This is an optimization exercise on Yosys and OpenROAD, whose aim is small area, a short achievable clock period and few clock cycles, not a production implementation.
Where RTL was checked, it was by simulation tests only, not by an equivalence proof against the original.
Not every run is shown, and edits may drop behaviour that the tests do not exercise.
Function not checked in runs 6 to 9: the RTL went through the layout flow alone.
The clock port is modelled as an ideal driver; clocking choices that lean on that would not hold on a real chip.

==> run_1/pinout.png <==
Bar = 200 um. Pins as bars across the die edge, other pins in grey.
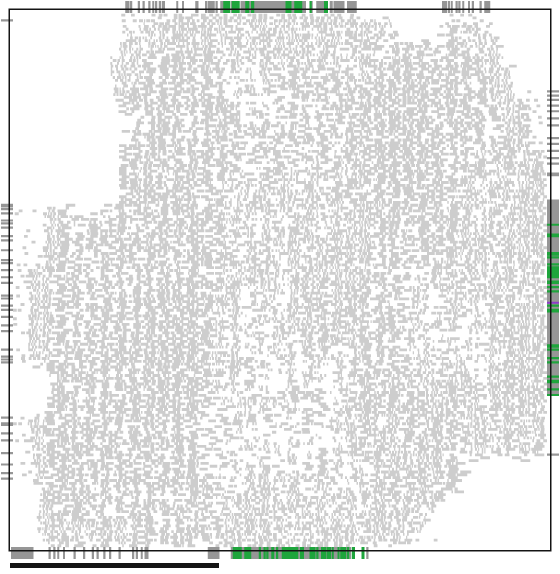
==> run_1/congestion_map.png <==
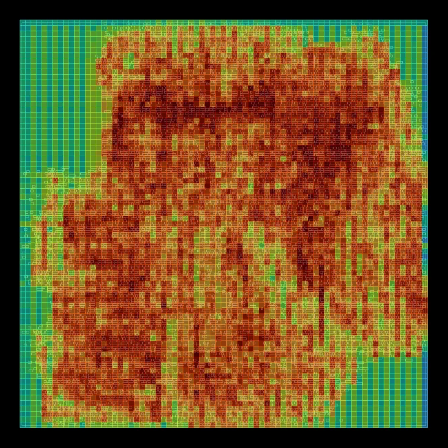
==> run_1/ff_map.png <==
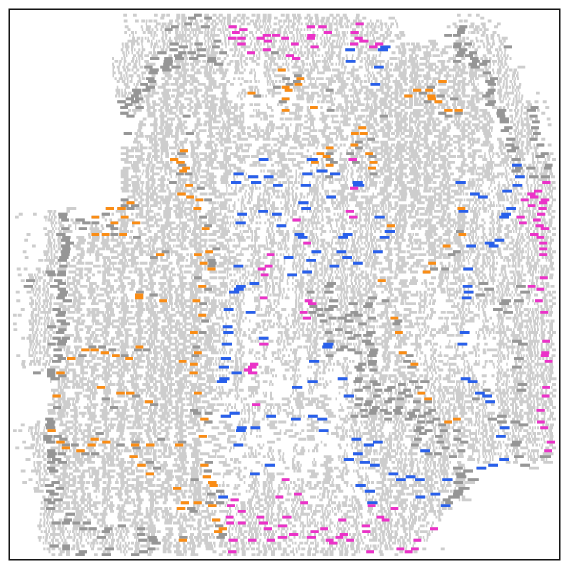
--- flow/design.v: outline only ---
// module fa: 4 lines
// module addr3_27: 223 lines
// module addr3_29: 243 lines
// module add131: 1047 lines
// module add128: 1030 lines
// module addc0: 183 lines
// module carrycx: 40 lines
// module carry130: 257 lines
// module poly1305: 3103 lines
module poly1305(
  input rst_ni,
  input clk,
  input [127:0] r,
  input [127:0] s,
  input [127:0] m,
  input fb,
  input ld,
  input first,
  output [127:0] p,
  output rdy);
  // ...
==> flow/flow/run.sh <==
#!/bin/bash
# Standard layout with extra setup-repair passes after placement and after CTS.
# Each tool's full output goes to its own log in this folder.
set -euo pipefail
R=orfs/results/sky130hd/poly1305/base
MARGIN=${REPAIR_MARGIN:-7}
bash standard.sh synth > 1_synth.log 2>&1
bash standard.sh floorplan > 2_floorplan.log 2>&1
bash standard.sh place > 3_place.log 2>&1
STAGE_ODB=$R/3_place.odb STAGE_SDC=$R/3_place.sdc MARGIN=$MARGIN PAD=1 \
  openroad -exit -no_init flow/repair.tcl > 3_extra_repair.log 2>&1
bash standard.sh cts > 4_cts.log 2>&1
STAGE_ODB=$R/4_cts.odb STAGE_SDC=$R/4_cts.sdc MARGIN=$MARGIN PAD=1 PROPAGATED=1 \
  openroad -exit -no_init flow/repair.tcl > 4_extra_repair.log 2>&1
bash standard.sh finish > 5_finish.log 2>&1
==> flow/flow/repair.tcl <==
# Extra setup repair on a placed (or clock-tree) database, then re-legalize.
# env: STAGE_ODB, STAGE_SDC, MARGIN, PAD
read_liberty $::env(FLOW_HOME)/platforms/sky130hd/lib/sky130_fd_sc_hd__tt_025C_1v80.lib
read_db $::env(STAGE_ODB)
read_sdc $::env(STAGE_SDC)
source $::env(FLOW_HOME)/platforms/sky130hd/setRC.tcl
if {[info exists ::env(PROPAGATED)]} { set_propagated_clock [all_clocks] }
set_dont_use [list sky130_fd_sc_hd__probe_p_8 sky130_fd_sc_hd__probec_p_8 sky130_fd_sc_hd__lpflow_*]
estimate_parasitics -placement
report_worst_slack
report_design_area
repair_timing -setup -setup_margin $::env(MARGIN) -verbose
if {[info exists ::env(PROPAGATED)]} { repair_timing -hold -hold_margin 0.05 -verbose }
set_placement_padding -global -left $::env(PAD) -right $::env(PAD)
detailed_placement
check_placement -verbose
estimate_parasitics -placement
report_worst_slack
report_design_area
write_db $::env(STAGE_ODB)
==> flow/standard.sh <==
#!/bin/bash
# synth_recipe.tcl (not shown) runs the flow's synth.tcl, then flattens the netlist and writes it again
# the make line also repeats each setting of config.mk as NAME=value (left out here)
make -C /OpenROAD-flow-scripts/flow DESIGN_CONFIG=/design/flow/config.mk WORK_HOME=/design/flow/orfs CLKGATE_MAP_FILE= SYNTH_SCRIPT=/design/flow/synth_recipe.tcl "${@:-finish}"
==> flow/config.mk <==
export PLATFORM = sky130hd
export DESIGN_NAME = poly1305
export DESIGN_NICKNAME = poly1305
export VERILOG_FILES = /design/flow/design.v
export SDC_FILE = /design/flow/constraint.sdc
export NUM_CORES = 8
export LEC_CHECK = 0
export CAP_MARGIN = 50
export CELL_PAD_IN_SITES_DETAIL_PLACEMENT = 1
export CORE_MARGIN = 2
export CORE_UTILIZATION = 40
export PLACE_DENSITY = 0.6
export SETUP_SLACK_MARGIN = 5
export SLEW_MARGIN = 70
export SYNTH_HIERARCHICAL = 1
==> flow/constraint.sdc <==
create_clock -name core_clock -period 12.0 [get_ports {clk}]
set_input_delay 2.4000 -clock core_clock [delete_from_list [all_inputs] [get_ports {clk}]]
set_output_delay 2.4000 -clock core_clock [all_outputs]
set_load 0.01 [all_outputs]
==> summary.md, run 1 <==
| Metric | Value |
|---|---|
| Num ports | `518` |
| Placed Cells | `about 14k` |
| WHS | `0.3541 ns` |
| Num rows | `between 150 and 200` |
| Longest Clk Path Bufs | `3` |
| Rel. slew slack | `0.6395` |
| Layout area overhead | `18.41%` |
| Startpoint Class | `register` |
| Critical Path AT | `between 5 and 6 ns` |
| Crit end category | `register` |
| Max Slew Vio Count | `0` |
| Hold Path Class | `register to register` |
| Clock slew seen by the registers of the worst setup and hold paths | `approximately 0.070 ns` |
| Clock skew | `around 0.11 ns` |
| Largest net degree at the start of global routing | `between 70 and 80` |
| Die area | `approximately 270,000 um2` |
| Final HPWL DP | `approximately 400,000 um` |
| CP Depth | `20` |
| Worst-path maximum fanout | `6` |
| Worst reg2reg path depth | `20` |
| Actual slew at the worst max-slew pin | `between 0.5 and 0.6 ns` |
| Synth Instances | `10.33k` |
| Max-Cap Viols | `0` |
| Yosys Warn Count | `7` |
| Antenna Nets Post-Route | `0` |
| Synth Cell Area | `between 100,000 and 150,000 um2` |
| DRC | `0` |
| Worst skew pair latency | `about 0.9 ns` |
| First-pass GRT wire length | `778,100 um` |
| # port buffers | `495` |
| Setup_tns | `0 ns` |
| Detailed Routing Iterations Pass 1 | `23` |
| Post_cts resized | `0` |
| Hold Vio Cnt, Final | `0` |
| DR iter-0 viols | `between 20k and 25k` |
| # nets final | `around 13k` |
| Die H | `slightly above 500 um` |
| Vias/cell | `about 7` |
| Total routed wirelength | `between 500,000 and 600,000 um` |
| Layout Cells excl Fill | `approximately 14k` |
| Max stage delay cell, worst path | `dfrtp_1` |
| Core area | `approximately 260,000 um2` |
| Share of cells above drive strength 1 | `0.1240` |
| Hold Crit Depth | `0` |
| Root buf cell | `clkbuf_16` |
| RSZ-0062 raised after global routing | `false` |
| All-Layer GR Usage | `0.3971` |
| CTS Buf Count | `roughly 120` |
| Starting density of the core | `0.4023` |
| CTS hold repair buffers | `0` |
| Die Wd | `517.6 um` |
| Routability cong. | `1.066` |
| Post-CTS setup buffer count | `0` |
| GRT Residual Overflow | `0` |
| CTS tree | `yes` |
| WP buf/inv | `2` |
| CP Class | `register to register` |
| Max FFs per register | `approximately 130` |
| Final min period | `5.271 ns` |
| Period utilization | `0.4393` |
| Required @ worst endpoint | `around 13 ns` |
| Critical-path cell list | `ha_1 > ha_1 > nand3_1 > o211ai_1 > o21ai_4 > o211ai_1 > or3_4 > nor3_4 > inv_4 > a21o_1 > a21o_1 > a21oi_1 > xnor2_1 > mux2i_1 > nor2_4 > a21oi_1 > nor2_1 > a21oi_4 > buf_4 > o21ai_0` |
| Final setup fails | `0` |
| Crit-path max cell delay | `~0.48 ns` |
| Mean Syn Cell Area | `10.22 um2` |
| Flop-to-flop setup slack | `between 6 and 7 ns` |
| H-tree Lvls | `3` |
| Number of global-route vias before repair | `between 100k and 150k` |
| Delay-heaviest family, CP | `compound AO/OA/AOI/OAI gates` |
| Initial antenna violation count | `24` |
| Max Freq | `about 0.19 GHz` |
| Status | `timing/DRC/antenna clean` |
| Clock sinks | `between 800 and 900` |
| Via count | `approximately 100k` |
Testbench counts for the RTL of run 1, summed over its fixed seeds: cycles 5,624.
About pinout.png:
colour	port	pins	direction	edge
purple	first	1	input	right
green	s	128	input	64 bottom, 32 right, 32 top
all pins by edge	178 bottom, 153 right, 151 top, 36 left

About congestion_map.png:
routing usage on met1: 0.4636
Global Route met3 Usage: 0.1431
routing usage on met2: 0.5945
final core occ: 0.4764
Avg WL per Cell: 38.55 um

About ff_map.png:
colour	netlist name	placed flops
magenta	M	128
blue	A	132
orange	HsN	124
FF+latch area: 19,250 um2
sequential portion of the cell area: 0.1541

==> run 1: worst register-to-register path, delay by kind of cell, from the launching register on <==
| family | cells | cell delay (ns) |
|---|---|---|
| AOI/OAI and AO/OA | 9 | 1.66 |
| xor gates and xnor gates | 1 | 0.14 |
| adders and majority gates | 2 | 0.84 |
| buffers and inverters | 2 | 0.36 |
| and+or+nand+nor | 5 | 1.49 |
| DFF | 1 | 0.48 |
| muxes | 1 | 0.12 |
==> run 1: routing by layer <==
metal | share of wire | track usage | wire [um] | up-vias
met5 | 0.00099 | 0.01280 | 545 | -
met4 | 0.10 | 0.3016 | 55710 | 18
met3 | 0.13 | 0.1431 | 71370 | 2559
met2 | 0.42 | 0.5945 | 232500 | 8348
met1 | 0.34 | 0.4636 | 188300 | 50680
li1 | - | - | - | 39350
==> run 1: metrics by stage <==
stage	area (um2)	worst slack, ns
finish	124900	6.729
global route	124900	6.553
CTS	123100	6.804
detailed placement	118100	6.247
global placement	112900	5.444
floorplan	106000	7.109
==> run 1: final cells by class <==
type,count,area [um2]
Fill cell,28100,137300
Multi-Input combinational cell,8263,84040
Sequential cell,878,19250
Timing Repair Buffer,1033,11750
Tap cell,3515,4398
Clock buffer,144,3308
Inverter,300,1129
Clock inverter,78,1025
Antenna cell,15,37.54
==> run 1: cells in the final DEF, fill, tap and decap left out, types with 92 or more instances in the layout <==
| cell | n |
|---|---|
| nand3_1 | 111 |
| inv_1 | 272 |
| ha_1 | 696 |
| a21o_1 | 155 |
| nand2_1 | 668 |
| xor2_1 | 134 |
| mux2i_1 | 136 |
| a21oi_1 | 574 |
| o211ai_1 | 139 |
| o21ai_0 | 471 |
| dfrtp_1 | 121 |
| fa_1 | 1719 |
| a222oi_1 | 1122 |
| conb_1 | 119 |
| or3_1 | 301 |
| clkdlybuf4s50_1 | 544 |
| clkbuf_16 | 126 |
| dfxtp_4 | 116 |
| dfxtp_1 | 331 |
| dfxtp_2 | 264 |
| a22oi_1 | 92 |
| xnor2_1 | 217 |
| buf_4 | 117 |
| nor2_1 | 510 |
==> run_1/closeup.png <==
Window x 104 to 154, y 104 to 154 um. Cells in grey, sequential cells in the stronger grey; small squares are vias.
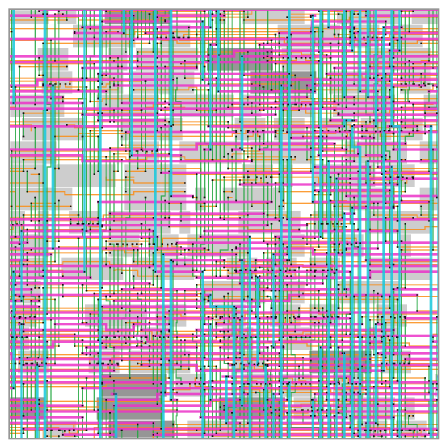

==> run 1 -> run 2 <==
==> flow/run.sh (new file) <==
#!/bin/bash
# synth_recipe.tcl (not shown) runs the flow's synth.tcl, then flattens the netlist and writes it again
# the make line also repeats each setting of config.mk as NAME=value (left out here)
make -C /OpenROAD-flow-scripts/flow DESIGN_CONFIG=/design/flow/config.mk WORK_HOME=/design/flow/orfs CLKGATE_MAP_FILE= SYNTH_SCRIPT=/design/flow/synth_recipe.tcl finish
removed: flow/flow/run.sh
removed: flow/flow/repair.tcl
removed: flow/standard.sh
==> run_2/closeup.png <==
Window x 104 to 154, y 104 to 154 um. Cells in grey, sequential cells in the stronger grey; small squares are vias.
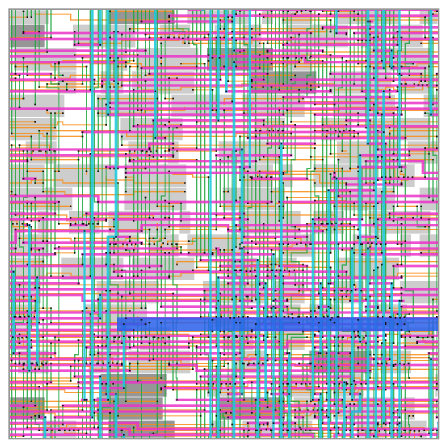
colour	layer
orange	M1
magenta	M3
blue	M5
cyan	M4
green	M2
cells with their middle in the window	113
most frequent	a222oi_1 (43), fa_1 (36), dfxtp_2 (9)
sequential cells in the window	10

==> run 2 against run 1 <==
Core utilization down 0.38 points. Clock skew down 0.042 ns. Highest routed layer unchanged. Design area down 0.79%. Sequential share of layout area up 0.11 points. Critical endpoint is now M[70]. Still clean. Worst setup slack worse by 0.29 ns. Routed wire length down 0.51%. Critical path depth unchanged. Fmax down 5.2%.
==> summary.md, run 2 <==
| Metric | Value |
|---|---|
| Rel. slew slack | `0.6404` |
| CTS tree | `yes` |
| Num ports | `approximately 520` |
| DR iter-0 viols | `~20k` |
| Initial antenna violation count | `25` |
| Worst reg2reg path depth | `20` |
| Max Slew Vio Count | `0` |
| Clock sinks | `slightly below 900` |
| Total routed wirelength | `between 500,000 and 600,000 um` |
| Layout area overhead | `17.47%` |
| Starting density of the core | `0.4023` |
| DRC | `0` |
| Number of global-route vias before repair | `approximately 110k` |
| Root buf cell | `clkbuf_16` |
| All-Layer GR Usage | `0.3958` |
| # nets final | `around 13k` |
| RSZ-0062 raised after global routing | `false` |
| Yosys Warn Count | `7` |
| Die area | `between 200,000 and 300,000 um2` |
| Routability cong. | `between 1 and 1.5` |
| Post-DP Area | `around 120,000 um2` |
| Layout Cells excl Fill | `between 10k and 15k` |
| WHS | `~0.35 ns` |
| First-pass GRT wire length | `775,500 um` |
| Final HPWL DP | `a little over 400,000 um` |
| Core area | `around 260,000 um2` |
| Multi-input logic area | `83,620 um2` |
| Setup_tns | `0 ns` |
| FF+latch area | `between 15,000 and 20,000 um2` |
| GRT Residual Overflow | `0` |
| Final setup fails | `0` |
| Period utilization | `0.4635` |
| Actual slew at the worst max-slew pin | `~0.53 ns` |
| Clock slew seen by the registers of the worst setup and hold paths | `approximately 0.060 ns` |
| Flop-to-flop setup slack | `~6.4 ns` |
| Avg WL per Cell | `38.48 um` |
| Hold Crit Depth | `0` |
| Hold Path Class | `register to register` |
| Antenna Nets Post-Route | `0` |
| Detailed Routing Iterations Pass 1 | `27` |
| Most frequent cells in the layout | `fa_1 (1,719), a222oi_1 (1,122), ha_1 (728), nand2_1 (670), a21oi_1 (581)` |
| Longest Clk Path Bufs | `3` |
| Synth Instances | `slightly above 10k` |
| Worst-path maximum fanout | `6` |
| Required @ worst endpoint | `approximately 13 ns` |
| Final min period | `5.562 ns` |
| H-tree Lvls | `3` |
| Max FFs per register | `132` |
| CP Class | `register to register` |
| CTS hold repair buffers | `0` |
| Max Freq | `0.1798 GHz` |
| Startpoint Class | `register` |
| Largest net degree at the start of global routing | `74` |
| Max-Cap Viols | `0` |
| Worst skew pair latency | `approximately 0.87 ns` |
| Via count | `~100k` |
| Status | `timing/DRC/antenna clean` |
| Placed Cells | `about 14k` |
| Critical Path AT | `roughly 6.3 ns` |
| Share of cells above drive strength 1 | `0.1143` |
| Design area | `approximately 120,000 um2` |
| Vias/cell | `between 7 and 8` |
| Synth Cell Area | `between 100,000 and 150,000 um2` |
| Num rows | `between 150 and 200` |
| Post_cts resized | `0` |
| CTS Buf Count | `~120` |
| Post-CTS setup buffer count | `0` |
| Mean Syn Cell Area | `around 10 um2` |
| Fillers | `28.13k` |
| Hold Vio Cnt, Final | `0` |
| Most common cell after layout, fill and taps aside | `fa_1` |
| Crit end category | `register` |
| Clock skew | `roughly 0.069 ns` |
==> run_2/pinout.png <==
Bar = 200 um. Pins as bars across the die edge, other pins in grey.
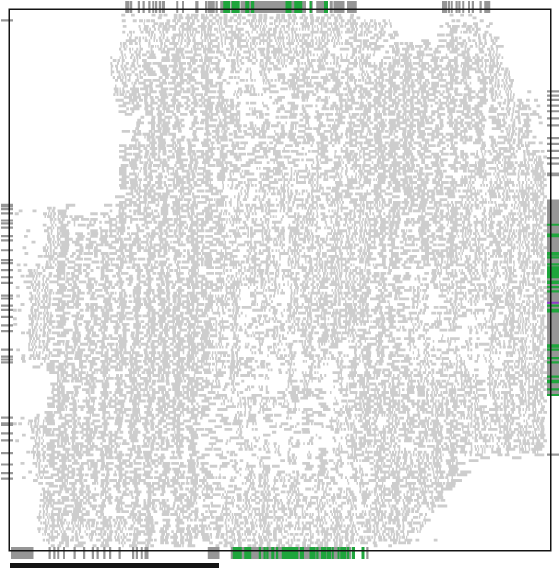
colour	port	pins	direction	edge
purple	first	1	input	right
green	s	128	input	64 bottom, 32 right, 32 top
Die H: 517.6 um
# port buffers: 495
Die Wd: 517.6 um

run 2: changes by cell type in the layout (fill, tap and decap cells not counted), sizes merged, moves of 2 or more:
cell / change
buf: -30
clkdlybuf4s25: +2
clkdlybuf4s50: +6
clkinv: +7
diode: -4
dlymetal6s2s: -13
inv: -12
run 2: worst max-delay path, cell delays in order (launching register included):
cell and delay, ns:
dfrtp_2 0.65, ha_1 0.32, ha_1 0.37, a21oi_2 0.18
o21ai_1 0.09, a221o_1 0.36, buf_4 0.20, nor2b_1 0.15
or3_4 0.41, nor3_4 0.43, inv_2 0.24, a21o_1 0.24
a21o_1 0.23, a2111o_1 0.42, o2111ai_1 0.11, mux2i_1 0.10
nor2_1 0.33, a21oi_1 0.08, nor2_1 0.14, a21oi_1 0.10
o21ai_0 0.24
run 2: layer usage:
metal,share of wire,track usage
met2,0.43,0.5935
met3,0.13,0.1447
met5,0.0011,0.01174
met4,0.10,0.2939
met1,0.34,0.4625
run 2: cell type report:
| type | instances | area share |
|---|---|---|
| Tap cell | 3515 | 0.03548 |
| Inverter | 300 | 0.009085 |
| Clock inverter | 71 | 0.007349 |
| Multi-Input combinational cell | 8263 | 0.6746 |
| Clock buffer | 149 | 0.02658 |
| Sequential cell | 878 | 0.1552 |
| Timing Repair Buffer | 993 | 0.09145 |
| Antenna cell | 11 | 0.0002221 |
run 2: per-stage QoR:
step | utilization | worst slack [ns]
6_report | 0.4726 | 6.438
5_1_grt | 0.4725 | 6.378
4_1_cts | 0.4663 | 6.583
3_5_place_dp | 0.4502 | 6.247
3_3_place_gp | 0.4305 | 5.444
2_1_floorplan | - | 7.109
==> run_2/ff_map.png <==
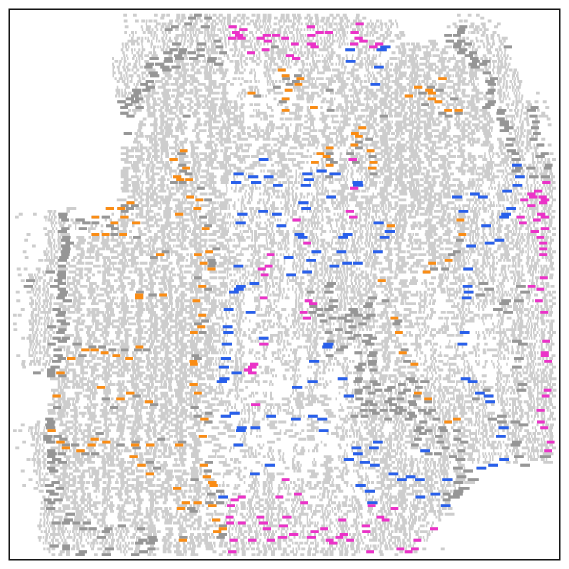

## Run 3: large edit since run 2, in outline
flow/design.v: 6130 -> 5739 lines; modules unchanged: 5
  addr3_27: edited, 223 -> 159 lines
  addr3_29: edited, 243 -> 175 lines
  poly1305: edited, 3103 -> 3101 lines
  removed: carry130
==> module addr3_29 as of run 3 <==
module addr3_29(input [28:0] a, input [28:0] b, input ci, output [28:0] s, output co);
  wire [28:0] p = a ^ b;
  wire [28:0] g = a & b;
  wire G0 = g[0] | (p[0] & ci);
  wire G1 = g[2] | (p[2] & g[1]);
  wire P1 = p[2] & p[1];
  wire G2 = g[4] | (p[4] & g[3]);
  wire P2 = p[4] & p[3];
  wire G3 = g[6] | (p[6] & g[5]);
  wire P3 = p[6] & p[5];
  wire G4 = g[8] | (p[8] & g[7]);
  wire P4 = p[8] & p[7];
  wire G5 = g[10] | (p[10] & g[9]);
  wire P5 = p[10] & p[9];
  wire G6 = g[12] | (p[12] & g[11]);
  wire P6 = p[12] & p[11];
  wire G7 = g[14] | (p[14] & g[13]);
  wire P7 = p[14] & p[13];
  wire G8 = g[16] | (p[16] & g[15]);
  wire P8 = p[16] & p[15];
  wire G9 = g[18] | (p[18] & g[17]);
  wire P9 = p[18] & p[17];
  wire G10 = g[20] | (p[20] & g[19]);
  wire P10 = p[20] & p[19];
  wire G11 = g[22] | (p[22] & g[21]);
  wire P11 = p[22] & p[21];
  wire G12 = g[24] | (p[24] & g[23]);
  wire P12 = p[24] & p[23];
  wire G13 = g[26] | (p[26] & g[25]);
  wire P13 = p[26] & p[25];
  wire G14 = g[28] | (p[28] & g[27]);
  wire P14 = p[28] & p[27];
  wire G15 = g[1] | (p[1] & G0);
  wire P15 = p[1] & 1'b0;
  wire G16 = G1 | (P1 & G0);
  wire P16 = P1 & 1'b0;
  wire G17 = g[5] | (p[5] & G2);
  wire P17 = p[5] & P2;
  wire G18 = G3 | (P3 & G2);
  wire P18 = P3 & P2;
  wire G19 = g[9] | (p[9] & G4);
  wire P19 = p[9] & P4;
  wire G20 = G5 | (P5 & G4);
  wire P20 = P5 & P4;
  wire G21 = g[13] | (p[13] & G6);
  wire P21 = p[13] & P6;
  wire G22 = G7 | (P7 & G6);
  wire P22 = P7 & P6;
  wire G23 = g[17] | (p[17] & G8);
  wire P23 = p[17] & P8;
  wire G24 = G9 | (P9 & G8);
  wire P24 = P9 & P8;
  wire G25 = g[21] | (p[21] & G10);
  wire P25 = p[21] & P10;
  wire G26 = G11 | (P11 & G10);
  wire P26 = P11 & P10;
  wire G27 = g[25] | (p[25] & G12);
  wire P27 = p[25] & P12;
  wire G28 = G13 | (P13 & G12);
  wire P28 = P13 & P12;
  wire G29 = g[3] | (p[3] & G16);
  wire P29 = p[3] & P16;
  wire G30 = G2 | (P2 & G16);
  wire P30 = P2 & P16;
  wire G31 = G17 | (P17 & G16);
  wire P31 = P17 & P16;
  wire G32 = G18 | (P18 & G16);
  wire P32 = P18 & P16;
  wire G33 = g[11] | (p[11] & G20);
  wire P33 = p[11] & P20;
  wire G34 = G6 | (P6 & G20);
  wire P34 = P6 & P20;
  wire G35 = G21 | (P21 & G20);
  wire P35 = P21 & P20;
  wire G36 = G22 | (P22 & G20);
  wire P36 = P22 & P20;
  wire G37 = g[19] | (p[19] & G24);
  wire P37 = p[19] & P24;
  wire G38 = G10 | (P10 & G24);
  wire P38 = P10 & P24;
  wire G39 = G25 | (P25 & G24);
  wire P39 = P25 & P24;
  wire G40 = G26 | (P26 & G24);
  wire P40 = P26 & P24;
  wire G41 = g[27] | (p[27] & G28);
  wire P41 = p[27] & P28;
  wire G42 = G14 | (P14 & G28);
  wire P42 = P14 & P28;
  wire G43 = g[7] | (p[7] & G32);
  wire P43 = p[7] & P32;
  wire G44 = G4 | (P4 & G32);
  wire P44 = P4 & P32;
  wire G45 = G19 | (P19 & G32);
  wire P45 = P19 & P32;
  wire G46 = G20 | (P20 & G32);
  wire P46 = P20 & P32;
  wire G47 = G33 | (P33 & G32);
  wire P47 = P33 & P32;
  wire G48 = G34 | (P34 & G32);
  wire P48 = P34 & P32;
  wire G49 = G35 | (P35 & G32);
  wire P49 = P35 & P32;
  wire G50 = G36 | (P36 & G32);
  wire P50 = P36 & P32;
  wire G51 = g[23] | (p[23] & G40);
  wire P51 = p[23] & P40;
  wire G52 = G12 | (P12 & G40);
  wire P52 = P12 & P40;
  wire G53 = G27 | (P27 & G40);
  wire P53 = P27 & P40;
  wire G54 = G28 | (P28 & G40);
  wire P54 = P28 & P40;
  wire G55 = G41 | (P41 & G40);
  wire P55 = P41 & P40;
  wire G56 = G42 | (P42 & G40);
  wire P56 = P42 & P40;
  wire G57 = g[15] | (p[15] & G50);
  wire P57 = p[15] & P50;
  wire G58 = G8 | (P8 & G50);
  wire P58 = P8 & P50;
  wire G59 = G23 | (P23 & G50);
  wire P59 = P23 & P50;
  wire G60 = G24 | (P24 & G50);
  wire P60 = P24 & P50;
  wire G61 = G37 | (P37 & G50);
  wire P61 = P37 & P50;
  wire G62 = G38 | (P38 & G50);
  wire P62 = P38 & P50;
  wire G63 = G39 | (P39 & G50);
  wire P63 = P39 & P50;
  wire G64 = G40 | (P40 & G50);
  wire P64 = P40 & P50;
  wire G65 = G51 | (P51 & G50);
  wire P65 = P51 & P50;
  wire G66 = G52 | (P52 & G50);
  wire P66 = P52 & P50;
  wire G67 = G53 | (P53 & G50);
  wire P67 = P53 & P50;
  wire G68 = G54 | (P54 & G50);
  wire P68 = P54 & P50;
  wire G69 = G55 | (P55 & G50);
  wire P69 = P55 & P50;
  wire G70 = G56 | (P56 & G50);
  wire P70 = P56 & P50;
  assign s[0] = p[0] ^ ci;
  assign s[1] = p[1] ^ G0;
  assign s[2] = p[2] ^ G15;
  assign s[3] = p[3] ^ G16;
  assign s[4] = p[4] ^ G29;
  assign s[5] = p[5] ^ G30;
  assign s[6] = p[6] ^ G31;
  assign s[7] = p[7] ^ G32;
  assign s[8] = p[8] ^ G43;
  assign s[9] = p[9] ^ G44;
  assign s[10] = p[10] ^ G45;
  assign s[11] = p[11] ^ G46;
  assign s[12] = p[12] ^ G47;
  assign s[13] = p[13] ^ G48;
  assign s[14] = p[14] ^ G49;
  assign s[15] = p[15] ^ G50;
  assign s[16] = p[16] ^ G57;
  assign s[17] = p[17] ^ G58;
  assign s[18] = p[18] ^ G59;
  assign s[19] = p[19] ^ G60;
  assign s[20] = p[20] ^ G61;
  assign s[21] = p[21] ^ G62;
  assign s[22] = p[22] ^ G63;
  assign s[23] = p[23] ^ G64;
  assign s[24] = p[24] ^ G65;
  assign s[25] = p[25] ^ G66;
  assign s[26] = p[26] ^ G67;
  assign s[27] = p[27] ^ G68;
  assign s[28] = p[28] ^ G69;
  assign co = G70;
endmodule
==> module addr3_27 as of run 3 <==
module addr3_27(input [26:0] a, input [26:0] b, input ci, output [26:0] s, output co);
  wire [26:0] p = a ^ b;
  wire [26:0] g = a & b;
  wire G0 = g[0] | (p[0] & ci);
  wire G1 = g[2] | (p[2] & g[1]);
  wire P1 = p[2] & p[1];
  wire G2 = g[4] | (p[4] & g[3]);
  wire P2 = p[4] & p[3];
  wire G3 = g[6] | (p[6] & g[5]);
  wire P3 = p[6] & p[5];
  wire G4 = g[8] | (p[8] & g[7]);
  wire P4 = p[8] & p[7];
  wire G5 = g[10] | (p[10] & g[9]);
  wire P5 = p[10] & p[9];
  wire G6 = g[12] | (p[12] & g[11]);
  wire P6 = p[12] & p[11];
  wire G7 = g[14] | (p[14] & g[13]);
  wire P7 = p[14] & p[13];
  wire G8 = g[16] | (p[16] & g[15]);
  wire P8 = p[16] & p[15];
  wire G9 = g[18] | (p[18] & g[17]);
  wire P9 = p[18] & p[17];
  wire G10 = g[20] | (p[20] & g[19]);
  wire P10 = p[20] & p[19];
  wire G11 = g[22] | (p[22] & g[21]);
  wire P11 = p[22] & p[21];
  wire G12 = g[24] | (p[24] & g[23]);
  wire P12 = p[24] & p[23];
  wire G13 = g[26] | (p[26] & g[25]);
  wire P13 = p[26] & p[25];
  wire G14 = g[1] | (p[1] & G0);
  wire P14 = p[1] & 1'b0;
  wire G15 = G1 | (P1 & G0);
  wire P15 = P1 & 1'b0;
  wire G16 = g[5] | (p[5] & G2);
  wire P16 = p[5] & P2;
  wire G17 = G3 | (P3 & G2);
  wire P17 = P3 & P2;
  wire G18 = g[9] | (p[9] & G4);
  wire P18 = p[9] & P4;
  wire G19 = G5 | (P5 & G4);
  wire P19 = P5 & P4;
  wire G20 = g[13] | (p[13] & G6);
  wire P20 = p[13] & P6;
  wire G21 = G7 | (P7 & G6);
  wire P21 = P7 & P6;
  wire G22 = g[17] | (p[17] & G8);
  wire P22 = p[17] & P8;
  wire G23 = G9 | (P9 & G8);
  wire P23 = P9 & P8;
  wire G24 = g[21] | (p[21] & G10);
  wire P24 = p[21] & P10;
  wire G25 = G11 | (P11 & G10);
  wire P25 = P11 & P10;
  wire G26 = g[25] | (p[25] & G12);
  wire P26 = p[25] & P12;
  wire G27 = G13 | (P13 & G12);
  wire P27 = P13 & P12;
  wire G28 = g[3] | (p[3] & G15);
  wire P28 = p[3] & P15;
  wire G29 = G2 | (P2 & G15);
  wire P29 = P2 & P15;
  wire G30 = G16 | (P16 & G15);
  wire P30 = P16 & P15;
  wire G31 = G17 | (P17 & G15);
  wire P31 = P17 & P15;
  wire G32 = g[11] | (p[11] & G19);
  wire P32 = p[11] & P19;
  wire G33 = G6 | (P6 & G19);
  wire P33 = P6 & P19;
  wire G34 = G20 | (P20 & G19);
  wire P34 = P20 & P19;
  wire G35 = G21 | (P21 & G19);
  wire P35 = P21 & P19;
  wire G36 = g[19] | (p[19] & G23);
  wire P36 = p[19] & P23;
  wire G37 = G10 | (P10 & G23);
  wire P37 = P10 & P23;
  wire G38 = G24 | (P24 & G23);
  wire P38 = P24 & P23;
  wire G39 = G25 | (P25 & G23);
  wire P39 = P25 & P23;
  wire G40 = g[7] | (p[7] & G31);
  wire P40 = p[7] & P31;
  wire G41 = G4 | (P4 & G31);
  wire P41 = P4 & P31;
  wire G42 = G18 | (P18 & G31);
  wire P42 = P18 & P31;
  wire G43 = G19 | (P19 & G31);
  wire P43 = P19 & P31;
  wire G44 = G32 | (P32 & G31);
  wire P44 = P32 & P31;
  wire G45 = G33 | (P33 & G31);
  wire P45 = P33 & P31;
  wire G46 = G34 | (P34 & G31);
  wire P46 = P34 & P31;
  wire G47 = G35 | (P35 & G31);
  wire P47 = P35 & P31;
  wire G48 = g[23] | (p[23] & G39);
  wire P48 = p[23] & P39;
  wire G49 = G12 | (P12 & G39);
  wire P49 = P12 & P39;
  wire G50 = G26 | (P26 & G39);
  wire P50 = P26 & P39;
  wire G51 = G27 | (P27 & G39);
  wire P51 = P27 & P39;
  wire G52 = g[15] | (p[15] & G47);
  wire P52 = p[15] & P47;
  wire G53 = G8 | (P8 & G47);
  wire P53 = P8 & P47;
  wire G54 = G22 | (P22 & G47);
  wire P54 = P22 & P47;
  wire G55 = G23 | (P23 & G47);
  wire P55 = P23 & P47;
  wire G56 = G36 | (P36 & G47);
  wire P56 = P36 & P47;
  wire G57 = G37 | (P37 & G47);
  wire P57 = P37 & P47;
  wire G58 = G38 | (P38 & G47);
  wire P58 = P38 & P47;
  wire G59 = G39 | (P39 & G47);
  wire P59 = P39 & P47;
  wire G60 = G48 | (P48 & G47);
  wire P60 = P48 & P47;
  wire G61 = G49 | (P49 & G47);
  wire P61 = P49 & P47;
  wire G62 = G50 | (P50 & G47);
  wire P62 = P50 & P47;
  wire G63 = G51 | (P51 & G47);
  wire P63 = P51 & P47;
  assign s[0] = p[0] ^ ci;
  assign s[1] = p[1] ^ G0;
  assign s[2] = p[2] ^ G14;
  assign s[3] = p[3] ^ G15;
  assign s[4] = p[4] ^ G28;
  assign s[5] = p[5] ^ G29;
  assign s[6] = p[6] ^ G30;
  assign s[7] = p[7] ^ G31;
  assign s[8] = p[8] ^ G40;
  assign s[9] = p[9] ^ G41;
  assign s[10] = p[10] ^ G42;
  assign s[11] = p[11] ^ G43;
  assign s[12] = p[12] ^ G44;
  assign s[13] = p[13] ^ G45;
  assign s[14] = p[14] ^ G46;
  assign s[15] = p[15] ^ G47;
  assign s[16] = p[16] ^ G52;
  assign s[17] = p[17] ^ G53;
  assign s[18] = p[18] ^ G54;
  assign s[19] = p[19] ^ G55;
  assign s[20] = p[20] ^ G56;
  assign s[21] = p[21] ^ G57;
  assign s[22] = p[22] ^ G58;
  assign s[23] = p[23] ^ G59;
  assign s[24] = p[24] ^ G60;
  assign s[25] = p[25] ^ G61;
  assign s[26] = p[26] ^ G62;
  assign co = G63;
endmodule
--- a/flow/config.mk
+++ b/flow/config.mk
@@ -8,7 +8,9 @@
 export CAP_MARGIN = 50
 export CELL_PAD_IN_SITES_DETAIL_PLACEMENT = 1
+export CELL_PAD_IN_SITES_GLOBAL_PLACEMENT = 1
 export CORE_MARGIN = 2
-export CORE_UTILIZATION = 40
-export PLACE_DENSITY = 0.6
+export CORE_UTILIZATION = 30
+export GPL_ROUTABILITY_DRIVEN = 1
+export PLACE_DENSITY = 0.45
 export SETUP_SLACK_MARGIN = 5
 export SLEW_MARGIN = 70
==> run_3/ff_map.png <==
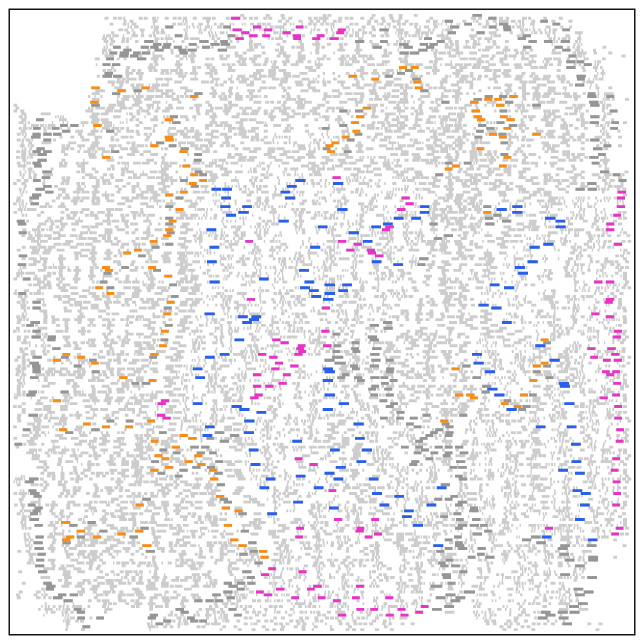
colour	netlist name	placed flops
magenta	M	128
orange	HsN	124
blue	A	132

==> run_3/closeup.png <==
Window x 121 to 171, y 121 to 171 um. Cells in grey, sequential cells in the stronger grey; small squares are vias.
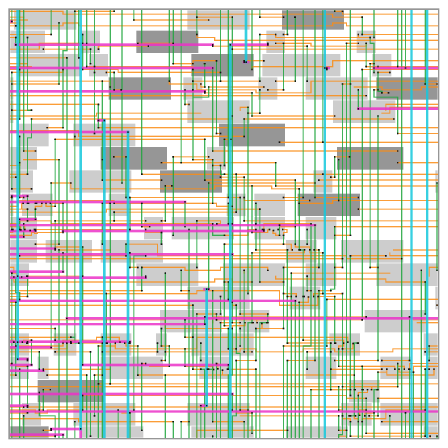
colour	layer
cyan	M4
orange	M1
green	M2
magenta	M3
sequential cells in the window	12
most frequent	fa_1 (23), a222oi_1 (14), or3_1 (13)
cells with their middle in the window	75

==> run 3 against run 2 <==
Critical path type unchanged. Die area up 28%. Area after synthesis down 3.8%. Highest routed layer unchanged. Design area down 2.3%. Largest cell class unchanged. Non-clock buffer count up 51.
==> summary.md, run 3 <==
| Metric | Value |
|---|---|
| Status | `timing/DRC/antenna clean` |
| Detailed Routing Iterations Pass 1 | `17` |
| DRC | `0` |
| Max Freq | `0.1797 GHz` |
| Clock slew seen by the registers of the worst setup and hold paths | `around 0.060 ns` |
| Worst reg2reg path depth | `19` |
| Hold Path Class | `register to register` |
| Setup_tns | `0 ns` |
| Hold Vio Cnt, Final | `0` |
| Max FFs per register | `approximately 130` |
| Placement Setup Slack | `around 5.9 ns` |
| Flop-to-flop setup slack | `roughly 6.4 ns` |
| Hold Crit Depth | `0` |
| CTS hold repair buffers | `0` |
| Longest Clk Path Bufs | `4` |
| Critical Path AT | `6.36 ns` |
| Final min period | `5.565 ns` |
| Antenna Nets Post-Route | `0` |
| Largest net degree at the start of global routing | `between 70 and 80` |
| Most frequent CP cell | `a21oi_1` |
| Period utilization | `0.4637` |
| Fin worst setup slack | `about 6.4 ns` |
| Via count | `about 92k` |
| Required @ worst endpoint | `12.79 ns` |
| Synth Instances | `between 9k and 10k` |
| Actual slew at the worst max-slew pin | `about 0.50 ns` |
| WP buf/inv | `2` |
| Die area | `~340,000 um2` |
| Share of cells above drive strength 1 | `0.1244` |
| Worst skew pair latency | `roughly 0.92 ns` |
| CP Class | `register to register` |
| Routability cong. | `approximately 0.98` |
| Root buf cell | `clkbuf_16` |
| Max stage delay cell, worst path | `a2111o_1` |
| Initial antenna violation count | `31` |
| Die Wd | `roughly 590 um` |
| Post_cts resized | `0` |
| Clock skew | `0.06684 ns` |
| Total routed wirelength | `between 500,000 and 600,000 um` |
| Starting density of the core | `0.3014` |
| Final HPWL DP | `about 450,000 um` |
| Num ports | `roughly 520` |
| CTS Buf Count | `around 140` |
| # port buffers | `495` |
| RSZ-0062 raised after global routing | `false` |
| Delay-heaviest family, CP | `compound AO/OA/AOI/OAI gates` |
| Most common cell after layout, fill and taps aside | `fa_1` |
| Crit-path max cell delay | `about 0.56 ns` |
| First-pass GRT wire length | `between 800,000 and 900,000 um` |
| CTS tree | `yes` |
| Critical-path cell list | `ha_1 > ha_1 > nand2_1 > nor3_1 > o2111ai_2 > a21o_1 > a211oi_4 > o2111ai_1 > buf_4 > a2111o_1 > a21o_1 > a21oi_1 > a21oi_1 > fa_1 > inv_1 > mux2i_1 > nor2_1 > a21oi_1 > nor2_1` |
| Worst-path maximum fanout | `7` |
| Yosys Warn Count | `7` |
| Max-Cap Viols | `0` |
| Number of global-route vias before repair | `approximately 98k` |
| Max Slew Vio Count | `0` |
| Rel. slew slack | `0.6654` |
| Core area | `around 340,000 um2` |
| CP Depth | `19` |
| Clock sinks | `approximately 880` |
| Final setup fails | `0` |
| GRT Residual Overflow | `0` |
| Vias/cell | `slightly above 6` |
| Num rows | `approximately 210` |
| All-Layer GR Usage | `0.3340` |
| Crit end category | `register` |
| # nets final | `approximately 13k` |
| H-tree Lvls | `4` |
| Synth Cell Area | `~100,000 um2` |
| Most frequent cells in the layout | `fa_1 (1,739), a222oi_1 (1,122), a21oi_1 (713), nor2_1 (706), ha_1 (595)` |
| Avg WL per Cell | `between 30 and 40 um` |
| Layout area overhead | `19.31%` |
| DR iter-0 viols | `16.03k` |
| Mean Syn Cell Area | `10.32 um2` |
| Die H | `between 500 and 600 um` |
Testbench counts for the RTL of run 3, summed over its fixed seeds: cycles 5,624.
-- run 3: layer usage --
| layer | wire length, um | GRT usage |
|---|---|---|
| met3 | 57350 | 0.08591 |
| met4 | 40190 | 0.1913 |
| met1 | 229100 | 0.4231 |
| met2 | 256100 | 0.5151 |
| met5 | 68 | 0 |
-- run 3: cell type report --
type	count	area, um2
fillers	36770	215700
multi-input cells	7750	79330
flip-flops and latches	878	19220
repair buffers	1044	11010
well taps	4515	5649
clock buffers	174	3816
inverters	348	1328
clock inverters	70	726.9
diodes	29	72.57
-- run 3: per-stage QoR --
step / cells / instance area (um2) / hold slack (ns) / util
2_1_floorplan: 9949 / 101900 / 0.3312 / -
4_1_cts: 14710 / 120100 / 0.3788 / 0.3566
5_1_grt: 14790 / 121100 / 0.3880 / 0.3595
3_3_place_gp: 14220 / 110800 / 0.3327 / 0.3288
6_report: 14810 / 121200 / 0.3721 / 0.3596
3_5_place_dp: 14460 / 115600 / 0.3365 / 0.3431
==> run 3 -> run 4 <==
--- a/flow/config.mk
+++ b/flow/config.mk
@@ -9,7 +9,6 @@
 export CELL_PAD_IN_SITES_DETAIL_PLACEMENT = 1
-export CELL_PAD_IN_SITES_GLOBAL_PLACEMENT = 1
 export CORE_MARGIN = 2
-export CORE_UTILIZATION = 30
-export GPL_ROUTABILITY_DRIVEN = 1
-export PLACE_DENSITY = 0.45
+export CORE_UTILIZATION = 40
+export MIN_ROUTING_LAYER = met2
+export PLACE_DENSITY = 0.6
 export SETUP_SLACK_MARGIN = 5
==> run 4 against run 3 <==
The flow now stops in global routing. Area after synthesis unchanged. Synthesized cell count stayed put.
==> summary.md, run 4 <==
| Metric | Value |
|---|---|
| Status | `aborted with a tool error` |
| Exit stage | `global routing` |
| Error | `[ERROR GRT-0116] Global routing finished with congestion. Check the congestion regions in the DRC Viewer.` |
| H-tree Lvls | `3` |
| Die H | `507.8 um` |
| Num ports | `a little over 500` |
| Num rows | `approximately 180` |
| Synth Cell Area | `101,500 um2` |
| CTS Buf Count | `118` |
| Root buf cell | `clkbuf_16` |
| # port buffers | `approximately 500` |
| Final HPWL DP | `448,600 um` |
| Clock sinks | `878` |
| Mean Syn Cell Area | `approximately 10 um2` |
| Yosys Warn Count | `7` |
| Starting density of the core | `0.4032` |
| Die Wd | `507.8 um` |
| Post_cts resized | `0` |
| Post-CTS setup buffer count | `0` |
| Largest net degree at the start of global routing | `between 70 and 80` |
| CTS hold repair buffers | `0` |
| Longest Clk Path Bufs | `3` |
| Synth Instances | `~10k` |
| Routability cong. | `roughly 1.2` |
-- run 4: per-stage QoR --
step / setup slack (ns) / cell area, um2 / util / cells / hold slack [ns]
after CTS: 6.335 / 118600 / 0.4710 / 13490 / 0.3722
after floorplan: 7.185 / 101900 / - / 9949 / 0.3312
after global placement: 5.133 / 109200 / 0.4336 / 13030 / 0.3365
after detailed placement: 5.847 / 114400 / 0.4544 / 13260 / 0.3660
==> run 4 -> run 5 <==
==> flow/flow/run.sh (new file) <==
#!/bin/bash
# Standard layout (standard.sh), with two changes to how it is made:
#  - the port buffers are sky130_fd_sc_hd__buf_2 cells (every port is still buffered);
#  - extra setup repair passes (repair_timing) after placement and after CTS.
# Each tool's full output goes to its own log in this folder.
set -euo pipefail
R=orfs/results/sky130hd/poly1305/base
MARGIN=${REPAIR_MARGIN:-7}
export BUFFER_PORTS_ARGS="-buffer_cell sky130_fd_sc_hd__buf_2"
bash standard.sh synth > 1_synth.log 2>&1
bash standard.sh floorplan > 2_floorplan.log 2>&1
bash standard.sh place > 3_place.log 2>&1
STAGE_ODB=$R/3_place.odb STAGE_SDC=$R/3_place.sdc MARGIN=$MARGIN PAD=1 \
  openroad -exit -no_init flow/repair.tcl > 3_extra_repair.log 2>&1
bash standard.sh cts > 4_cts.log 2>&1
STAGE_ODB=$R/4_cts.odb STAGE_SDC=$R/4_cts.sdc MARGIN=$MARGIN PAD=1 PROPAGATED=1 \
  openroad -exit -no_init flow/repair.tcl > 4_extra_repair.log 2>&1
bash standard.sh finish > 5_finish.log 2>&1
==> flow/flow/repair.tcl (new file) <==
# Extra setup repair on a placed (or clock-tree) database, then re-legalize.
# env: STAGE_ODB, STAGE_SDC, MARGIN, PAD
read_liberty $::env(FLOW_HOME)/platforms/sky130hd/lib/sky130_fd_sc_hd__tt_025C_1v80.lib
read_db $::env(STAGE_ODB)
read_sdc $::env(STAGE_SDC)
source $::env(FLOW_HOME)/platforms/sky130hd/setRC.tcl
if {[info exists ::env(PROPAGATED)]} { set_propagated_clock [all_clocks] }
set_dont_use [list sky130_fd_sc_hd__probe_p_8 sky130_fd_sc_hd__probec_p_8 sky130_fd_sc_hd__lpflow_*]
estimate_parasitics -placement
report_worst_slack
report_design_area
repair_timing -setup -setup_margin $::env(MARGIN) -verbose
if {[info exists ::env(PROPAGATED)]} { repair_timing -hold -hold_margin 0.05 -verbose }
set_placement_padding -global -left $::env(PAD) -right $::env(PAD)
detailed_placement
check_placement -verbose
estimate_parasitics -placement
report_worst_slack
report_design_area
write_db $::env(STAGE_ODB)
==> flow/standard.sh (new file) <==
#!/bin/bash
# synth_recipe.tcl (not shown) runs the flow's synth.tcl, then flattens the netlist and writes it again
# the make line also repeats each setting of config.mk as NAME=value (left out here)
make -C /OpenROAD-flow-scripts/flow DESIGN_CONFIG=/design/flow/config.mk WORK_HOME=/design/flow/orfs CLKGATE_MAP_FILE= SYNTH_SCRIPT=/design/flow/synth_recipe.tcl "${@:-finish}"
--- a/flow/config.mk
+++ b/flow/config.mk
@@ -9,6 +9,7 @@
 export CELL_PAD_IN_SITES_DETAIL_PLACEMENT = 1
+export CELL_PAD_IN_SITES_GLOBAL_PLACEMENT = 1
 export CORE_MARGIN = 2
-export CORE_UTILIZATION = 40
-export MIN_ROUTING_LAYER = met2
-export PLACE_DENSITY = 0.6
+export CORE_UTILIZATION = 30
+export GPL_ROUTABILITY_DRIVEN = 1
+export PLACE_DENSITY = 0.45
 export SETUP_SLACK_MARGIN = 5
removed: flow/run.sh
==> run_5/ff_map.png <==
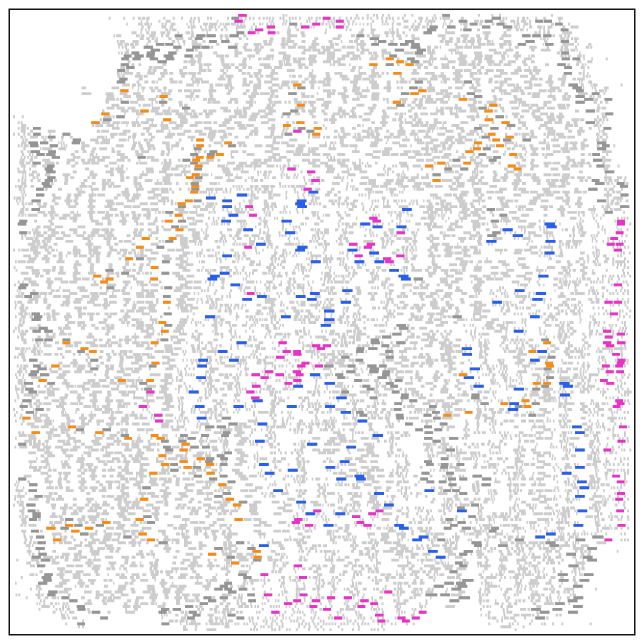
colour	netlist name	placed flops
magenta	M	128
orange	HsN	124
blue	A	132
not coloured	494

==> run_5/congestion_map.png <==
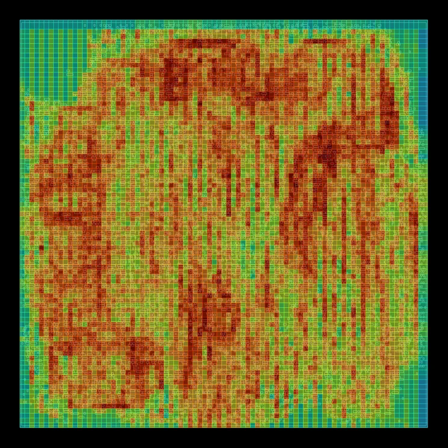
routing usage on met2: 0.5172
All-Layer GR Usage: 0.3312
final core occ: 0.3544
Avg WL per Cell: 39.04 um
routing usage on met1: 0.4275

==> run 5 against run 4 <==
The run now finishes clean. Synthesized cell count unchanged. Area after synthesis unchanged.
==> summary.md, run 5 <==
| Metric | Value |
|---|---|
| # nets final | `roughly 13k` |
| Placed Cells | `14.46k` |
| Synth Cell Area | `roughly 100,000 um2` |
| Rel. slew slack | `0.6272` |
| Max Freq | `between 0.15 and 0.2 GHz` |
| Routability cong. | `0.9525` |
| GRT Residual Overflow | `0` |
| Final min period | `a little over 5 ns` |
| WP buf/inv | `1` |
| Largest net degree at the start of global routing | `75` |
| Required @ worst endpoint | `about 13 ns` |
| Actual slew at the worst max-slew pin | `approximately 0.56 ns` |
| Post-DP Area | `113,400 um2` |
| Clock slew seen by the registers of the worst setup and hold paths | `around 0.06 ns` |
| Worst skew pair latency | `0.90 ns` |
| DRC | `0` |
| Number of global-route vias before repair | `slightly below 100k` |
| Worst reg2reg path depth | `19` |
| Layout Cells excl Fill | `14.79k` |
| Detailed Routing Iterations Pass 1 | `15` |
| Delay-heaviest family, CP | `simple AND/OR/NAND/NOR gates` |
| Root buf cell | `clkbuf_16` |
| Most frequent cells in the layout | `fa_1 (1,738), a222oi_1 (1,122), a21oi_1 (710), nor2_1 (702), ha_1 (586)` |
| Flop-to-flop setup slack | `between 6 and 7 ns` |
| Antenna Nets Post-Route | `0` |
| CP Depth | `19` |
| Final setup fails | `0` |
| Share of cells above drive strength 1 | `0.1757` |
| Crit end category | `register` |
| Die area | `343,100 um2` |
| Die H | `585.8 um` |
| Startpoint Class | `register` |
| Clock skew | `0.05850 ns` |
| Status | `timing/DRC/antenna clean` |
| Crit-path max cell delay | `0.58 ns` |
| CTS tree | `yes` |
| CP Class | `register to register` |
| Max-Cap Viols | `0` |
| H-tree Lvls | `4` |
| Max FFs per register | `132` |
| Period utilization | `0.4282` |
| Critical Path AT | `5.95 ns` |
| CTS Buf Count | `roughly 140` |
| Worst-path maximum fanout | `8` |
| Hold Path Class | `register to register` |
| CTS hold repair buffers | `0` |
| Vias/cell | `6.187` |
| Hold Crit Depth | `0` |
| Via count | `a little over 90k` |
| Core area | `between 300,000 and 400,000 um2` |
| Post_cts resized | `0` |
| Fillers | `about 37k` |
| Yosys Warn Count | `7` |
| Hold Vio Cnt, Final | `0` |
| Max Slew Vio Count | `0` |
| Max stage delay cell, worst path | `dfxtp_2` |
| Initial antenna violation count | `33` |
| Num rows | `about 210` |
| Starting density of the core | `0.3014` |
| Total routed wirelength | `roughly 580,000 um` |
| DR iter-0 viols | `about 16k` |
| Post-CTS setup buffer count | `0` |
| Critical-path cell list | `ha_1 > ha_1 > and4_1 > and2_1 > nand3_2 > or4_1 > a21oi_4 > nor3_4 > clkbuf_4 > o31ai_2 > a21oi_4 > o31ai_1 > xor2_1 > mux2i_1 > nor2_1 > a21oi_1 > nor2_1 > a21oi_1 > o21ai_0` |
| # port buffers | `between 400 and 500` |
| Clock sinks | `approximately 880` |
## run 5: area by class of cell
type | instances | area, um2 | area share
Timing Repair Buffer | 1045 | 8987 | 0.07528
Tap cell | 4515 | 5649 | 0.04732
Sequential cell | 878 | 19130 | 0.1603
Clock buffer | 175 | 3913 | 0.03277
Clock inverter | 72 | 698.2 | 0.005848
Inverter | 348 | 1320 | 0.01106
Antenna cell | 10 | 25.02 | 0.0002096
Multi-Input combinational cell | 7750 | 79650 | 0.6672
## run 5: through the flow
step	hold slack [ns]	utilization	setup WS, ns
floorplan	0.3312	-	7.185
global placement	0.3359	0.3213	5.625
detailed placement	0.3551	0.3366	6.293
CTS	0.3579	0.3515	6.963
global route	0.3666	0.3543	6.560
finish	0.3593	0.3544	6.862
## run 5: metal layers
| metal | part of all wire | wire (um) | GRT usage | vias up |
|---|---|---|---|---|
| met1 | 0.40 | 230600 | 0.4275 | 47850 |
| met4 | 0.066 | 38280 | 0.1793 | 4 |
| met5 | 0.000047 | 27 | 0 | - |
| met2 | 0.45 | 257400 | 0.5172 | 5363 |
| li1 | - | - | - | 37240 |
| met3 | 0.089 | 51280 | 0.07065 | 1068 |
==> run_5/port_trees.png <==
Bar = 200 um.
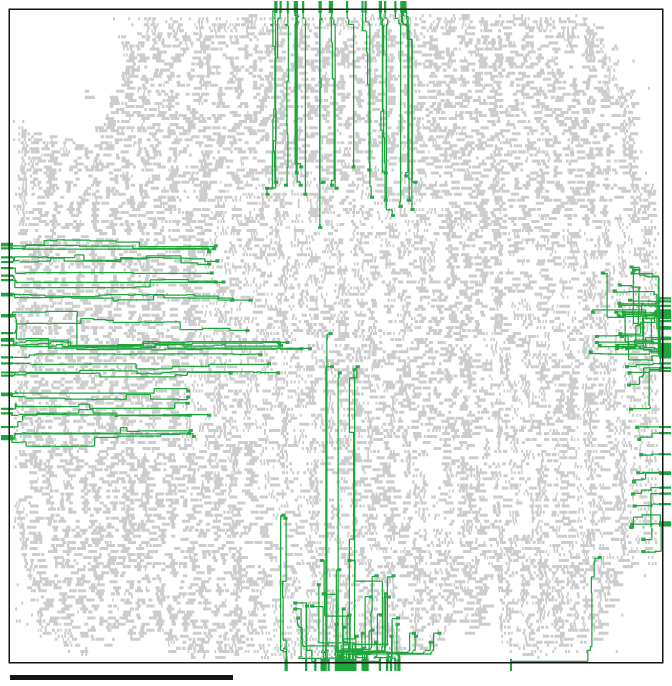

==> run 6: too many edits to list; what changed since run 5 <==
flow/design.v: 5739 -> 5741 lines; modules unchanged: 7
  poly1305: edited, 3101 -> 3103 lines
==> run_6/port_trees.png <==
Bar = 200 um.
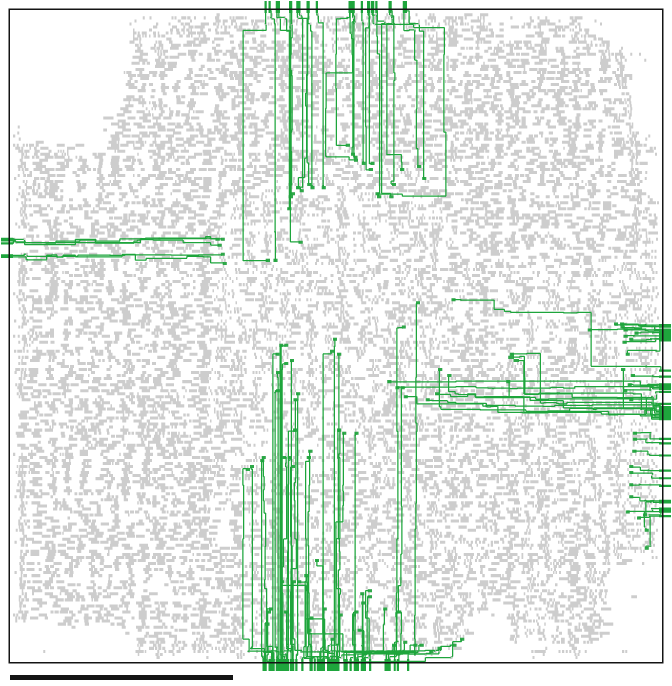
colour	port	direction	end cells	buffers	wire
green	s	input	128	128	17,900 um
num ports: 518

==> run 6 against run 5 <==
Flip-flop and latch count unchanged. Design area shrank 0.38%. Core utilization down 0.080 points. Die area fell by 0.25%. Global-route usage is 0.18 points lower. Highest routed layer unchanged. Routed wire length down 0.38%. Non-clock buffer count fell by 6. Critical endpoint is now M[53].
==> summary.md, run 6 <==
| Metric | Value |
|---|---|
| Avg WL per Cell | `~39 um` |
| Core area | `between 300,000 and 400,000 um2` |
| Hold Path Class | `register to register` |
| Post-DP Area | `roughly 110,000 um2` |
| Die H | `about 590 um` |
| Worst reg2reg path depth | `19` |
| H-tree Lvls | `4` |
| Clock sinks | `about 880` |
| Synth Instances | `9,667` |
| Clock skew | `around 0.057 ns` |
| Starting density of the core | `0.3012` |
| Vias/cell | `a little over 6` |
| CTS Buf Count | `between 100 and 150` |
| CTS tree | `yes` |
| Synth Cell Area | `101,300 um2` |
| Critical Path AT | `5.83 ns` |
| Post-CTS setup buffer count | `0` |
| Actual slew at the worst max-slew pin | `roughly 0.53 ns` |
| Post_cts resized | `0` |
| CP Class | `register to register` |
| Final setup fails | `0` |
| Layout area overhead | `17.41%` |
| Max FFs per register | `~130` |
| Hold Crit Depth | `0` |
| Final core occ | `0.3536` |
| CTS hold repair buffers | `0` |
| Most frequent cells in the layout | `fa_1 (1,737), a222oi_1 (1,122), ha_1 (591), nand2_1 (577), buf_2 (501)` |
| Share of cells above drive strength 1 | `0.1961` |
| Final HPWL DP | `between 400,000 and 500,000 um` |
| Routability cong. | `0.9732` |
| Number of global-route vias before repair | `between 90k and 100k` |
| GRT Residual Overflow | `0` |
| Clock slew seen by the registers of the worst setup and hold paths | `about 0.060 ns` |
| Worst skew pair latency | `0.89 ns` |
| Longest Clk Path Bufs | `4` |
| Max Slew Vio Count | `0` |
| RSZ-0062 raised after global routing | `false` |
| Detailed Routing Iterations Pass 1 | `15` |
| # nets final | `between 10k and 15k` |
| Final min period | `about 5.0 ns` |
| Setup_tns | `0 ns` |
| Period utilization | `0.4196` |
| Design area | `approximately 120,000 um2` |
| Mean Syn Cell Area | `~10 um2` |
| Status | `timing/DRC/antenna clean` |
| Max-Cap Viols | `0` |
| Worst-path maximum fanout | `5` |
| Most common cell after layout, fill and taps aside | `fa_1` |
| Root buf cell | `clkbuf_16` |
| Flop-to-flop setup slack | `between 6 and 7 ns` |
| Via count | `~90k` |
| DRC | `0` |
| # port buffers | `between 400 and 500` |
| WHS | `about 0.36 ns` |
| Die Wd | `about 590 um` |
| Num rows | `roughly 210` |
| Total routed wirelength | `between 500,000 and 600,000 um` |
| Max Freq | `0.1986 GHz` |
| Startpoint Class | `register` |
| First-pass GRT wire length | `between 700,000 and 800,000 um` |
| Yosys Warn Count | `7` |
| Antenna Nets Post-Route | `0` |
| Largest net degree at the start of global routing | `90` |
| Crit end category | `register` |
| Required @ worst endpoint | `12.79 ns` |
| Die area | `around 340,000 um2` |
| DR iter-0 viols | `15.61k` |
| Rel. slew slack | `0.6464` |
| Hold Vio Cnt, Final | `0` |
| Initial antenna violation count | `34` |
==> run_6/congestion_map.png <==
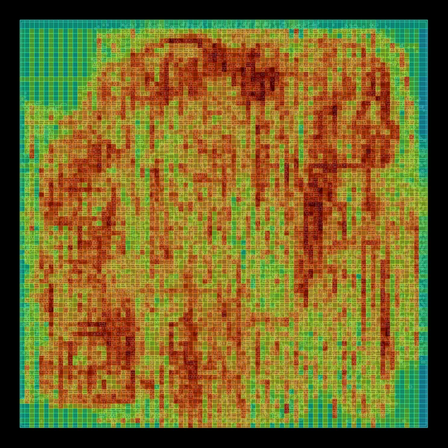
gr busiest metal: met2
All-Layer GR Usage: 0.3294

## run 6: changes by cell type in the layout (fill, tap and decap cells not counted), sizes merged, moves of 12 or more
cell	before	now
nand2	469	584
o211ai	34	141
or3	298	51
a21boi	20	32
diode	10	22
o21ai	372	463
clkinv	66	53
a21oi	750	539
or2	11	260
nor2	714	479
clkbuf	184	203
## run 6: layout make-up
class	count	area (um2)
Inverter	343	1290
Fill cell	36860	217400
Timing Repair Buffer	1039	8812
Antenna cell	22	55.05
Multi-Input combinational cell	7614	79420
Clock inverter	52	631.9
Clock buffer	191	3926
Tap cell	4515	5649
Sequential cell	878	19140
## run 6: worst max-delay path, cell delays in order, from the launching register on
cell,delay (ns)
dfrtp_1,0.36
buf_4,0.18
ha_1,0.32
ha_1,0.35
a21o_1,0.19
a21o_1,0.19
a21oi_1,0.30
o21a_1,0.36
o21ai_0,0.19
or2_4,0.31
a311o_1,0.46
a221o_1,0.38
a21oi_1,0.25
xnor2_2,0.22
mux2i_1,0.13
nor2_1,0.13
a21oi_1,0.06
nor2_1,0.33
a21oi_1,0.09
o21ai_0,0.15
## run 6: layer usage
metal | wire length [um] | GRT usage
met1 | 228900 | 0.4248
met2 | 258100 | 0.5205
met3 | 49080 | 0.06139
met4 | 39250 | 0.1802
met5 | 62 | 0.0005604
## run 6: stage by stage
step	cells	worst slack, ns
after global routing	14640	6.731
after detailed placement	14300	6.439
after floorplan	9776	7.168
after global placement	14060	5.739
final	14650	6.965
after CTS	14560	6.824
==> run_6/closeup.png <==
Window x 121 to 171, y 121 to 171 um. Cells in grey, sequential cells in the stronger grey; small squares are vias.
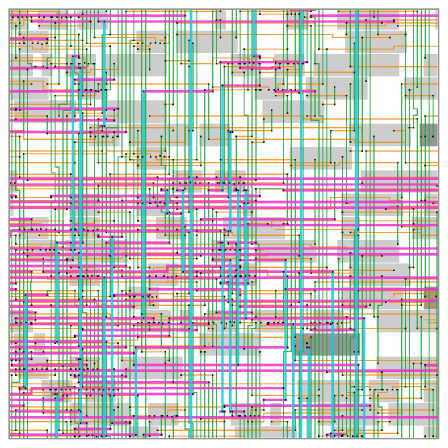

==> run 6 -> run 7 <==
--- a/flow/flow/run.sh
+++ b/flow/flow/run.sh
@@ -3,3 +3,4 @@
 #  - the port buffers are sky130_fd_sc_hd__buf_2 cells (every port is still buffered);
-#  - extra setup repair passes (repair_timing) after placement and after CTS.
+#  - extra setup repair passes (repair_timing) after placement and after CTS;
+#  - delay cells (clkdlybuf4s*, dlygate*, dlymetal*) are not used for buffering.
 # Each tool's full output goes to its own log in this folder.
@@ -9,2 +10,3 @@
 export BUFFER_PORTS_ARGS="-buffer_cell sky130_fd_sc_hd__buf_2"
+export DONT_USE_CELLS="sky130_fd_sc_hd__clkdlybuf4s15_1 sky130_fd_sc_hd__clkdlybuf4s15_2 sky130_fd_sc_hd__clkdlybuf4s18_1 sky130_fd_sc_hd__clkdlybuf4s18_2 sky130_fd_sc_hd__clkdlybuf4s25_1 sky130_fd_sc_hd__clkdlybuf4s25_2 sky130_fd_sc_hd__clkdlybuf4s50_1 sky130_fd_sc_hd__clkdlybuf4s50_2 sky130_fd_sc_hd__dlygate4sd1_1 sky130_fd_sc_hd__dlygate4sd2_1 sky130_fd_sc_hd__dlygate4sd3_1 sky130_fd_sc_hd__dlymetal6s2s_1 sky130_fd_sc_hd__dlymetal6s4s_1 sky130_fd_sc_hd__dlymetal6s6s_1"
 bash standard.sh synth > 1_synth.log 2>&1
--- a/flow/flow/repair.tcl
+++ b/flow/flow/repair.tcl
@@ -7,3 +7,3 @@
 if {[info exists ::env(PROPAGATED)]} { set_propagated_clock [all_clocks] }
-set_dont_use [list sky130_fd_sc_hd__probe_p_8 sky130_fd_sc_hd__probec_p_8 sky130_fd_sc_hd__lpflow_*]
+set_dont_use [list sky130_fd_sc_hd__probe_p_8 sky130_fd_sc_hd__probec_p_8 sky130_fd_sc_hd__lpflow_* sky130_fd_sc_hd__clkdlybuf4s* sky130_fd_sc_hd__dlygate* sky130_fd_sc_hd__dlymetal*]
 estimate_parasitics -placement
==> run_7/closeup.png <==
Window x 121 to 171, y 121 to 171 um. Cells in grey, sequential cells in the stronger grey; small squares are vias.
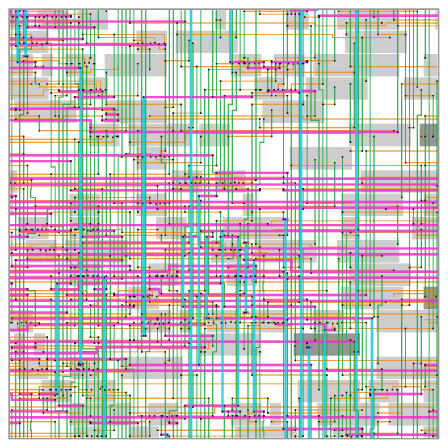
colour	layer
green	M2
cyan	M4
magenta	M3
orange	M1
most frequent	a222oi_1 (36), fa_1 (29)
sequential cells in the window	1
cells with their middle in the window	84

==> run_7/pinout.png <==
Bar = 200 um. Pins as bars across the die edge, other pins in grey.
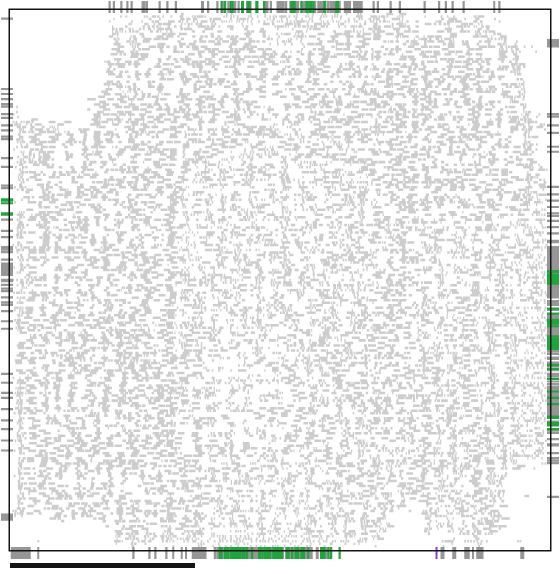
colour	port	pins	direction	edge
purple	first	1	input	bottom
green	s	128	input	59 bottom, 39 right, 25 top, 5 left
all pins by edge	179 bottom, 157 right, 118 top, 64 left
Die H: 585.1 um
Die Wd: 585.1 um

==> run 7 against run 6 <==
Non-clock buffer count rose by 11. Routed wire length rose by 0.11%. Via count shrank 0.18%. Flip-flop and latch count stayed put. Clock-buffer cell count stayed put. Largest cell class unchanged.
==> summary.md, run 7 <==
| Metric | Value |
|---|---|
| Status | `timing/DRC/antenna clean` |
| Max stage delay cell, worst path | `a311o_1` |
| Total routed wirelength | `576,000 um` |
| Fin worst setup slack | `about 7 ns` |
| Post_cts resized | `0` |
| GRT Residual Overflow | `0` |
| Post-CTS setup buffer count | `0` |
| CP Class | `register to register` |
| Mean Syn Cell Area | `about 10 um2` |
| Clock slew seen by the registers of the worst setup and hold paths | `0.06 ns` |
| First-pass GRT wire length | `a little under 800,000 um` |
| CTS hold repair buffers | `0` |
| Final min period | `approximately 5.0 ns` |
| Rel. slew slack | `0.6571` |
| Layout area overhead | `17.47%` |
| Longest Clk Path Bufs | `4` |
| Layout Cells excl Fill | `14.67k` |
| Design area | `119,000 um2` |
| Starting density of the core | `0.3012` |
| Period utilization | `0.4187` |
| Fillers | `around 37k` |
| Number of global-route vias before repair | `between 90k and 100k` |
| Core area | `between 300,000 and 400,000 um2` |
| Post-DP Area | `112,900 um2` |
| Crit end category | `register` |
| Required @ worst endpoint | `12.79 ns` |
| Flop-to-flop setup slack | `between 6 and 7 ns` |
| Yosys Warn Count | `7` |
| H-tree Lvls | `4` |
| Antenna Nets Post-Route | `0` |
| Startpoint Class | `register` |
| Detailed Routing Iterations Pass 1 | `15` |
| CTS Buf Count | `136` |
| Critical Path AT | `approximately 5.8 ns` |
| Actual slew at the worst max-slew pin | `a little over 0.5 ns` |
| FF+latch area | `between 15,000 and 20,000 um2` |
| Via count | `between 90k and 100k` |
| Synth Cell Area | `101,300 um2` |
| Max FFs per register | `between 100 and 150` |
| CTS tree | `yes` |
| Setup_tns | `0 ns` |
| Initial antenna violation count | `32` |
| Avg WL per Cell | `39.27 um` |
| Clock sinks | `just under 900` |
| Num ports | `518` |
| Root buf cell | `clkbuf_16` |
| Crit-path max cell delay | `0.46 ns` |
| Routability cong. | `between 0.9 and 1` |
| Max-Cap Viols | `0` |
| Clock skew | `0.06421 ns` |
| All-Layer GR Usage | `0.3296` |
| Multi-input logic area | `about 79,000 um2` |
| Vias/cell | `~6.1` |
| Synth Instances | `roughly 9.7k` |
| DRC | `0` |
| Most frequent CP cell | `a21oi_1` |
| Num rows | `~210` |
| Placed Cells | `~14k` |
| Die area | `approximately 340,000 um2` |
| Max Freq | `~0.2 GHz` |
| Most frequent cells in the layout | `fa_1 (1,737), a222oi_1 (1,122), ha_1 (588), nand2_1 (577), buf_2 (509)` |
| Share of cells above drive strength 1 | `0.1956` |
| Worst-path maximum fanout | `5` |
| Critical-path cell list | `buf_4 > ha_1 > ha_1 > a21o_1 > a21o_1 > a21oi_1 > o21a_1 > o21ai_0 > or2_4 > a311o_1 > a221o_1 > a21oi_1 > xnor2_2 > mux2i_1 > nor2_1 > a21oi_1 > nor2_1 > a21oi_1 > o21ai_0` |
| Largest net degree at the start of global routing | `90` |
| Final HPWL DP | `between 400,000 and 500,000 um` |
| Hold Crit Depth | `0` |
| Most common cell after layout, fill and taps aside | `fa_1` |
| Max Slew Vio Count | `0` |
| # port buffers | `just under 500` |
| Final setup fails | `0` |
| # nets final | `roughly 13k` |
| RSZ-0062 raised after global routing | `false` |
| Hold Vio Cnt, Final | `0` |
| Worst reg2reg path depth | `19` |
| Placement Setup Slack | `approximately 6.4 ns` |
| Hold Path Class | `register to register` |
| Worst skew pair latency | `approximately 0.90 ns` |
| DR iter-0 viols | `15.17k` |
run 7: area by class of cell:
class | instances | share of cell area
Antenna cell | 23 | 0.0004837
Clock buffer | 191 | 0.03300
Clock inverter | 52 | 0.005311
Inverter | 343 | 0.01084
Multi-Input combinational cell | 7614 | 0.6677
Sequential cell | 878 | 0.1609
Tap cell | 4515 | 0.04748
Timing Repair Buffer | 1050 | 0.07423
run 7: routing by layer:
| metal | share of wire | track usage |
|---|---|---|
| met1 | 0.40 | 0.4246 |
| met4 | 0.068 | 0.1797 |
| met3 | 0.086 | 0.06150 |
| met5 | 0.00014 | 0.0005604 |
| met2 | 0.45 | 0.5215 |
run 7: per-stage QoR:
step / hold slack, ns / util
floorplan: 0.3312 / -
global placement: 0.3335 / 0.3213
detailed placement: 0.3419 / 0.3358
CTS: 0.3629 / 0.3505
global route: 0.3725 / 0.3537
finish: 0.3606 / 0.3538
run 7: critical path: cells and delay by family (launching register included):
family                     cells  cell delay (ns)
and+or+nand+nor                3             0.76
adders and majority gates      2             0.67
DFF                            1             0.36
muxes                          1             0.12
buffers and inverters          1             0.18
xor gates and xnor gates       1             0.21
AOI/OAI and AO/OA             11             2.64
==> run_7/port_trees.png <==
Bar = 200 um.
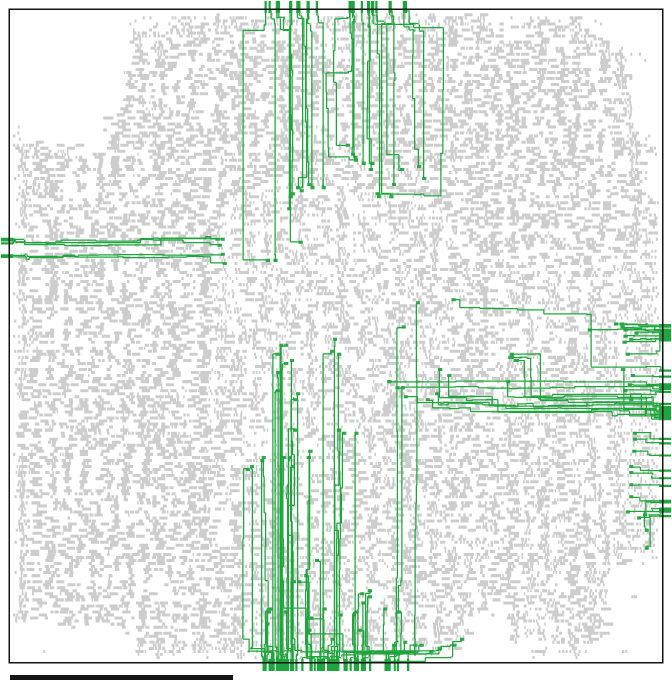

==> run 7 -> run 8 <==
--- a/flow/flow/run.sh
+++ b/flow/flow/run.sh
@@ -8,3 +8,3 @@
 R=orfs/results/sky130hd/poly1305/base
-MARGIN=${REPAIR_MARGIN:-7}
+MARGIN=${REPAIR_MARGIN:-8}
 export BUFFER_PORTS_ARGS="-buffer_cell sky130_fd_sc_hd__buf_2"
==> run_8/port_trees.png <==
Bar = 200 um.
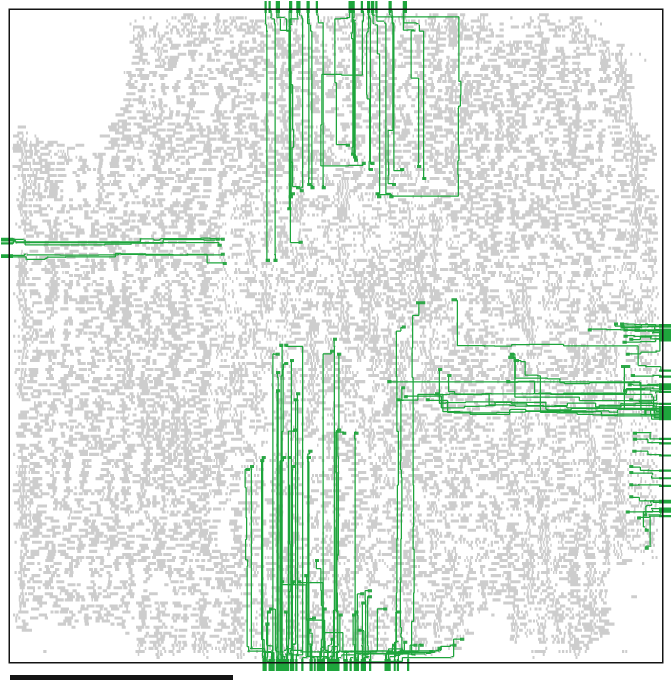
colour	port	direction	end cells	buffers	wire
green	s	input	128	128	17,900 um

==> run_8/pinout.png <==
Bar = 200 um. Pins as bars across the die edge, other pins in grey.
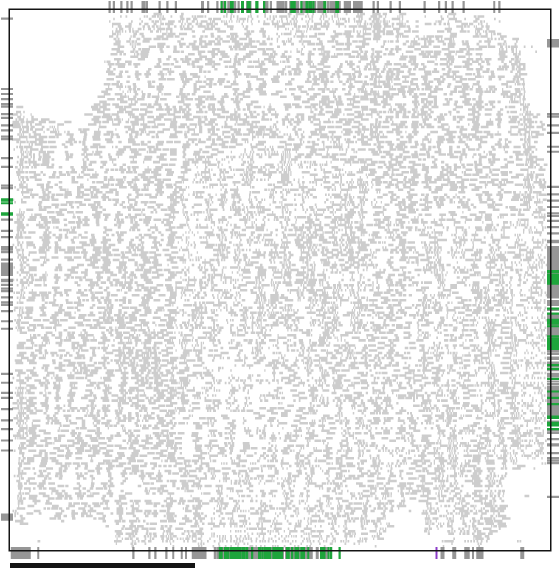
colour	port	pins	direction	edge
purple	first	1	input	bottom
green	s	128	input	59 bottom, 39 right, 25 top, 5 left
all pins by edge	179 bottom, 157 right, 118 top, 64 left

==> run 8 against run 7 <==
Clock skew decreased by 0.023 ns. Worst setup slack better by 0.21 ns. First-iteration DRC count is 4.0% higher.
==> summary.md, run 8 <==
| Metric | Value |
|---|---|
| Num ports | `518` |
| Avg WL per Cell | `39.69 um` |
| Flop-to-flop setup slack | `7.18 ns` |
| Design area | `roughly 130,000 um2` |
| Max-Cap Viols | `0` |
| Clock slew seen by the registers of the worst setup and hold paths | `~0.060 ns` |
| Starting density of the core | `0.3012` |
| Max Slew Vio Count | `0` |
| Longest Clk Path Bufs | `4` |
| CP Class | `register to register` |
| Mean Syn Cell Area | `about 10 um2` |
| Final HPWL DP | `~440,000 um` |
| All-Layer GR Usage | `0.3507` |
| FF+latch area | `about 19,000 um2` |
| CP Depth | `36` |
| Fin worst setup slack | `between 7 and 8 ns` |
| Layout Cells excl Fill | `15.44k` |
| GRT Residual Overflow | `0` |
| CTS Buf Count | `134` |
| Via count | `~95k` |
| Placement Setup Slack | `between 6 and 7 ns` |
| Max FFs per register | `between 100 and 150` |
| Share of cells above drive strength 1 | `0.3397` |
| Num rows | `between 200 and 250` |
| Critical Path AT | `5.58 ns` |
| Die H | `between 500 and 600 um` |
| Post_cts resized | `0` |
| Synth Instances | `around 9.7k` |
| Worst skew pair latency | `roughly 0.86 ns` |
| Required @ worst endpoint | `about 13 ns` |
| Antenna Nets Post-Route | `0` |
| Total routed wirelength | `between 600,000 and 700,000 um` |
| CTS tree | `yes` |
| Worst reg2reg path depth | `36` |
| Hold Vio Cnt, Final | `0` |
| Initial antenna violation count | `39` |
| Actual slew at the worst max-slew pin | `~0.52 ns` |
| # nets final | `between 10k and 15k` |
| Largest net degree at the start of global routing | `70` |
| Status | `timing/DRC/antenna clean` |
| Yosys Warn Count | `7` |
| Hold Path Class | `register to register` |
| Setup_tns | `0 ns` |
| Post-CTS setup buffer count | `0` |
| H-tree Lvls | `4` |
| Number of global-route vias before repair | `101.8k` |
| Detailed Routing Iterations Pass 1 | `17` |
| Final setup fails | `0` |
| Startpoint Class | `register` |
| Period utilization | `0.4013` |
| Rel. slew slack | `0.6547` |
| Vias/cell | `around 6` |
| Layout area overhead | `31.06%` |
| Most frequent cells in the layout | `a222oi_1 (1,122), fa_1 (1,098), fa_2 (641), buf_2 (595), nand2_1 (559)` |
| Max stage delay cell, worst path | `dfxtp_4` |
| CTS hold repair buffers | `0` |
| Clock sinks | `roughly 900` |
==> run 8: cell type report <==
cell class              count  area share
diodes                     21   0.0003959
well taps                4515     0.04256
clock inverters            49    0.004685
clock buffers             191     0.02921
flip-flops and latches    878      0.1466
multi-input cells        7614      0.6509
repair buffers           1826      0.1156
inverters                 343     0.01007
==> run 8: metal layers <==
layer | vias up | track usage | wire length (um)
met5 | - | 0.0005604 | 62
met3 | 1306 | 0.07639 | 56120
met1 | 49880 | 0.4395 | 236500
met2 | 5604 | 0.5452 | 271500
li1 | 38230 | - | -
met4 | 10 | 0.2269 | 48520
==> run 8: per-stage QoR <==
stage               hold WS [ns]    util
CTS                       0.3584  0.3833
finish                    0.3570  0.3947
detailed placement        0.3419  0.3358
global route              0.3696  0.3946
global placement          0.3335  0.3213
floorplan                 0.3312       -
==> run 8: worst reg2reg max path, delay by kind of cell (launching register included) <==
family / cells / cell delay [ns]
flops: 1 / 0.43
fa+ha+maj: 2 / 0.54
mux: 1 / 0.12
xor+xnor: 1 / 0.28
compound gates: 6 / 0.72
buf+inv: 24 / 2.46
simple gates: 2 / 0.20
==> run_8/closeup.png <==
Window x 121 to 171, y 121 to 171 um. Cells in grey, sequential cells in the stronger grey; small squares are vias.
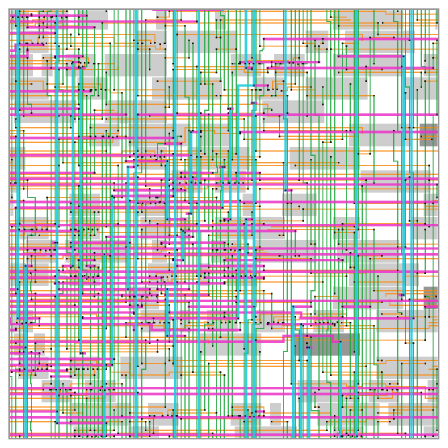

==> run 8 -> run 9 <==
--- a/flow/design.v
+++ b/flow/design.v
@@ -2730,3 +2730,6 @@
   wire [W+1:0] chunk = load ? chunk0 : chunk1;
-  wire [W:0] plow = ~({1'b0, LsN} + {1'b0, LcN} + {{W{1'b0}}, clN});    
+  wire [W-1:0] LsI = LsN | {W{it[0]}};
+  wire [W-1:0] LcI = LcN | {W{it[0]}};
+  wire clI = clN | it[0];
+  wire [W:0] plow = ~({1'b0, LsI} + {1'b0, LcI} + {{W{1'b0}}, clI});    
   wire cxco;    
@@ -5736,5 +5739,5 @@
     HcN <= tcN[145:W];
-    LsN <= load ? '1 : tsN[W-1:0];
-    LcN <= load ? '1 : tcN[W-1:0];
-    cl <= load ? 1'b0 : plow[W];
+    LsN <= tsN[W-1:0];
+    LcN <= tcN[W-1:0];
+    cl <= plow[W];
   end
--- a/flow/flow/run.sh
+++ b/flow/flow/run.sh
@@ -8,3 +8,3 @@
 R=orfs/results/sky130hd/poly1305/base
-MARGIN=${REPAIR_MARGIN:-8}
+MARGIN=${REPAIR_MARGIN:-7}
 export BUFFER_PORTS_ARGS="-buffer_cell sky130_fd_sc_hd__buf_2"
==> run_9/closeup.png <==
Window x 121 to 171, y 121 to 171 um. Cells in grey, sequential cells in the stronger grey; small squares are vias.
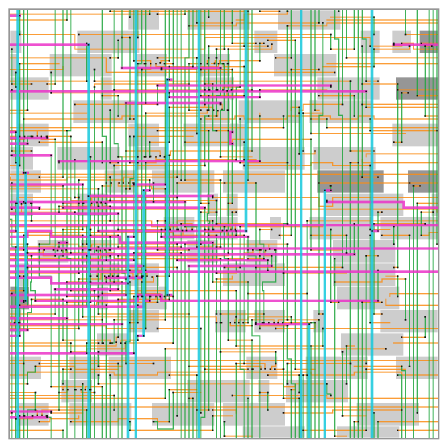
colour	layer
magenta	M3
cyan	M4
green	M2
orange	M1
cells with their middle in the window	80
sequential cells in the window	2
most frequent	fa_1 (34), a222oi_1 (23), buf_1 (6)

==> run 9 against run 8 <==
Still clean on timing, DRC and antenna. Synthesized cell count hardly changed. First-iteration DRC count down 0.54%. Critical path type unchanged.
==> summary.md, run 9 <==
| Metric | Value |
|---|---|
| Status | `timing/DRC/antenna clean` |
| Worst-path maximum fanout | `8` |
| Die H | `584.8 um` |
| Synth Cell Area | `101,200 um2` |
| Num rows | `~210` |
| Max-Cap Viols | `0` |
| Max Freq | `0.1859 GHz` |
| Hold Path Class | `register to register` |
| Hold Vio Cnt, Final | `0` |
| Layout area overhead | `17.99%` |
| Synth Instances | `between 9k and 10k` |
| First-pass GRT wire length | `approximately 790,000 um` |
| Mean Syn Cell Area | `10.47 um2` |
| Detailed Routing Iterations Pass 1 | `17` |
| RSZ-0062 raised after global routing | `false` |
| Yosys Warn Count | `7` |
| Final min period | `about 5.4 ns` |
| Crit end category | `register` |
| Most frequent cells in the layout | `fa_1 (1,736), a222oi_1 (1,122), ha_1 (583), nand2_1 (564), buf_2 (506)` |
| Core area | `approximately 340,000 um2` |
| Startpoint Class | `register` |
| Die Wd | `a little under 600 um` |
| GRT Residual Overflow | `0` |
| Max Slew Vio Count | `0` |
| Starting density of the core | `0.3011` |
| DRC | `0` |
| H-tree Lvls | `4` |
| Setup_tns | `0 ns` |
| CP Class | `register to register` |
| Period utilization | `0.4482` |
| Final setup fails | `0` |
| Post-CTS setup buffer count | `0` |
| Gr busiest metal | `met2` |
| # port buffers | `a little under 500` |
| Avg WL per Cell | `slightly below 40 um` |
| Rel. slew slack | `0.6536` |
| Share of cells above drive strength 1 | `0.2016` |
| Post_cts resized | `0` |
| Hold Crit Depth | `0` |
| Routing usage on met1 | `0.4198` |
| Final core occ | `0.3553` |
| CTS Buf Count | `approximately 140` |
| Final HPWL DP | `439,200 um` |
| Die area | `between 300,000 and 400,000 um2` |
| Via count | `roughly 90k` |
| CTS tree | `yes` |
| Worst skew pair latency | `around 0.87 ns` |
| DR iter-0 viols | `around 16k` |
| Clock sinks | `878` |
| # nets final | `12.77k` |
| Max FFs per register | `approximately 130` |
| Total routed wirelength | `between 500,000 and 600,000 um` |
| Num ports | `518` |
| Worst reg2reg path depth | `20` |
| CTS hold repair buffers | `0` |
| Number of global-route vias before repair | `about 96k` |
| Most common cell after layout, fill and taps aside | `fa_1` |
| Clock skew | `0.05670 ns` |
| Vias/cell | `6.146` |
| Required @ worst endpoint | `~13 ns` |
| Initial antenna violation count | `31` |
| Root buf cell | `clkbuf_16` |
| Flop-to-flop setup slack | `about 6.6 ns` |
| Antenna Nets Post-Route | `0` |
| Longest Clk Path Bufs | `4` |
| Largest net degree at the start of global routing | `84` |
| Routability cong. | `0.9861` |
| Critical Path AT | `6.11 ns` |
| Clock slew seen by the registers of the worst setup and hold paths | `about 0.06 ns` |
| Actual slew at the worst max-slew pin | `between 0.5 and 0.6 ns` |
| Fillers | `roughly 37k` |
==> run_9/congestion_map.png <==
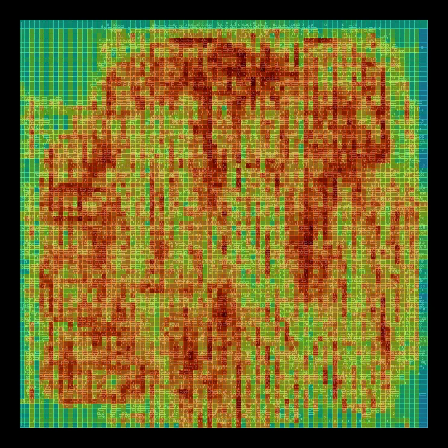
routing usage on met2: 0.5110
All-Layer GR Usage: 0.3266
Global Route met3 Usage: 0.06122

[run 9: changes by cell type in the layout (fill, tap and decap cells not counted), moves of 74 or more]
cell,before,now
dfxtp_4,169,95
buf_1,428,111
or2_2,61,294
o21ai_1,147,32
or2_4,197,2
buf_2,595,506
fa_2,641,3
a21oi_1,374,492
o21ai_0,269,419
ha_1,410,583
a21oi_2,123,33
fa_1,1098,1736
buf_6,179,27
ha_4,172,8
[run 9: critical path, stage by stage (launching register included)]
cell	delay [ns]
dfrtp_1	0.61
ha_1	0.32
ha_1	0.39
a21oi_1	0.18
nand2_1	0.09
a221oi_1	0.33
clkdlybuf4s50_1	0.59
nor2_1	0.06
or3_4	0.37
nor3_4	0.42
inv_2	0.21
a21oi_1	0.36
o21bai_1	0.16
a21oi_1	0.20
xnor2_1	0.09
mux2i_1	0.12
nor2_1	0.05
a21oi_1	0.33
nor2_2	0.15
a21oi_1	0.14
o21ai_0	0.08
[run 9: metrics by stage]
step / hold slack (ns) / area, um2 / std cells / setup WS, ns
finish: 0.3523 / 119400 / 14690 / 6.622
global route: 0.3560 / 119400 / 14680 / 6.278
CTS: 0.3543 / 118300 / 14600 / 6.973
detailed placement: 0.3409 / 113000 / 14320 / 6.435
global placement: 0.3347 / 107900 / 14050 / 5.764
floorplan: 0.3312 / 101600 / 9773 / 7.180
[run 9: layout make-up]
class                           instances  area [um2]  share of cell area
Clock inverter                         57       661.9            0.005544
Sequential cell                       878       19130              0.1602
Antenna cell                           18       45.04           0.0003773
Inverter                              341        1284             0.01075
Tap cell                             4515        5649             0.04731
Timing Repair Buffer                 1073        9015             0.07550
Multi-Input combinational cell       7619       79600              0.6667
Clock buffer                          188        4009             0.03358
[run 9: per-layer routing]
layer / wire length [um] / share of wire / vias to the layer above
li1: - / - / 36680
met1: 223700 / 0.39 / 47080
met2: 254000 / 0.45 / 5404
met3: 49960 / 0.088 / 1109
met4: 41310 / 0.073 / 14
met5: 102 / 0.00018 / -
==> run_9/pinout.png <==
Bar = 200 um. Pins as bars across the die edge, other pins in grey.
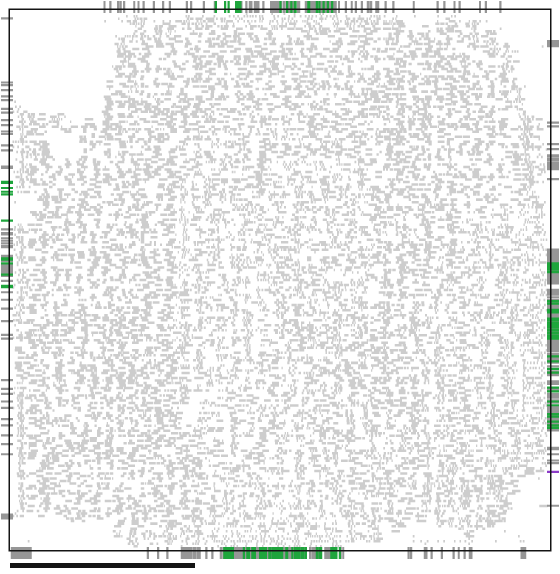

==> run 9 -> run 10 <==
--- a/flow/design.v
+++ b/flow/design.v
@@ -5712,5 +5712,3 @@
       apre <= {1'b0, A[W-1:0]} + {{(W-2){1'b0}}, c5r, 1'b0, c5r};
-      if (iter) A <= {plow[W-1:0], A[NB-1:W]};
-      else if (f1) A <= {{(NB-131){1'b0}}, xsN};
-      else if (f1b) begin
+      if (f1b) begin
         A <= {{(NB-130){1'b0}}, X[129:0]};
@@ -5718,2 +5716,4 @@
       end
+      else if (iter) A <= {plow[W-1:0], A[NB-1:W]};
+      else if (f1) A <= {{(NB-131){1'b0}}, xsN};
     end
@@ -5721,7 +5721,7 @@
   always @(posedge clk) begin
-    if (load) M <= {{(W-1){1'b0}}, fb, m[127:W]};
+    if (f2) M <= pv;
+    else if (load) M <= {{(W-1){1'b0}}, fb, m[127:W]};
     else if (iter) M <= M >> W;
     else if (f1) M <= xcN[127:0];
-    else if (f1b) M <= s;
-    else M <= pv;
+    else M <= s;
     XT <= xcN[130:128];
==> run_10/pinout.png <==
Bar = 200 um. Pins as bars across the die edge, other pins in grey.
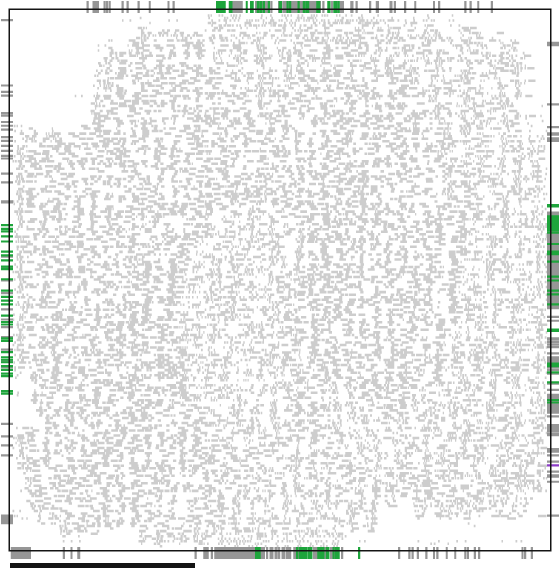
colour	port	pins	direction	edge
purple	first	1	input	right
green	s	128	input	35 top, 34 right, 30 left, 29 bottom
all pins by edge	164 bottom, 149 right, 134 top, 71 left

==> run_10/ff_map.png <==
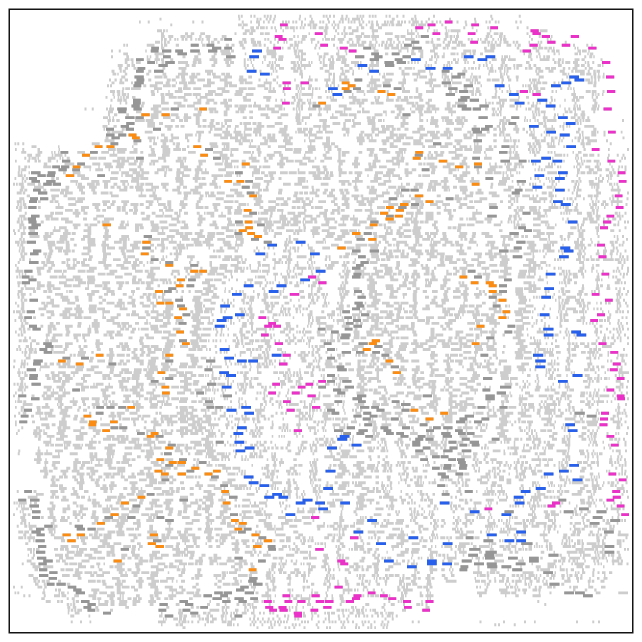
colour	netlist name	placed flops
blue	A	132
magenta	M	128
orange	HsN	124
not coloured	494

==> run 10 against run 9 <==
Still clean on timing, DRC and antenna. Flip-flop and latch count unchanged. Register-to-register slack improved by 0.45 ns. Fmax increased by 9.0%. Design area decreased by 0.40%. Area after synthesis decreased by 0.33%. Global-route usage decreased by 0.31 points. Core utilization increased by 0.080 points. Non-clock buffer count decreased by 44. Critical path type unchanged. Highest routed layer unchanged.
==> summary.md, run 10 <==
| Metric | Value |
|---|---|
| Via count | `90.15k` |
| Routability cong. | `about 0.95` |
| Number of global-route vias before repair | `96.04k` |
| Final min period | `4.933 ns` |
| Routing usage on met1 | `0.4128` |
| Clock slew seen by the registers of the worst setup and hold paths | `around 0.060 ns` |
| Starting density of the core | `0.3020` |
| DRC | `0` |
| Post-CTS setup buffer count | `0` |
| CTS hold repair buffers | `0` |
| Design area | `roughly 120,000 um2` |
| Hold Path Class | `register to register` |
| CTS tree | `yes` |
| Share of cells above drive strength 1 | `0.1973` |
| Critical Path AT | `~5.7 ns` |
| # port buffers | `a little under 500` |
| Initial antenna violation count | `about 50` |
| Actual slew at the worst max-slew pin | `approximately 0.47 ns` |
| Period utilization | `0.4111` |
| Synth Cell Area | `~100,000 um2` |
| Die Wd | `~580 um` |
| Post-DP Area | `about 110,000 um2` |
| H-tree Lvls | `3` |
| Max Freq | `around 0.2 GHz` |
| Crit end category | `register` |
| Clock sinks | `878` |
| CP Class | `register to register` |
| Layout area overhead | `17.90%` |
| Max Slew Vio Count | `0` |
| Global Route met3 Usage | `0.07454` |
| Hold Vio Cnt, Final | `0` |
| RSZ-0062 raised after global routing | `false` |
| Placed Cells | `14.15k` |
| Final HPWL DP | `roughly 430,000 um` |
| Most common cell after layout, fill and taps aside | `fa_1` |
| Status | `timing/DRC/antenna clean` |
| CTS Buf Count | `125` |
| Startpoint Class | `register` |
| Num ports | `roughly 520` |
| Antenna Nets Post-Route | `0` |
| Max-Cap Viols | `0` |
| Routing usage on met2 | `0.5129` |
| Setup_tns | `0 ns` |
| First-pass GRT wire length | `780,400 um` |
| Core area | `334,000 um2` |
| Root buf cell | `clkbuf_16` |
| Gr busiest metal | `met2` |
| Final setup fails | `0` |
| Die H | `583.8 um` |
| GRT Residual Overflow | `0` |
| Synth Instances | `about 9.6k` |
| Clock skew | `between 0.08 and 0.09 ns` |
| Post_cts resized | `0` |
| All-Layer GR Usage | `0.3234` |
| Max FFs per register | `between 100 and 150` |
| Worst skew pair latency | `approximately 0.94 ns` |
| DR iter-0 viols | `between 15k and 20k` |
| Longest Clk Path Bufs | `4` |
| Required @ worst endpoint | `~13 ns` |
| # nets final | `between 10k and 15k` |
| Detailed Routing Iterations Pass 1 | `17` |
| Num rows | `212` |
| Flop-to-flop setup slack | `roughly 7.1 ns` |
| Avg WL per Cell | `38.72 um` |
| Worst reg2reg path depth | `19` |
| Largest net degree at the start of global routing | `76` |
| Die area | `between 300,000 and 400,000 um2` |
| Hold Crit Depth | `0` |
| Layout Cells excl Fill | `about 14k` |
| Mean Syn Cell Area | `between 10 and 15 um2` |
| Vias/cell | `roughly 6.2` |
| Rel. slew slack | `0.6750` |
| Worst-path maximum fanout | `6` |
| Total routed wirelength | `~560,000 um` |
| Yosys Warn Count | `7` |
| Most frequent cells in the layout | `fa_1 (1,737), a222oi_1 (1,122), nand2_1 (709), ha_1 (593), o21ai_0 (511)` |
Testbench counts for the RTL of run 10, summed over its fixed seeds: cycles 5,624.
## run 10: cell types whose count changed in the layout (fill, tap and decap cells not counted), moves of 73 or more
cell | previous run | this run
nor2_1 | 474 | 314
a21oi_1 | 492 | 346
nand2_1 | 564 | 709
o211ai_1 | 133 | 23
o21ai_0 | 419 | 511
dfxtp_2 | 252 | 177
dfxtp_1 | 364 | 437
## run 10: area by class of cell
| class | instances | area (um2) |
|---|---|---|
| timing repair buffer | 1029 | 8865 |
| inverter | 350 | 1330 |
| antenna | 21 | 52.55 |
| clock buffer | 167 | 3610 |
| tap | 4387 | 5489 |
| sequential | 878 | 19020 |
| fill | 36420 | 215000 |
| multi-input combinational | 7595 | 79800 |
| clock inverter | 65 | 753.2 |
## run 10: stage by stage
step | setup WS [ns] | hold slack [ns] | util
6_report | 7.067 | 0.3739 | 0.3561
2_1_floorplan | 7.164 | 0.3519 | -
5_1_grt | 6.835 | 0.3806 | 0.3560
3_3_place_gp | 5.406 | 0.3597 | 0.3218
4_1_cts | 6.937 | 0.3737 | 0.3527
3_5_place_dp | 6.318 | 0.3639 | 0.3383
## run 10: per-layer routing
layer	wire length, um	part of all wire
met5	68	0.00012
met4	32790	0.058
met3	54480	0.097
met2	254100	0.45
met1	219800	0.39
## run 10: critical path, cell delays in order (launching register included)
cell	delay, ns
dfrtp_1	0.42
ha_1	0.32
ha_1	0.38
and4_1	0.31
nand2_2	0.21
nor4_4	0.44
buf_4	0.22
nand2_1	0.11
nor2_4	0.15
buf_12	0.16
o2111ai_2	0.09
buf_4	0.23
a2111o_1	0.49
a21o_1	0.24
a21oi_2	0.18
a21oi_1	0.11
fa_1	0.48
inv_1	0.04
nand2_1	0.05
o21ai_0	0.07
==> run_10/closeup.png <==
Window x 121 to 171, y 121 to 171 um. Cells in grey, sequential cells in the stronger grey; small squares are vias.
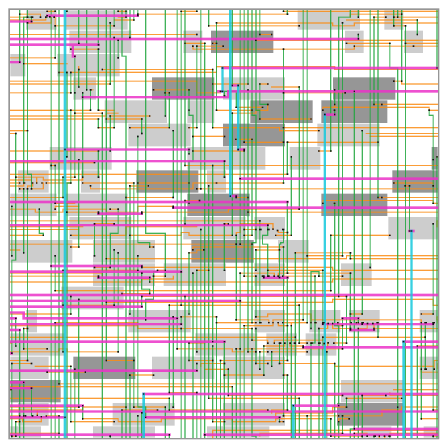

==> run 10 -> run 11 <==
--- a/flow/flow/run.sh
+++ b/flow/flow/run.sh
@@ -4,3 +4,4 @@
 #  - extra setup repair passes (repair_timing) after placement and after CTS;
-#  - delay cells (clkdlybuf4s*, dlygate*, dlymetal*) are not used for buffering.
+#  - in those passes, delay cells (clkdlybuf4s*, dlygate*, dlymetal*) left as buffers by
+#    earlier repair steps are swapped for sky130_fd_sc_hd__buf_2.
 # Each tool's full output goes to its own log in this folder.
@@ -10,3 +11,2 @@
 export BUFFER_PORTS_ARGS="-buffer_cell sky130_fd_sc_hd__buf_2"
-export DONT_USE_CELLS="sky130_fd_sc_hd__clkdlybuf4s15_1 sky130_fd_sc_hd__clkdlybuf4s15_2 sky130_fd_sc_hd__clkdlybuf4s18_1 sky130_fd_sc_hd__clkdlybuf4s18_2 sky130_fd_sc_hd__clkdlybuf4s25_1 sky130_fd_sc_hd__clkdlybuf4s25_2 sky130_fd_sc_hd__clkdlybuf4s50_1 sky130_fd_sc_hd__clkdlybuf4s50_2 sky130_fd_sc_hd__dlygate4sd1_1 sky130_fd_sc_hd__dlygate4sd2_1 sky130_fd_sc_hd__dlygate4sd3_1 sky130_fd_sc_hd__dlymetal6s2s_1 sky130_fd_sc_hd__dlymetal6s4s_1 sky130_fd_sc_hd__dlymetal6s6s_1"
 bash standard.sh synth > 1_synth.log 2>&1
--- a/flow/flow/repair.tcl
+++ b/flow/flow/repair.tcl
@@ -8,2 +8,12 @@
 set_dont_use [list sky130_fd_sc_hd__probe_p_8 sky130_fd_sc_hd__probec_p_8 sky130_fd_sc_hd__lpflow_* sky130_fd_sc_hd__clkdlybuf4s* sky130_fd_sc_hd__dlygate* sky130_fd_sc_hd__dlymetal*]
+# swap delay-cell buffers left by earlier repair steps for plain buffers
+set nswap 0
+foreach inst [[ord::get_db_block] getInsts] {
+  set m [[$inst getMaster] getName]
+  if {[string match "sky130_fd_sc_hd__clkdlybuf4s*" $m] || [string match "sky130_fd_sc_hd__dlygate*" $m] || [string match "sky130_fd_sc_hd__dlymetal*" $m]} {
+    replace_cell [get_cells [$inst getName]] sky130_fd_sc_hd__buf_2
+    incr nswap
+  }
+}
+puts "swapped $nswap delay cells"
 estimate_parasitics -placement
==> run_11/closeup.png <==
Window x 121 to 171, y 121 to 171 um. Cells in grey, sequential cells in the stronger grey; small squares are vias.
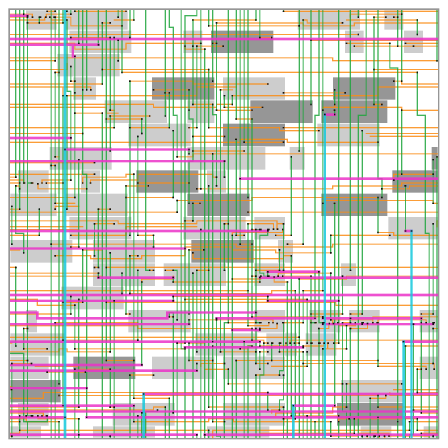
colour	layer
cyan	M4
magenta	M3
orange	M1
green	M2
sequential cells in the window	14
cells with their middle in the window	71
most frequent	fa_1 (30), a222oi_1 (13), dfxtp_1 (11)

==> run 11 against run 10 <==
Critical path type unchanged. Fmax rose by 0.30%. Largest cell class unchanged. Synthesized cell count did not move. Critical endpoint unchanged. Design area fell by 0.25%. Register-to-register slack barely moved. Area after synthesis did not move. Cell count barely moved.
==> summary.md, run 11 <==
| Metric | Value |
|---|---|
| Status | `timing/DRC/antenna clean` |
| GRT Residual Overflow | `0` |
| Clock slew seen by the registers of the worst setup and hold paths | `around 0.060 ns` |
| Longest Clk Path Bufs | `4` |
| Clock skew | `approximately 0.09 ns` |
| Most common cell after layout, fill and taps aside | `fa_1` |
| CTS Buf Count | `~130` |
| Hold Crit Depth | `0` |
| Final HPWL DP | `430,700 um` |
| Worst skew pair latency | `around 0.95 ns` |
| DR iter-0 viols | `~16k` |
| WHS | `0.3752 ns` |
| Flop-to-flop setup slack | `around 7.1 ns` |
| All-Layer GR Usage | `0.3235` |
| Post-DP Area | `around 110,000 um2` |
| Share of cells above drive strength 1 | `0.2025` |
| First-pass GRT wire length | `just under 800,000 um` |
| Antenna Nets Post-Route | `0` |
| Starting density of the core | `0.3020` |
| Max Slew Vio Count | `0` |
| Routability cong. | `around 0.95` |
| Critical Path AT | `5.66 ns` |
| Core area | `334,000 um2` |
| Synth Cell Area | `100,900 um2` |
| Avg WL per Cell | `38.77 um` |
| Hold Path Class | `register to register` |
| Post_cts resized | `0` |
| Num rows | `about 210` |
| Crit end category | `register` |
| CTS hold repair buffers | `0` |
| Final setup fails | `0` |
| Max-Cap Viols | `0` |
| Required @ worst endpoint | `12.75 ns` |
| Most frequent cells in the layout | `fa_1 (1,737), a222oi_1 (1,122), nand2_1 (709), ha_1 (593), buf_2 (562)` |
| Max FFs per register | `132` |
| Startpoint Class | `register` |
| Setup_tns | `0 ns` |
| Largest net degree at the start of global routing | `between 70 and 80` |
| Hold Vio Cnt, Final | `0` |
| CP Class | `register to register` |
| Root buf cell | `clkbuf_16` |
| Worst-path maximum fanout | `6` |
| Layout area overhead | `17.61%` |
| DRC | `0` |
| Worst reg2reg path depth | `19` |
==> run_11/pinout.png <==
Bar = 200 um. Pins as bars across the die edge, other pins in grey.
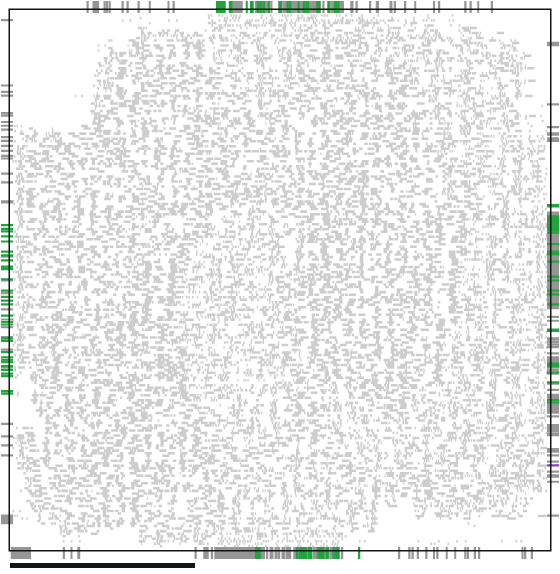
colour	port	pins	direction	edge
green	s	128	input	35 top, 34 right, 30 left, 29 bottom
purple	first	1	input	right
all pins by edge	164 bottom, 149 right, 134 top, 71 left
Die H: 583.8 um
Die Wd: 583.8 um

==> run 11: changes by cell type in the layout (fill, tap and decap cells not counted), sizes merged <==
cell and delta:
buf +53, clkbuf -1, clkdlybuf4s18 -4, clkdlybuf4s25 -26
clkdlybuf4s50 -23, diode -3
==> run 11: layout make-up <==
type                       count  area (um2)
clock inverter                65       753.2
antenna                       18       45.04
fill                       36460      215300
inverter                     350        1330
tap                         4387        5489
timing repair buffer        1028        8582
sequential                   878       19020
clock buffer                 167        3610
multi-input combinational   7595       79800
==> run 11: through the flow <==
stage,std cells,worst slack [ns],util
2_1_floorplan,9752,7.164,-
3_3_place_gp,13910,5.406,0.3218
3_5_place_dp,14150,6.318,0.3383
4_1_cts,14400,6.937,0.3519
5_1_grt,14480,6.835,0.3551
6_report,14490,7.082,0.3552
==> run 11: routing by layer <==
layer | track usage | part of all wire | up-vias | wire (um)
met5 | 0.0005670 | 0.00016 | - | 88
met4 | 0.1613 | 0.059 | 12 | 33290
met3 | 0.07473 | 0.096 | 1064 | 53820
met2 | 0.5130 | 0.45 | 5445 | 254200
met1 | 0.4121 | 0.39 | 47120 | 220300
li1 | - | - | 36500 | -
==> run 11: critical path, cell delays in order (launching register included) <==
cell and delay (ns):
dfrtp_1 0.43, ha_1 0.32, ha_1 0.38, and4_1 0.31, nand2_2 0.21, nor4_4 0.45, buf_4 0.22, nand2_1 0.11
nor2_4 0.15, buf_12 0.16, o2111ai_2 0.09, buf_4 0.23, a2111o_1 0.48, a21o_1 0.24, a21oi_2 0.18, a21oi_1 0.11
fa_1 0.48, inv_1 0.04, nand2_1 0.05, o21ai_0 0.07
==> run 11 -> run 12 <==
--- a/flow/flow/run.sh
+++ b/flow/flow/run.sh
@@ -1,3 +1,3 @@
 #!/bin/bash
-# Standard layout (standard.sh), with two changes to how it is made:
+# Standard layout (standard.sh), with these changes to how it is made:
 #  - the port buffers are sky130_fd_sc_hd__buf_2 cells (every port is still buffered);
==> run_12/congestion_map.png <==
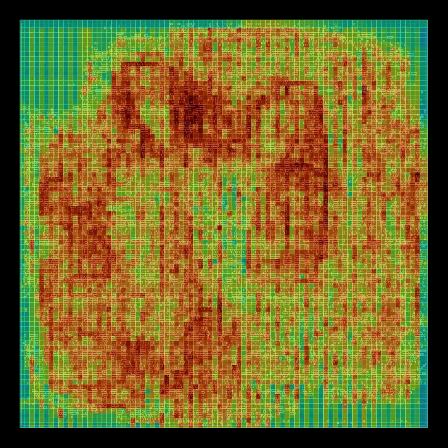
All-Layer GR Usage: 0.3235
final core occ: 0.3552

==> run_12/ff_map.png <==
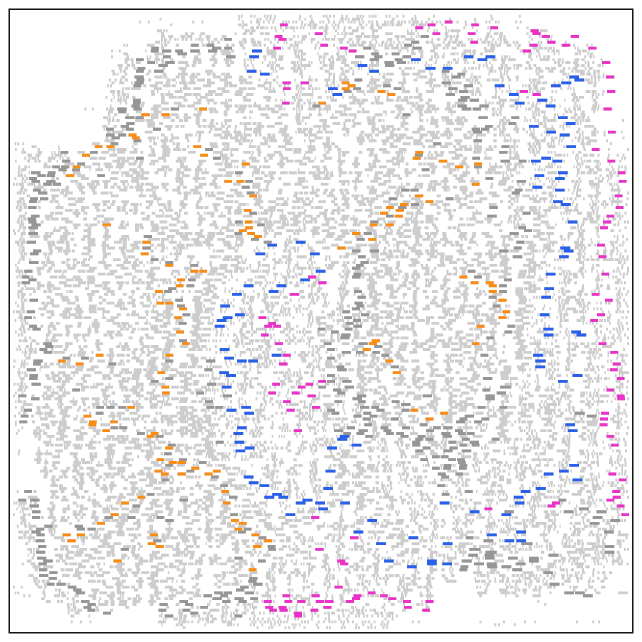
colour	netlist name	placed flops
magenta	M	128
orange	HsN	124
blue	A	132
not coloured	494

==> run 12 against run 11 <==
Cell count stayed put. Critical path type unchanged. Still clean. Critical path depth did not move. Clock-buffer cell count unchanged. Largest cell class unchanged. First-iteration DRC count unchanged.
==> summary.md, run 12 <==
| Metric | Value |
|---|---|
| Starting density of the core | `0.3020` |
| Final min period | `4.918 ns` |
| Avg WL per Cell | `roughly 39 um` |
| CP Depth | `19` |
| CTS hold repair buffers | `0` |
| Worst-path maximum fanout | `6` |
| Total routed wirelength | `between 500,000 and 600,000 um` |
| Critical Path AT | `around 5.7 ns` |
| Metal-1 WL | `220,300 um` |
| Setup_tns | `0 ns` |
| Root buf cell | `clkbuf_16` |
| Status | `timing/DRC/antenna clean` |
| Startpoint Class | `register` |
| DRC | `0` |
| WP buf/inv | `4` |
| Rel. slew slack | `0.6690` |
| Max FFs per register | `132` |
| RSZ-0062 raised after global routing | `false` |
| Vias/cell | `a little over 6` |
| Required @ worst endpoint | `12.75 ns` |
| Crit end category | `register` |
| H-tree Lvls | `3` |
| Share of cells above drive strength 1 | `0.2025` |
| Detailed Routing Iterations Pass 1 | `15` |
| Die H | `slightly below 600 um` |
| Layout area overhead | `17.61%` |
| CTS Buf Count | `about 130` |
| Clock slew seen by the registers of the worst setup and hold paths | `about 0.06 ns` |
| GRT Residual Overflow | `0` |
| Most common cell after layout, fill and taps aside | `fa_1` |
| Crit-path max cell delay | `around 0.48 ns` |
| Clock sinks | `around 880` |
| Max stage delay cell, worst path | `a2111o_1` |
| Most frequent cells in the layout | `fa_1 (1,737), a222oi_1 (1,122), nand2_1 (709), ha_1 (593), buf_2 (562)` |
| Synth Instances | `9,643` |
| Worst reg2reg path depth | `19` |
| DR iter-0 viols | `15.79k` |
| WL met2 | `~250,000 um` |
| Top Metal Used | `met5` |
| Hold Crit Depth | `0` |
| Post_cts resized | `0` |
| Max Freq | `roughly 0.20 GHz` |
==> run 12: layout make-up <==
cell class                 count  area (um2)  share of cell area
clock inverter                65       753.2            0.006350
sequential                   878       19020              0.1603
multi-input combinational   7595       79800              0.6727
inverter                     350        1330             0.01121
antenna                       18       45.04           0.0003797
timing repair buffer        1028        8582             0.07235
tap                         4387        5489             0.04627
clock buffer                 167        3610             0.03043
==> run 12: stage by stage <==
step | hold slack (ns) | area, um2 | setup slack [ns] | cells
CTS | 0.3737 | 117500 | 6.937 | 14400
global placement | 0.3597 | 107500 | 5.406 | 13910
finish | 0.3752 | 118600 | 7.082 | 14490
floorplan | 0.3519 | 101300 | 7.164 | 9752
detailed placement | 0.3639 | 113000 | 6.318 | 14150
global route | 0.3806 | 118600 | 6.835 | 14480
==> run 12: metal layers <==
layer	vias up	track usage
met4	12	0.1613
met3	1064	0.07473
li1	36500	-
met1	47120	0.4121
met2	5445	0.5130
met5	-	0.0005670
==> run_12/port_trees.png <==
Bar = 200 um.
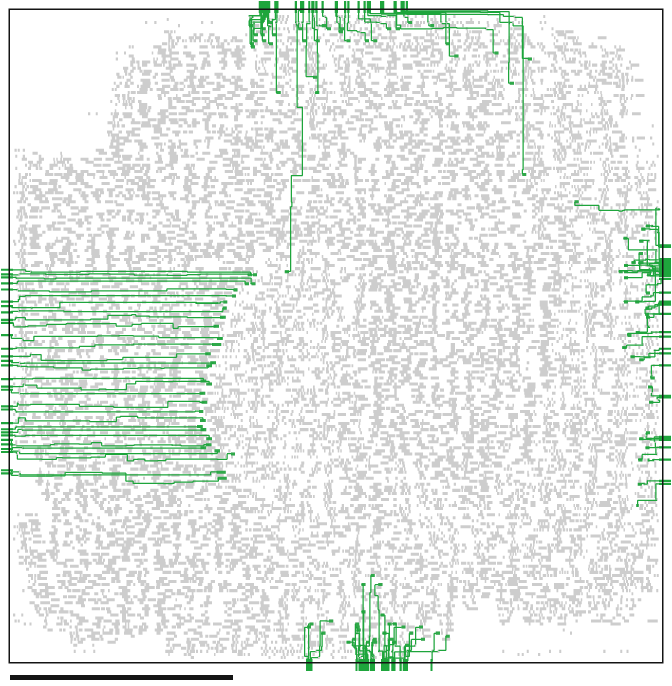

==> run 12 -> run 13 <==
--- a/flow/config.mk
+++ b/flow/config.mk
@@ -7,3 +7,3 @@
 export LEC_CHECK = 0
-export CAP_MARGIN = 50
+export CAP_MARGIN = 20
 export CELL_PAD_IN_SITES_DETAIL_PLACEMENT = 1
@@ -15,3 +15,3 @@
 export SETUP_SLACK_MARGIN = 5
-export SLEW_MARGIN = 70
+export SLEW_MARGIN = 30
 export SYNTH_HIERARCHICAL = 1
==> run_13/port_trees.png <==
Bar = 200 um.
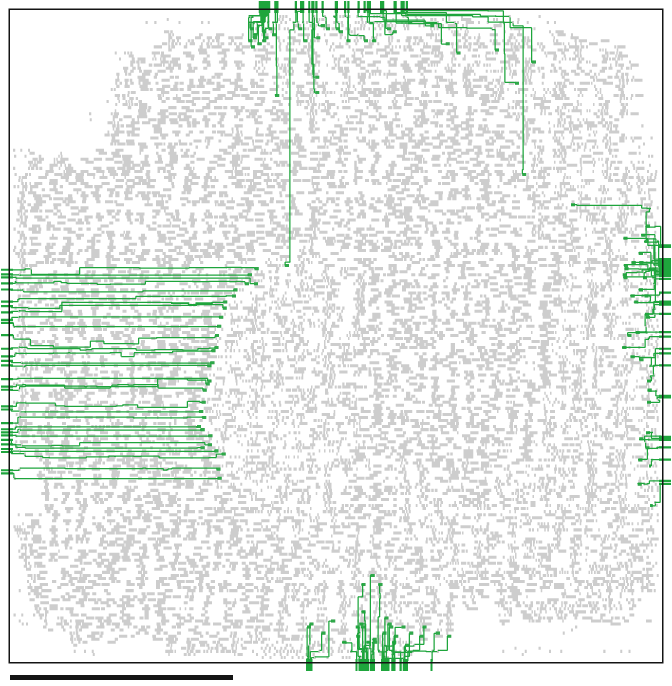
colour	port	direction	end cells	buffers	wire
green	s	input	128	128	10,200 um

==> run 13 against run 12 <==
Global-route usage shrank 0.19 points. Hold slack improved by 0.0037 ns. Fmax fell by 0.93%. Routed wire length is 0.51% lower. Flip-flop and latch count did not move. Area after synthesis did not move. Via count shrank 1.5%. Core utilization is 1.7 points lower. Cell count fell by 2.0%. Still clean. Sequential share of layout area rose by 0.43 points. Worst setup slack worse by 0.046 ns. First-iteration DRC count shrank 2.8%.
==> summary.md, run 13 <==
| Metric | Value |
|---|---|
| Hold Crit Depth | `0` |
| Post_cts resized | `0` |
| Flop-to-flop setup slack | `between 7 and 8 ns` |
| Most common cell after layout, fill and taps aside | `fa_1` |
| Clock sinks | `878` |
| Longest Clk Path Bufs | `4` |
| Hold Vio Cnt, Final | `0` |
| Worst-path maximum fanout | `100` |
| Setup_tns | `0 ns` |
| Crit-path max cell delay | `roughly 0.8 ns` |
| Fin worst setup slack | `a little over 7 ns` |
| Worst reg2reg path depth | `8` |
| Worst skew pair latency | `0.88 ns` |
| Delay-heaviest family, CP | `adder cells` |
| # nets final | `12.41k` |
| Max Freq | `0.2014 GHz` |
| Starting density of the core | `0.3020` |
| Rel. slew slack | `0.2126` |
| Antenna Nets Post-Route | `0` |
| H-tree Lvls | `4` |
| Max Slew Vio Count | `0` |
| Core area | `334,000 um2` |
| Most frequent cells in the layout | `fa_1 (1,738), a222oi_1 (1,122), nand2_1 (711), dfxtp_1 (644), ha_1 (590)` |
| Total routed wirelength | `~560,000 um` |
| CTS hold repair buffers | `0` |
| Die H | `583.8 um` |
| CTS tree | `yes` |
| Final setup fails | `0` |
| CP Depth | `8` |
| Share of cells above drive strength 1 | `0.1511` |
| Initial antenna violation count | `64` |
| DRC | `0` |
| Status | `timing/DRC/antenna clean` |
| Detailed Routing Iterations Pass 1 | `19` |
| Clock slew seen by the registers of the worst setup and hold paths | `0.06 ns` |
| Number of global-route vias before repair | `94.95k` |
| Max FFs per register | `about 130` |
| Num rows | `between 200 and 250` |
| Clock skew | `0.06770 ns` |
| Hold Path Class | `register to register` |
| Required @ worst endpoint | `approximately 13 ns` |
| Via count | `88.80k` |
| # port buffers | `just under 500` |
| RSZ-0062 raised after global routing | `false` |
| Final min period | `about 5.0 ns` |
| Post-CTS setup buffer count | `0` |
==> run_13/congestion_map.png <==
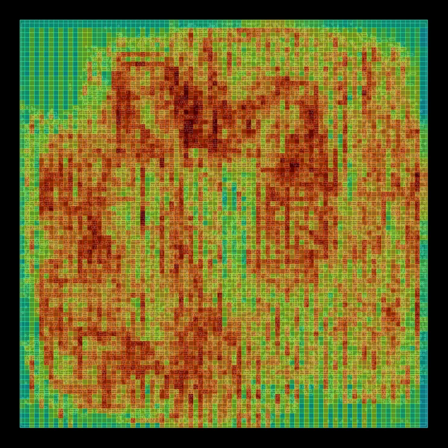
final core occ: 0.3380
All-Layer GR Usage: 0.3216
Avg WL per Cell: 39.34 um
routing usage on met1: 0.4091

[run 13: cell type report]
| type | count | area [um2] |
|---|---|---|
| fillers | 36880 | 221100 |
| multi-input cells | 7595 | 78540 |
| flip-flops and latches | 878 | 18580 |
| well taps | 4387 | 5489 |
| repair buffers | 728 | 4392 |
| clock buffers | 192 | 4070 |
| inverters | 350 | 1316 |
| clock inverters | 47 | 432.9 |
| diodes | 26 | 65.06 |
[run 13: routing by layer]
metal | GRT usage | routed length [um] | vias up
li1 | - | - | 35900
met1 | 0.4091 | 220800 | 46520
met5 | 0.001276 | 85 | -
met4 | 0.1588 | 32690 | 14
met2 | 0.5073 | 250900 | 5331
met3 | 0.07989 | 54260 | 1034
[run 13: per-stage QoR]
| stage | instance area, um2 | hold slack [ns] |
|---|---|---|
| after floorplan | 101300 | 0.3519 |
| after global placement | 107500 | 0.3597 |
| after detailed placement | 107600 | 0.3634 |
| after CTS | 112700 | 0.3795 |
| after global routing | 112800 | 0.3894 |
| final | 112900 | 0.3789 |

==> screenshots <==
Routing congestion map.
(a)
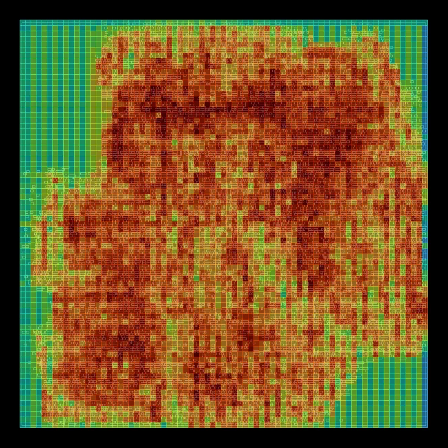
(b)
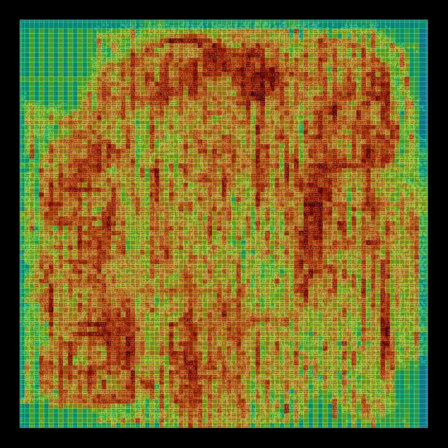
(a): run 2
(b): run 7

## static timing again, ports no longer ideal
The flow's constraints put no driver on any port. The routed layouts listed below were extracted and timed again, unchanged, in two steps. Step 1, drivers: a clkbuf_16 drives clk and a buf_2 each remaining input, both assumed. Step 2 adds t to the input delays and takes it off the output delays; t is the mean of the earliest and latest rising clock arrival at the registers after step 1. Input paths then give back, and output paths get back, about the clock's delay inside the block. Slacks: ideal ports / drivers / drivers and shift; pairs: ideal ports / drivers.
run | shift t [ns] | slack for setup (ns) | worst setup path at the end | slew at the worst register clock pin (ns)
run 1 | 0.932 | 6.729 / 6.729 / 6.729 | register to register | 0.07 / 0.07
run 2 | 0.944 | 6.438 / 6.438 / 6.144 | input to register | 0.07 / 0.07
run 3 | 0.980 | 6.435 / 6.435 / 5.951 | input to register | 0.08 / 0.08
run 5 | 0.981 | 6.862 / 6.862 / 6.700 | input to register | 0.07 / 0.07
run 6 | 0.963 | 6.965 / 6.965 / 6.789 | input to register | 0.07 / 0.07
run 7 | 0.965 | 6.976 / 6.976 / 6.849 | input to register | 0.07 / 0.07
run 8 | 0.945 | 7.185 / 7.185 / 6.613 | input to register | 0.07 / 0.07
run 9 | 0.945 | 6.622 / 6.622 / 6.622 | register to register | 0.07 / 0.07
run 10 | 1.008 | 7.067 / 7.067 / 6.527 | input to register | 0.07 / 0.07
run 11 | 1.012 | 7.082 / 7.082 / 6.531 | input to register | 0.07 / 0.07
run 12 | 1.012 | 7.082 / 7.082 / 6.531 | input to register | 0.07 / 0.07
run 13 | 0.952 | 7.036 / 7.036 / 6.677 | input to register | 0.07 / 0.07
After both steps every run listed still meets setup and hold. The setup slack of run 8, which loses most, moves by 0.000 ns with the drivers and by -0.572 ns with both steps.
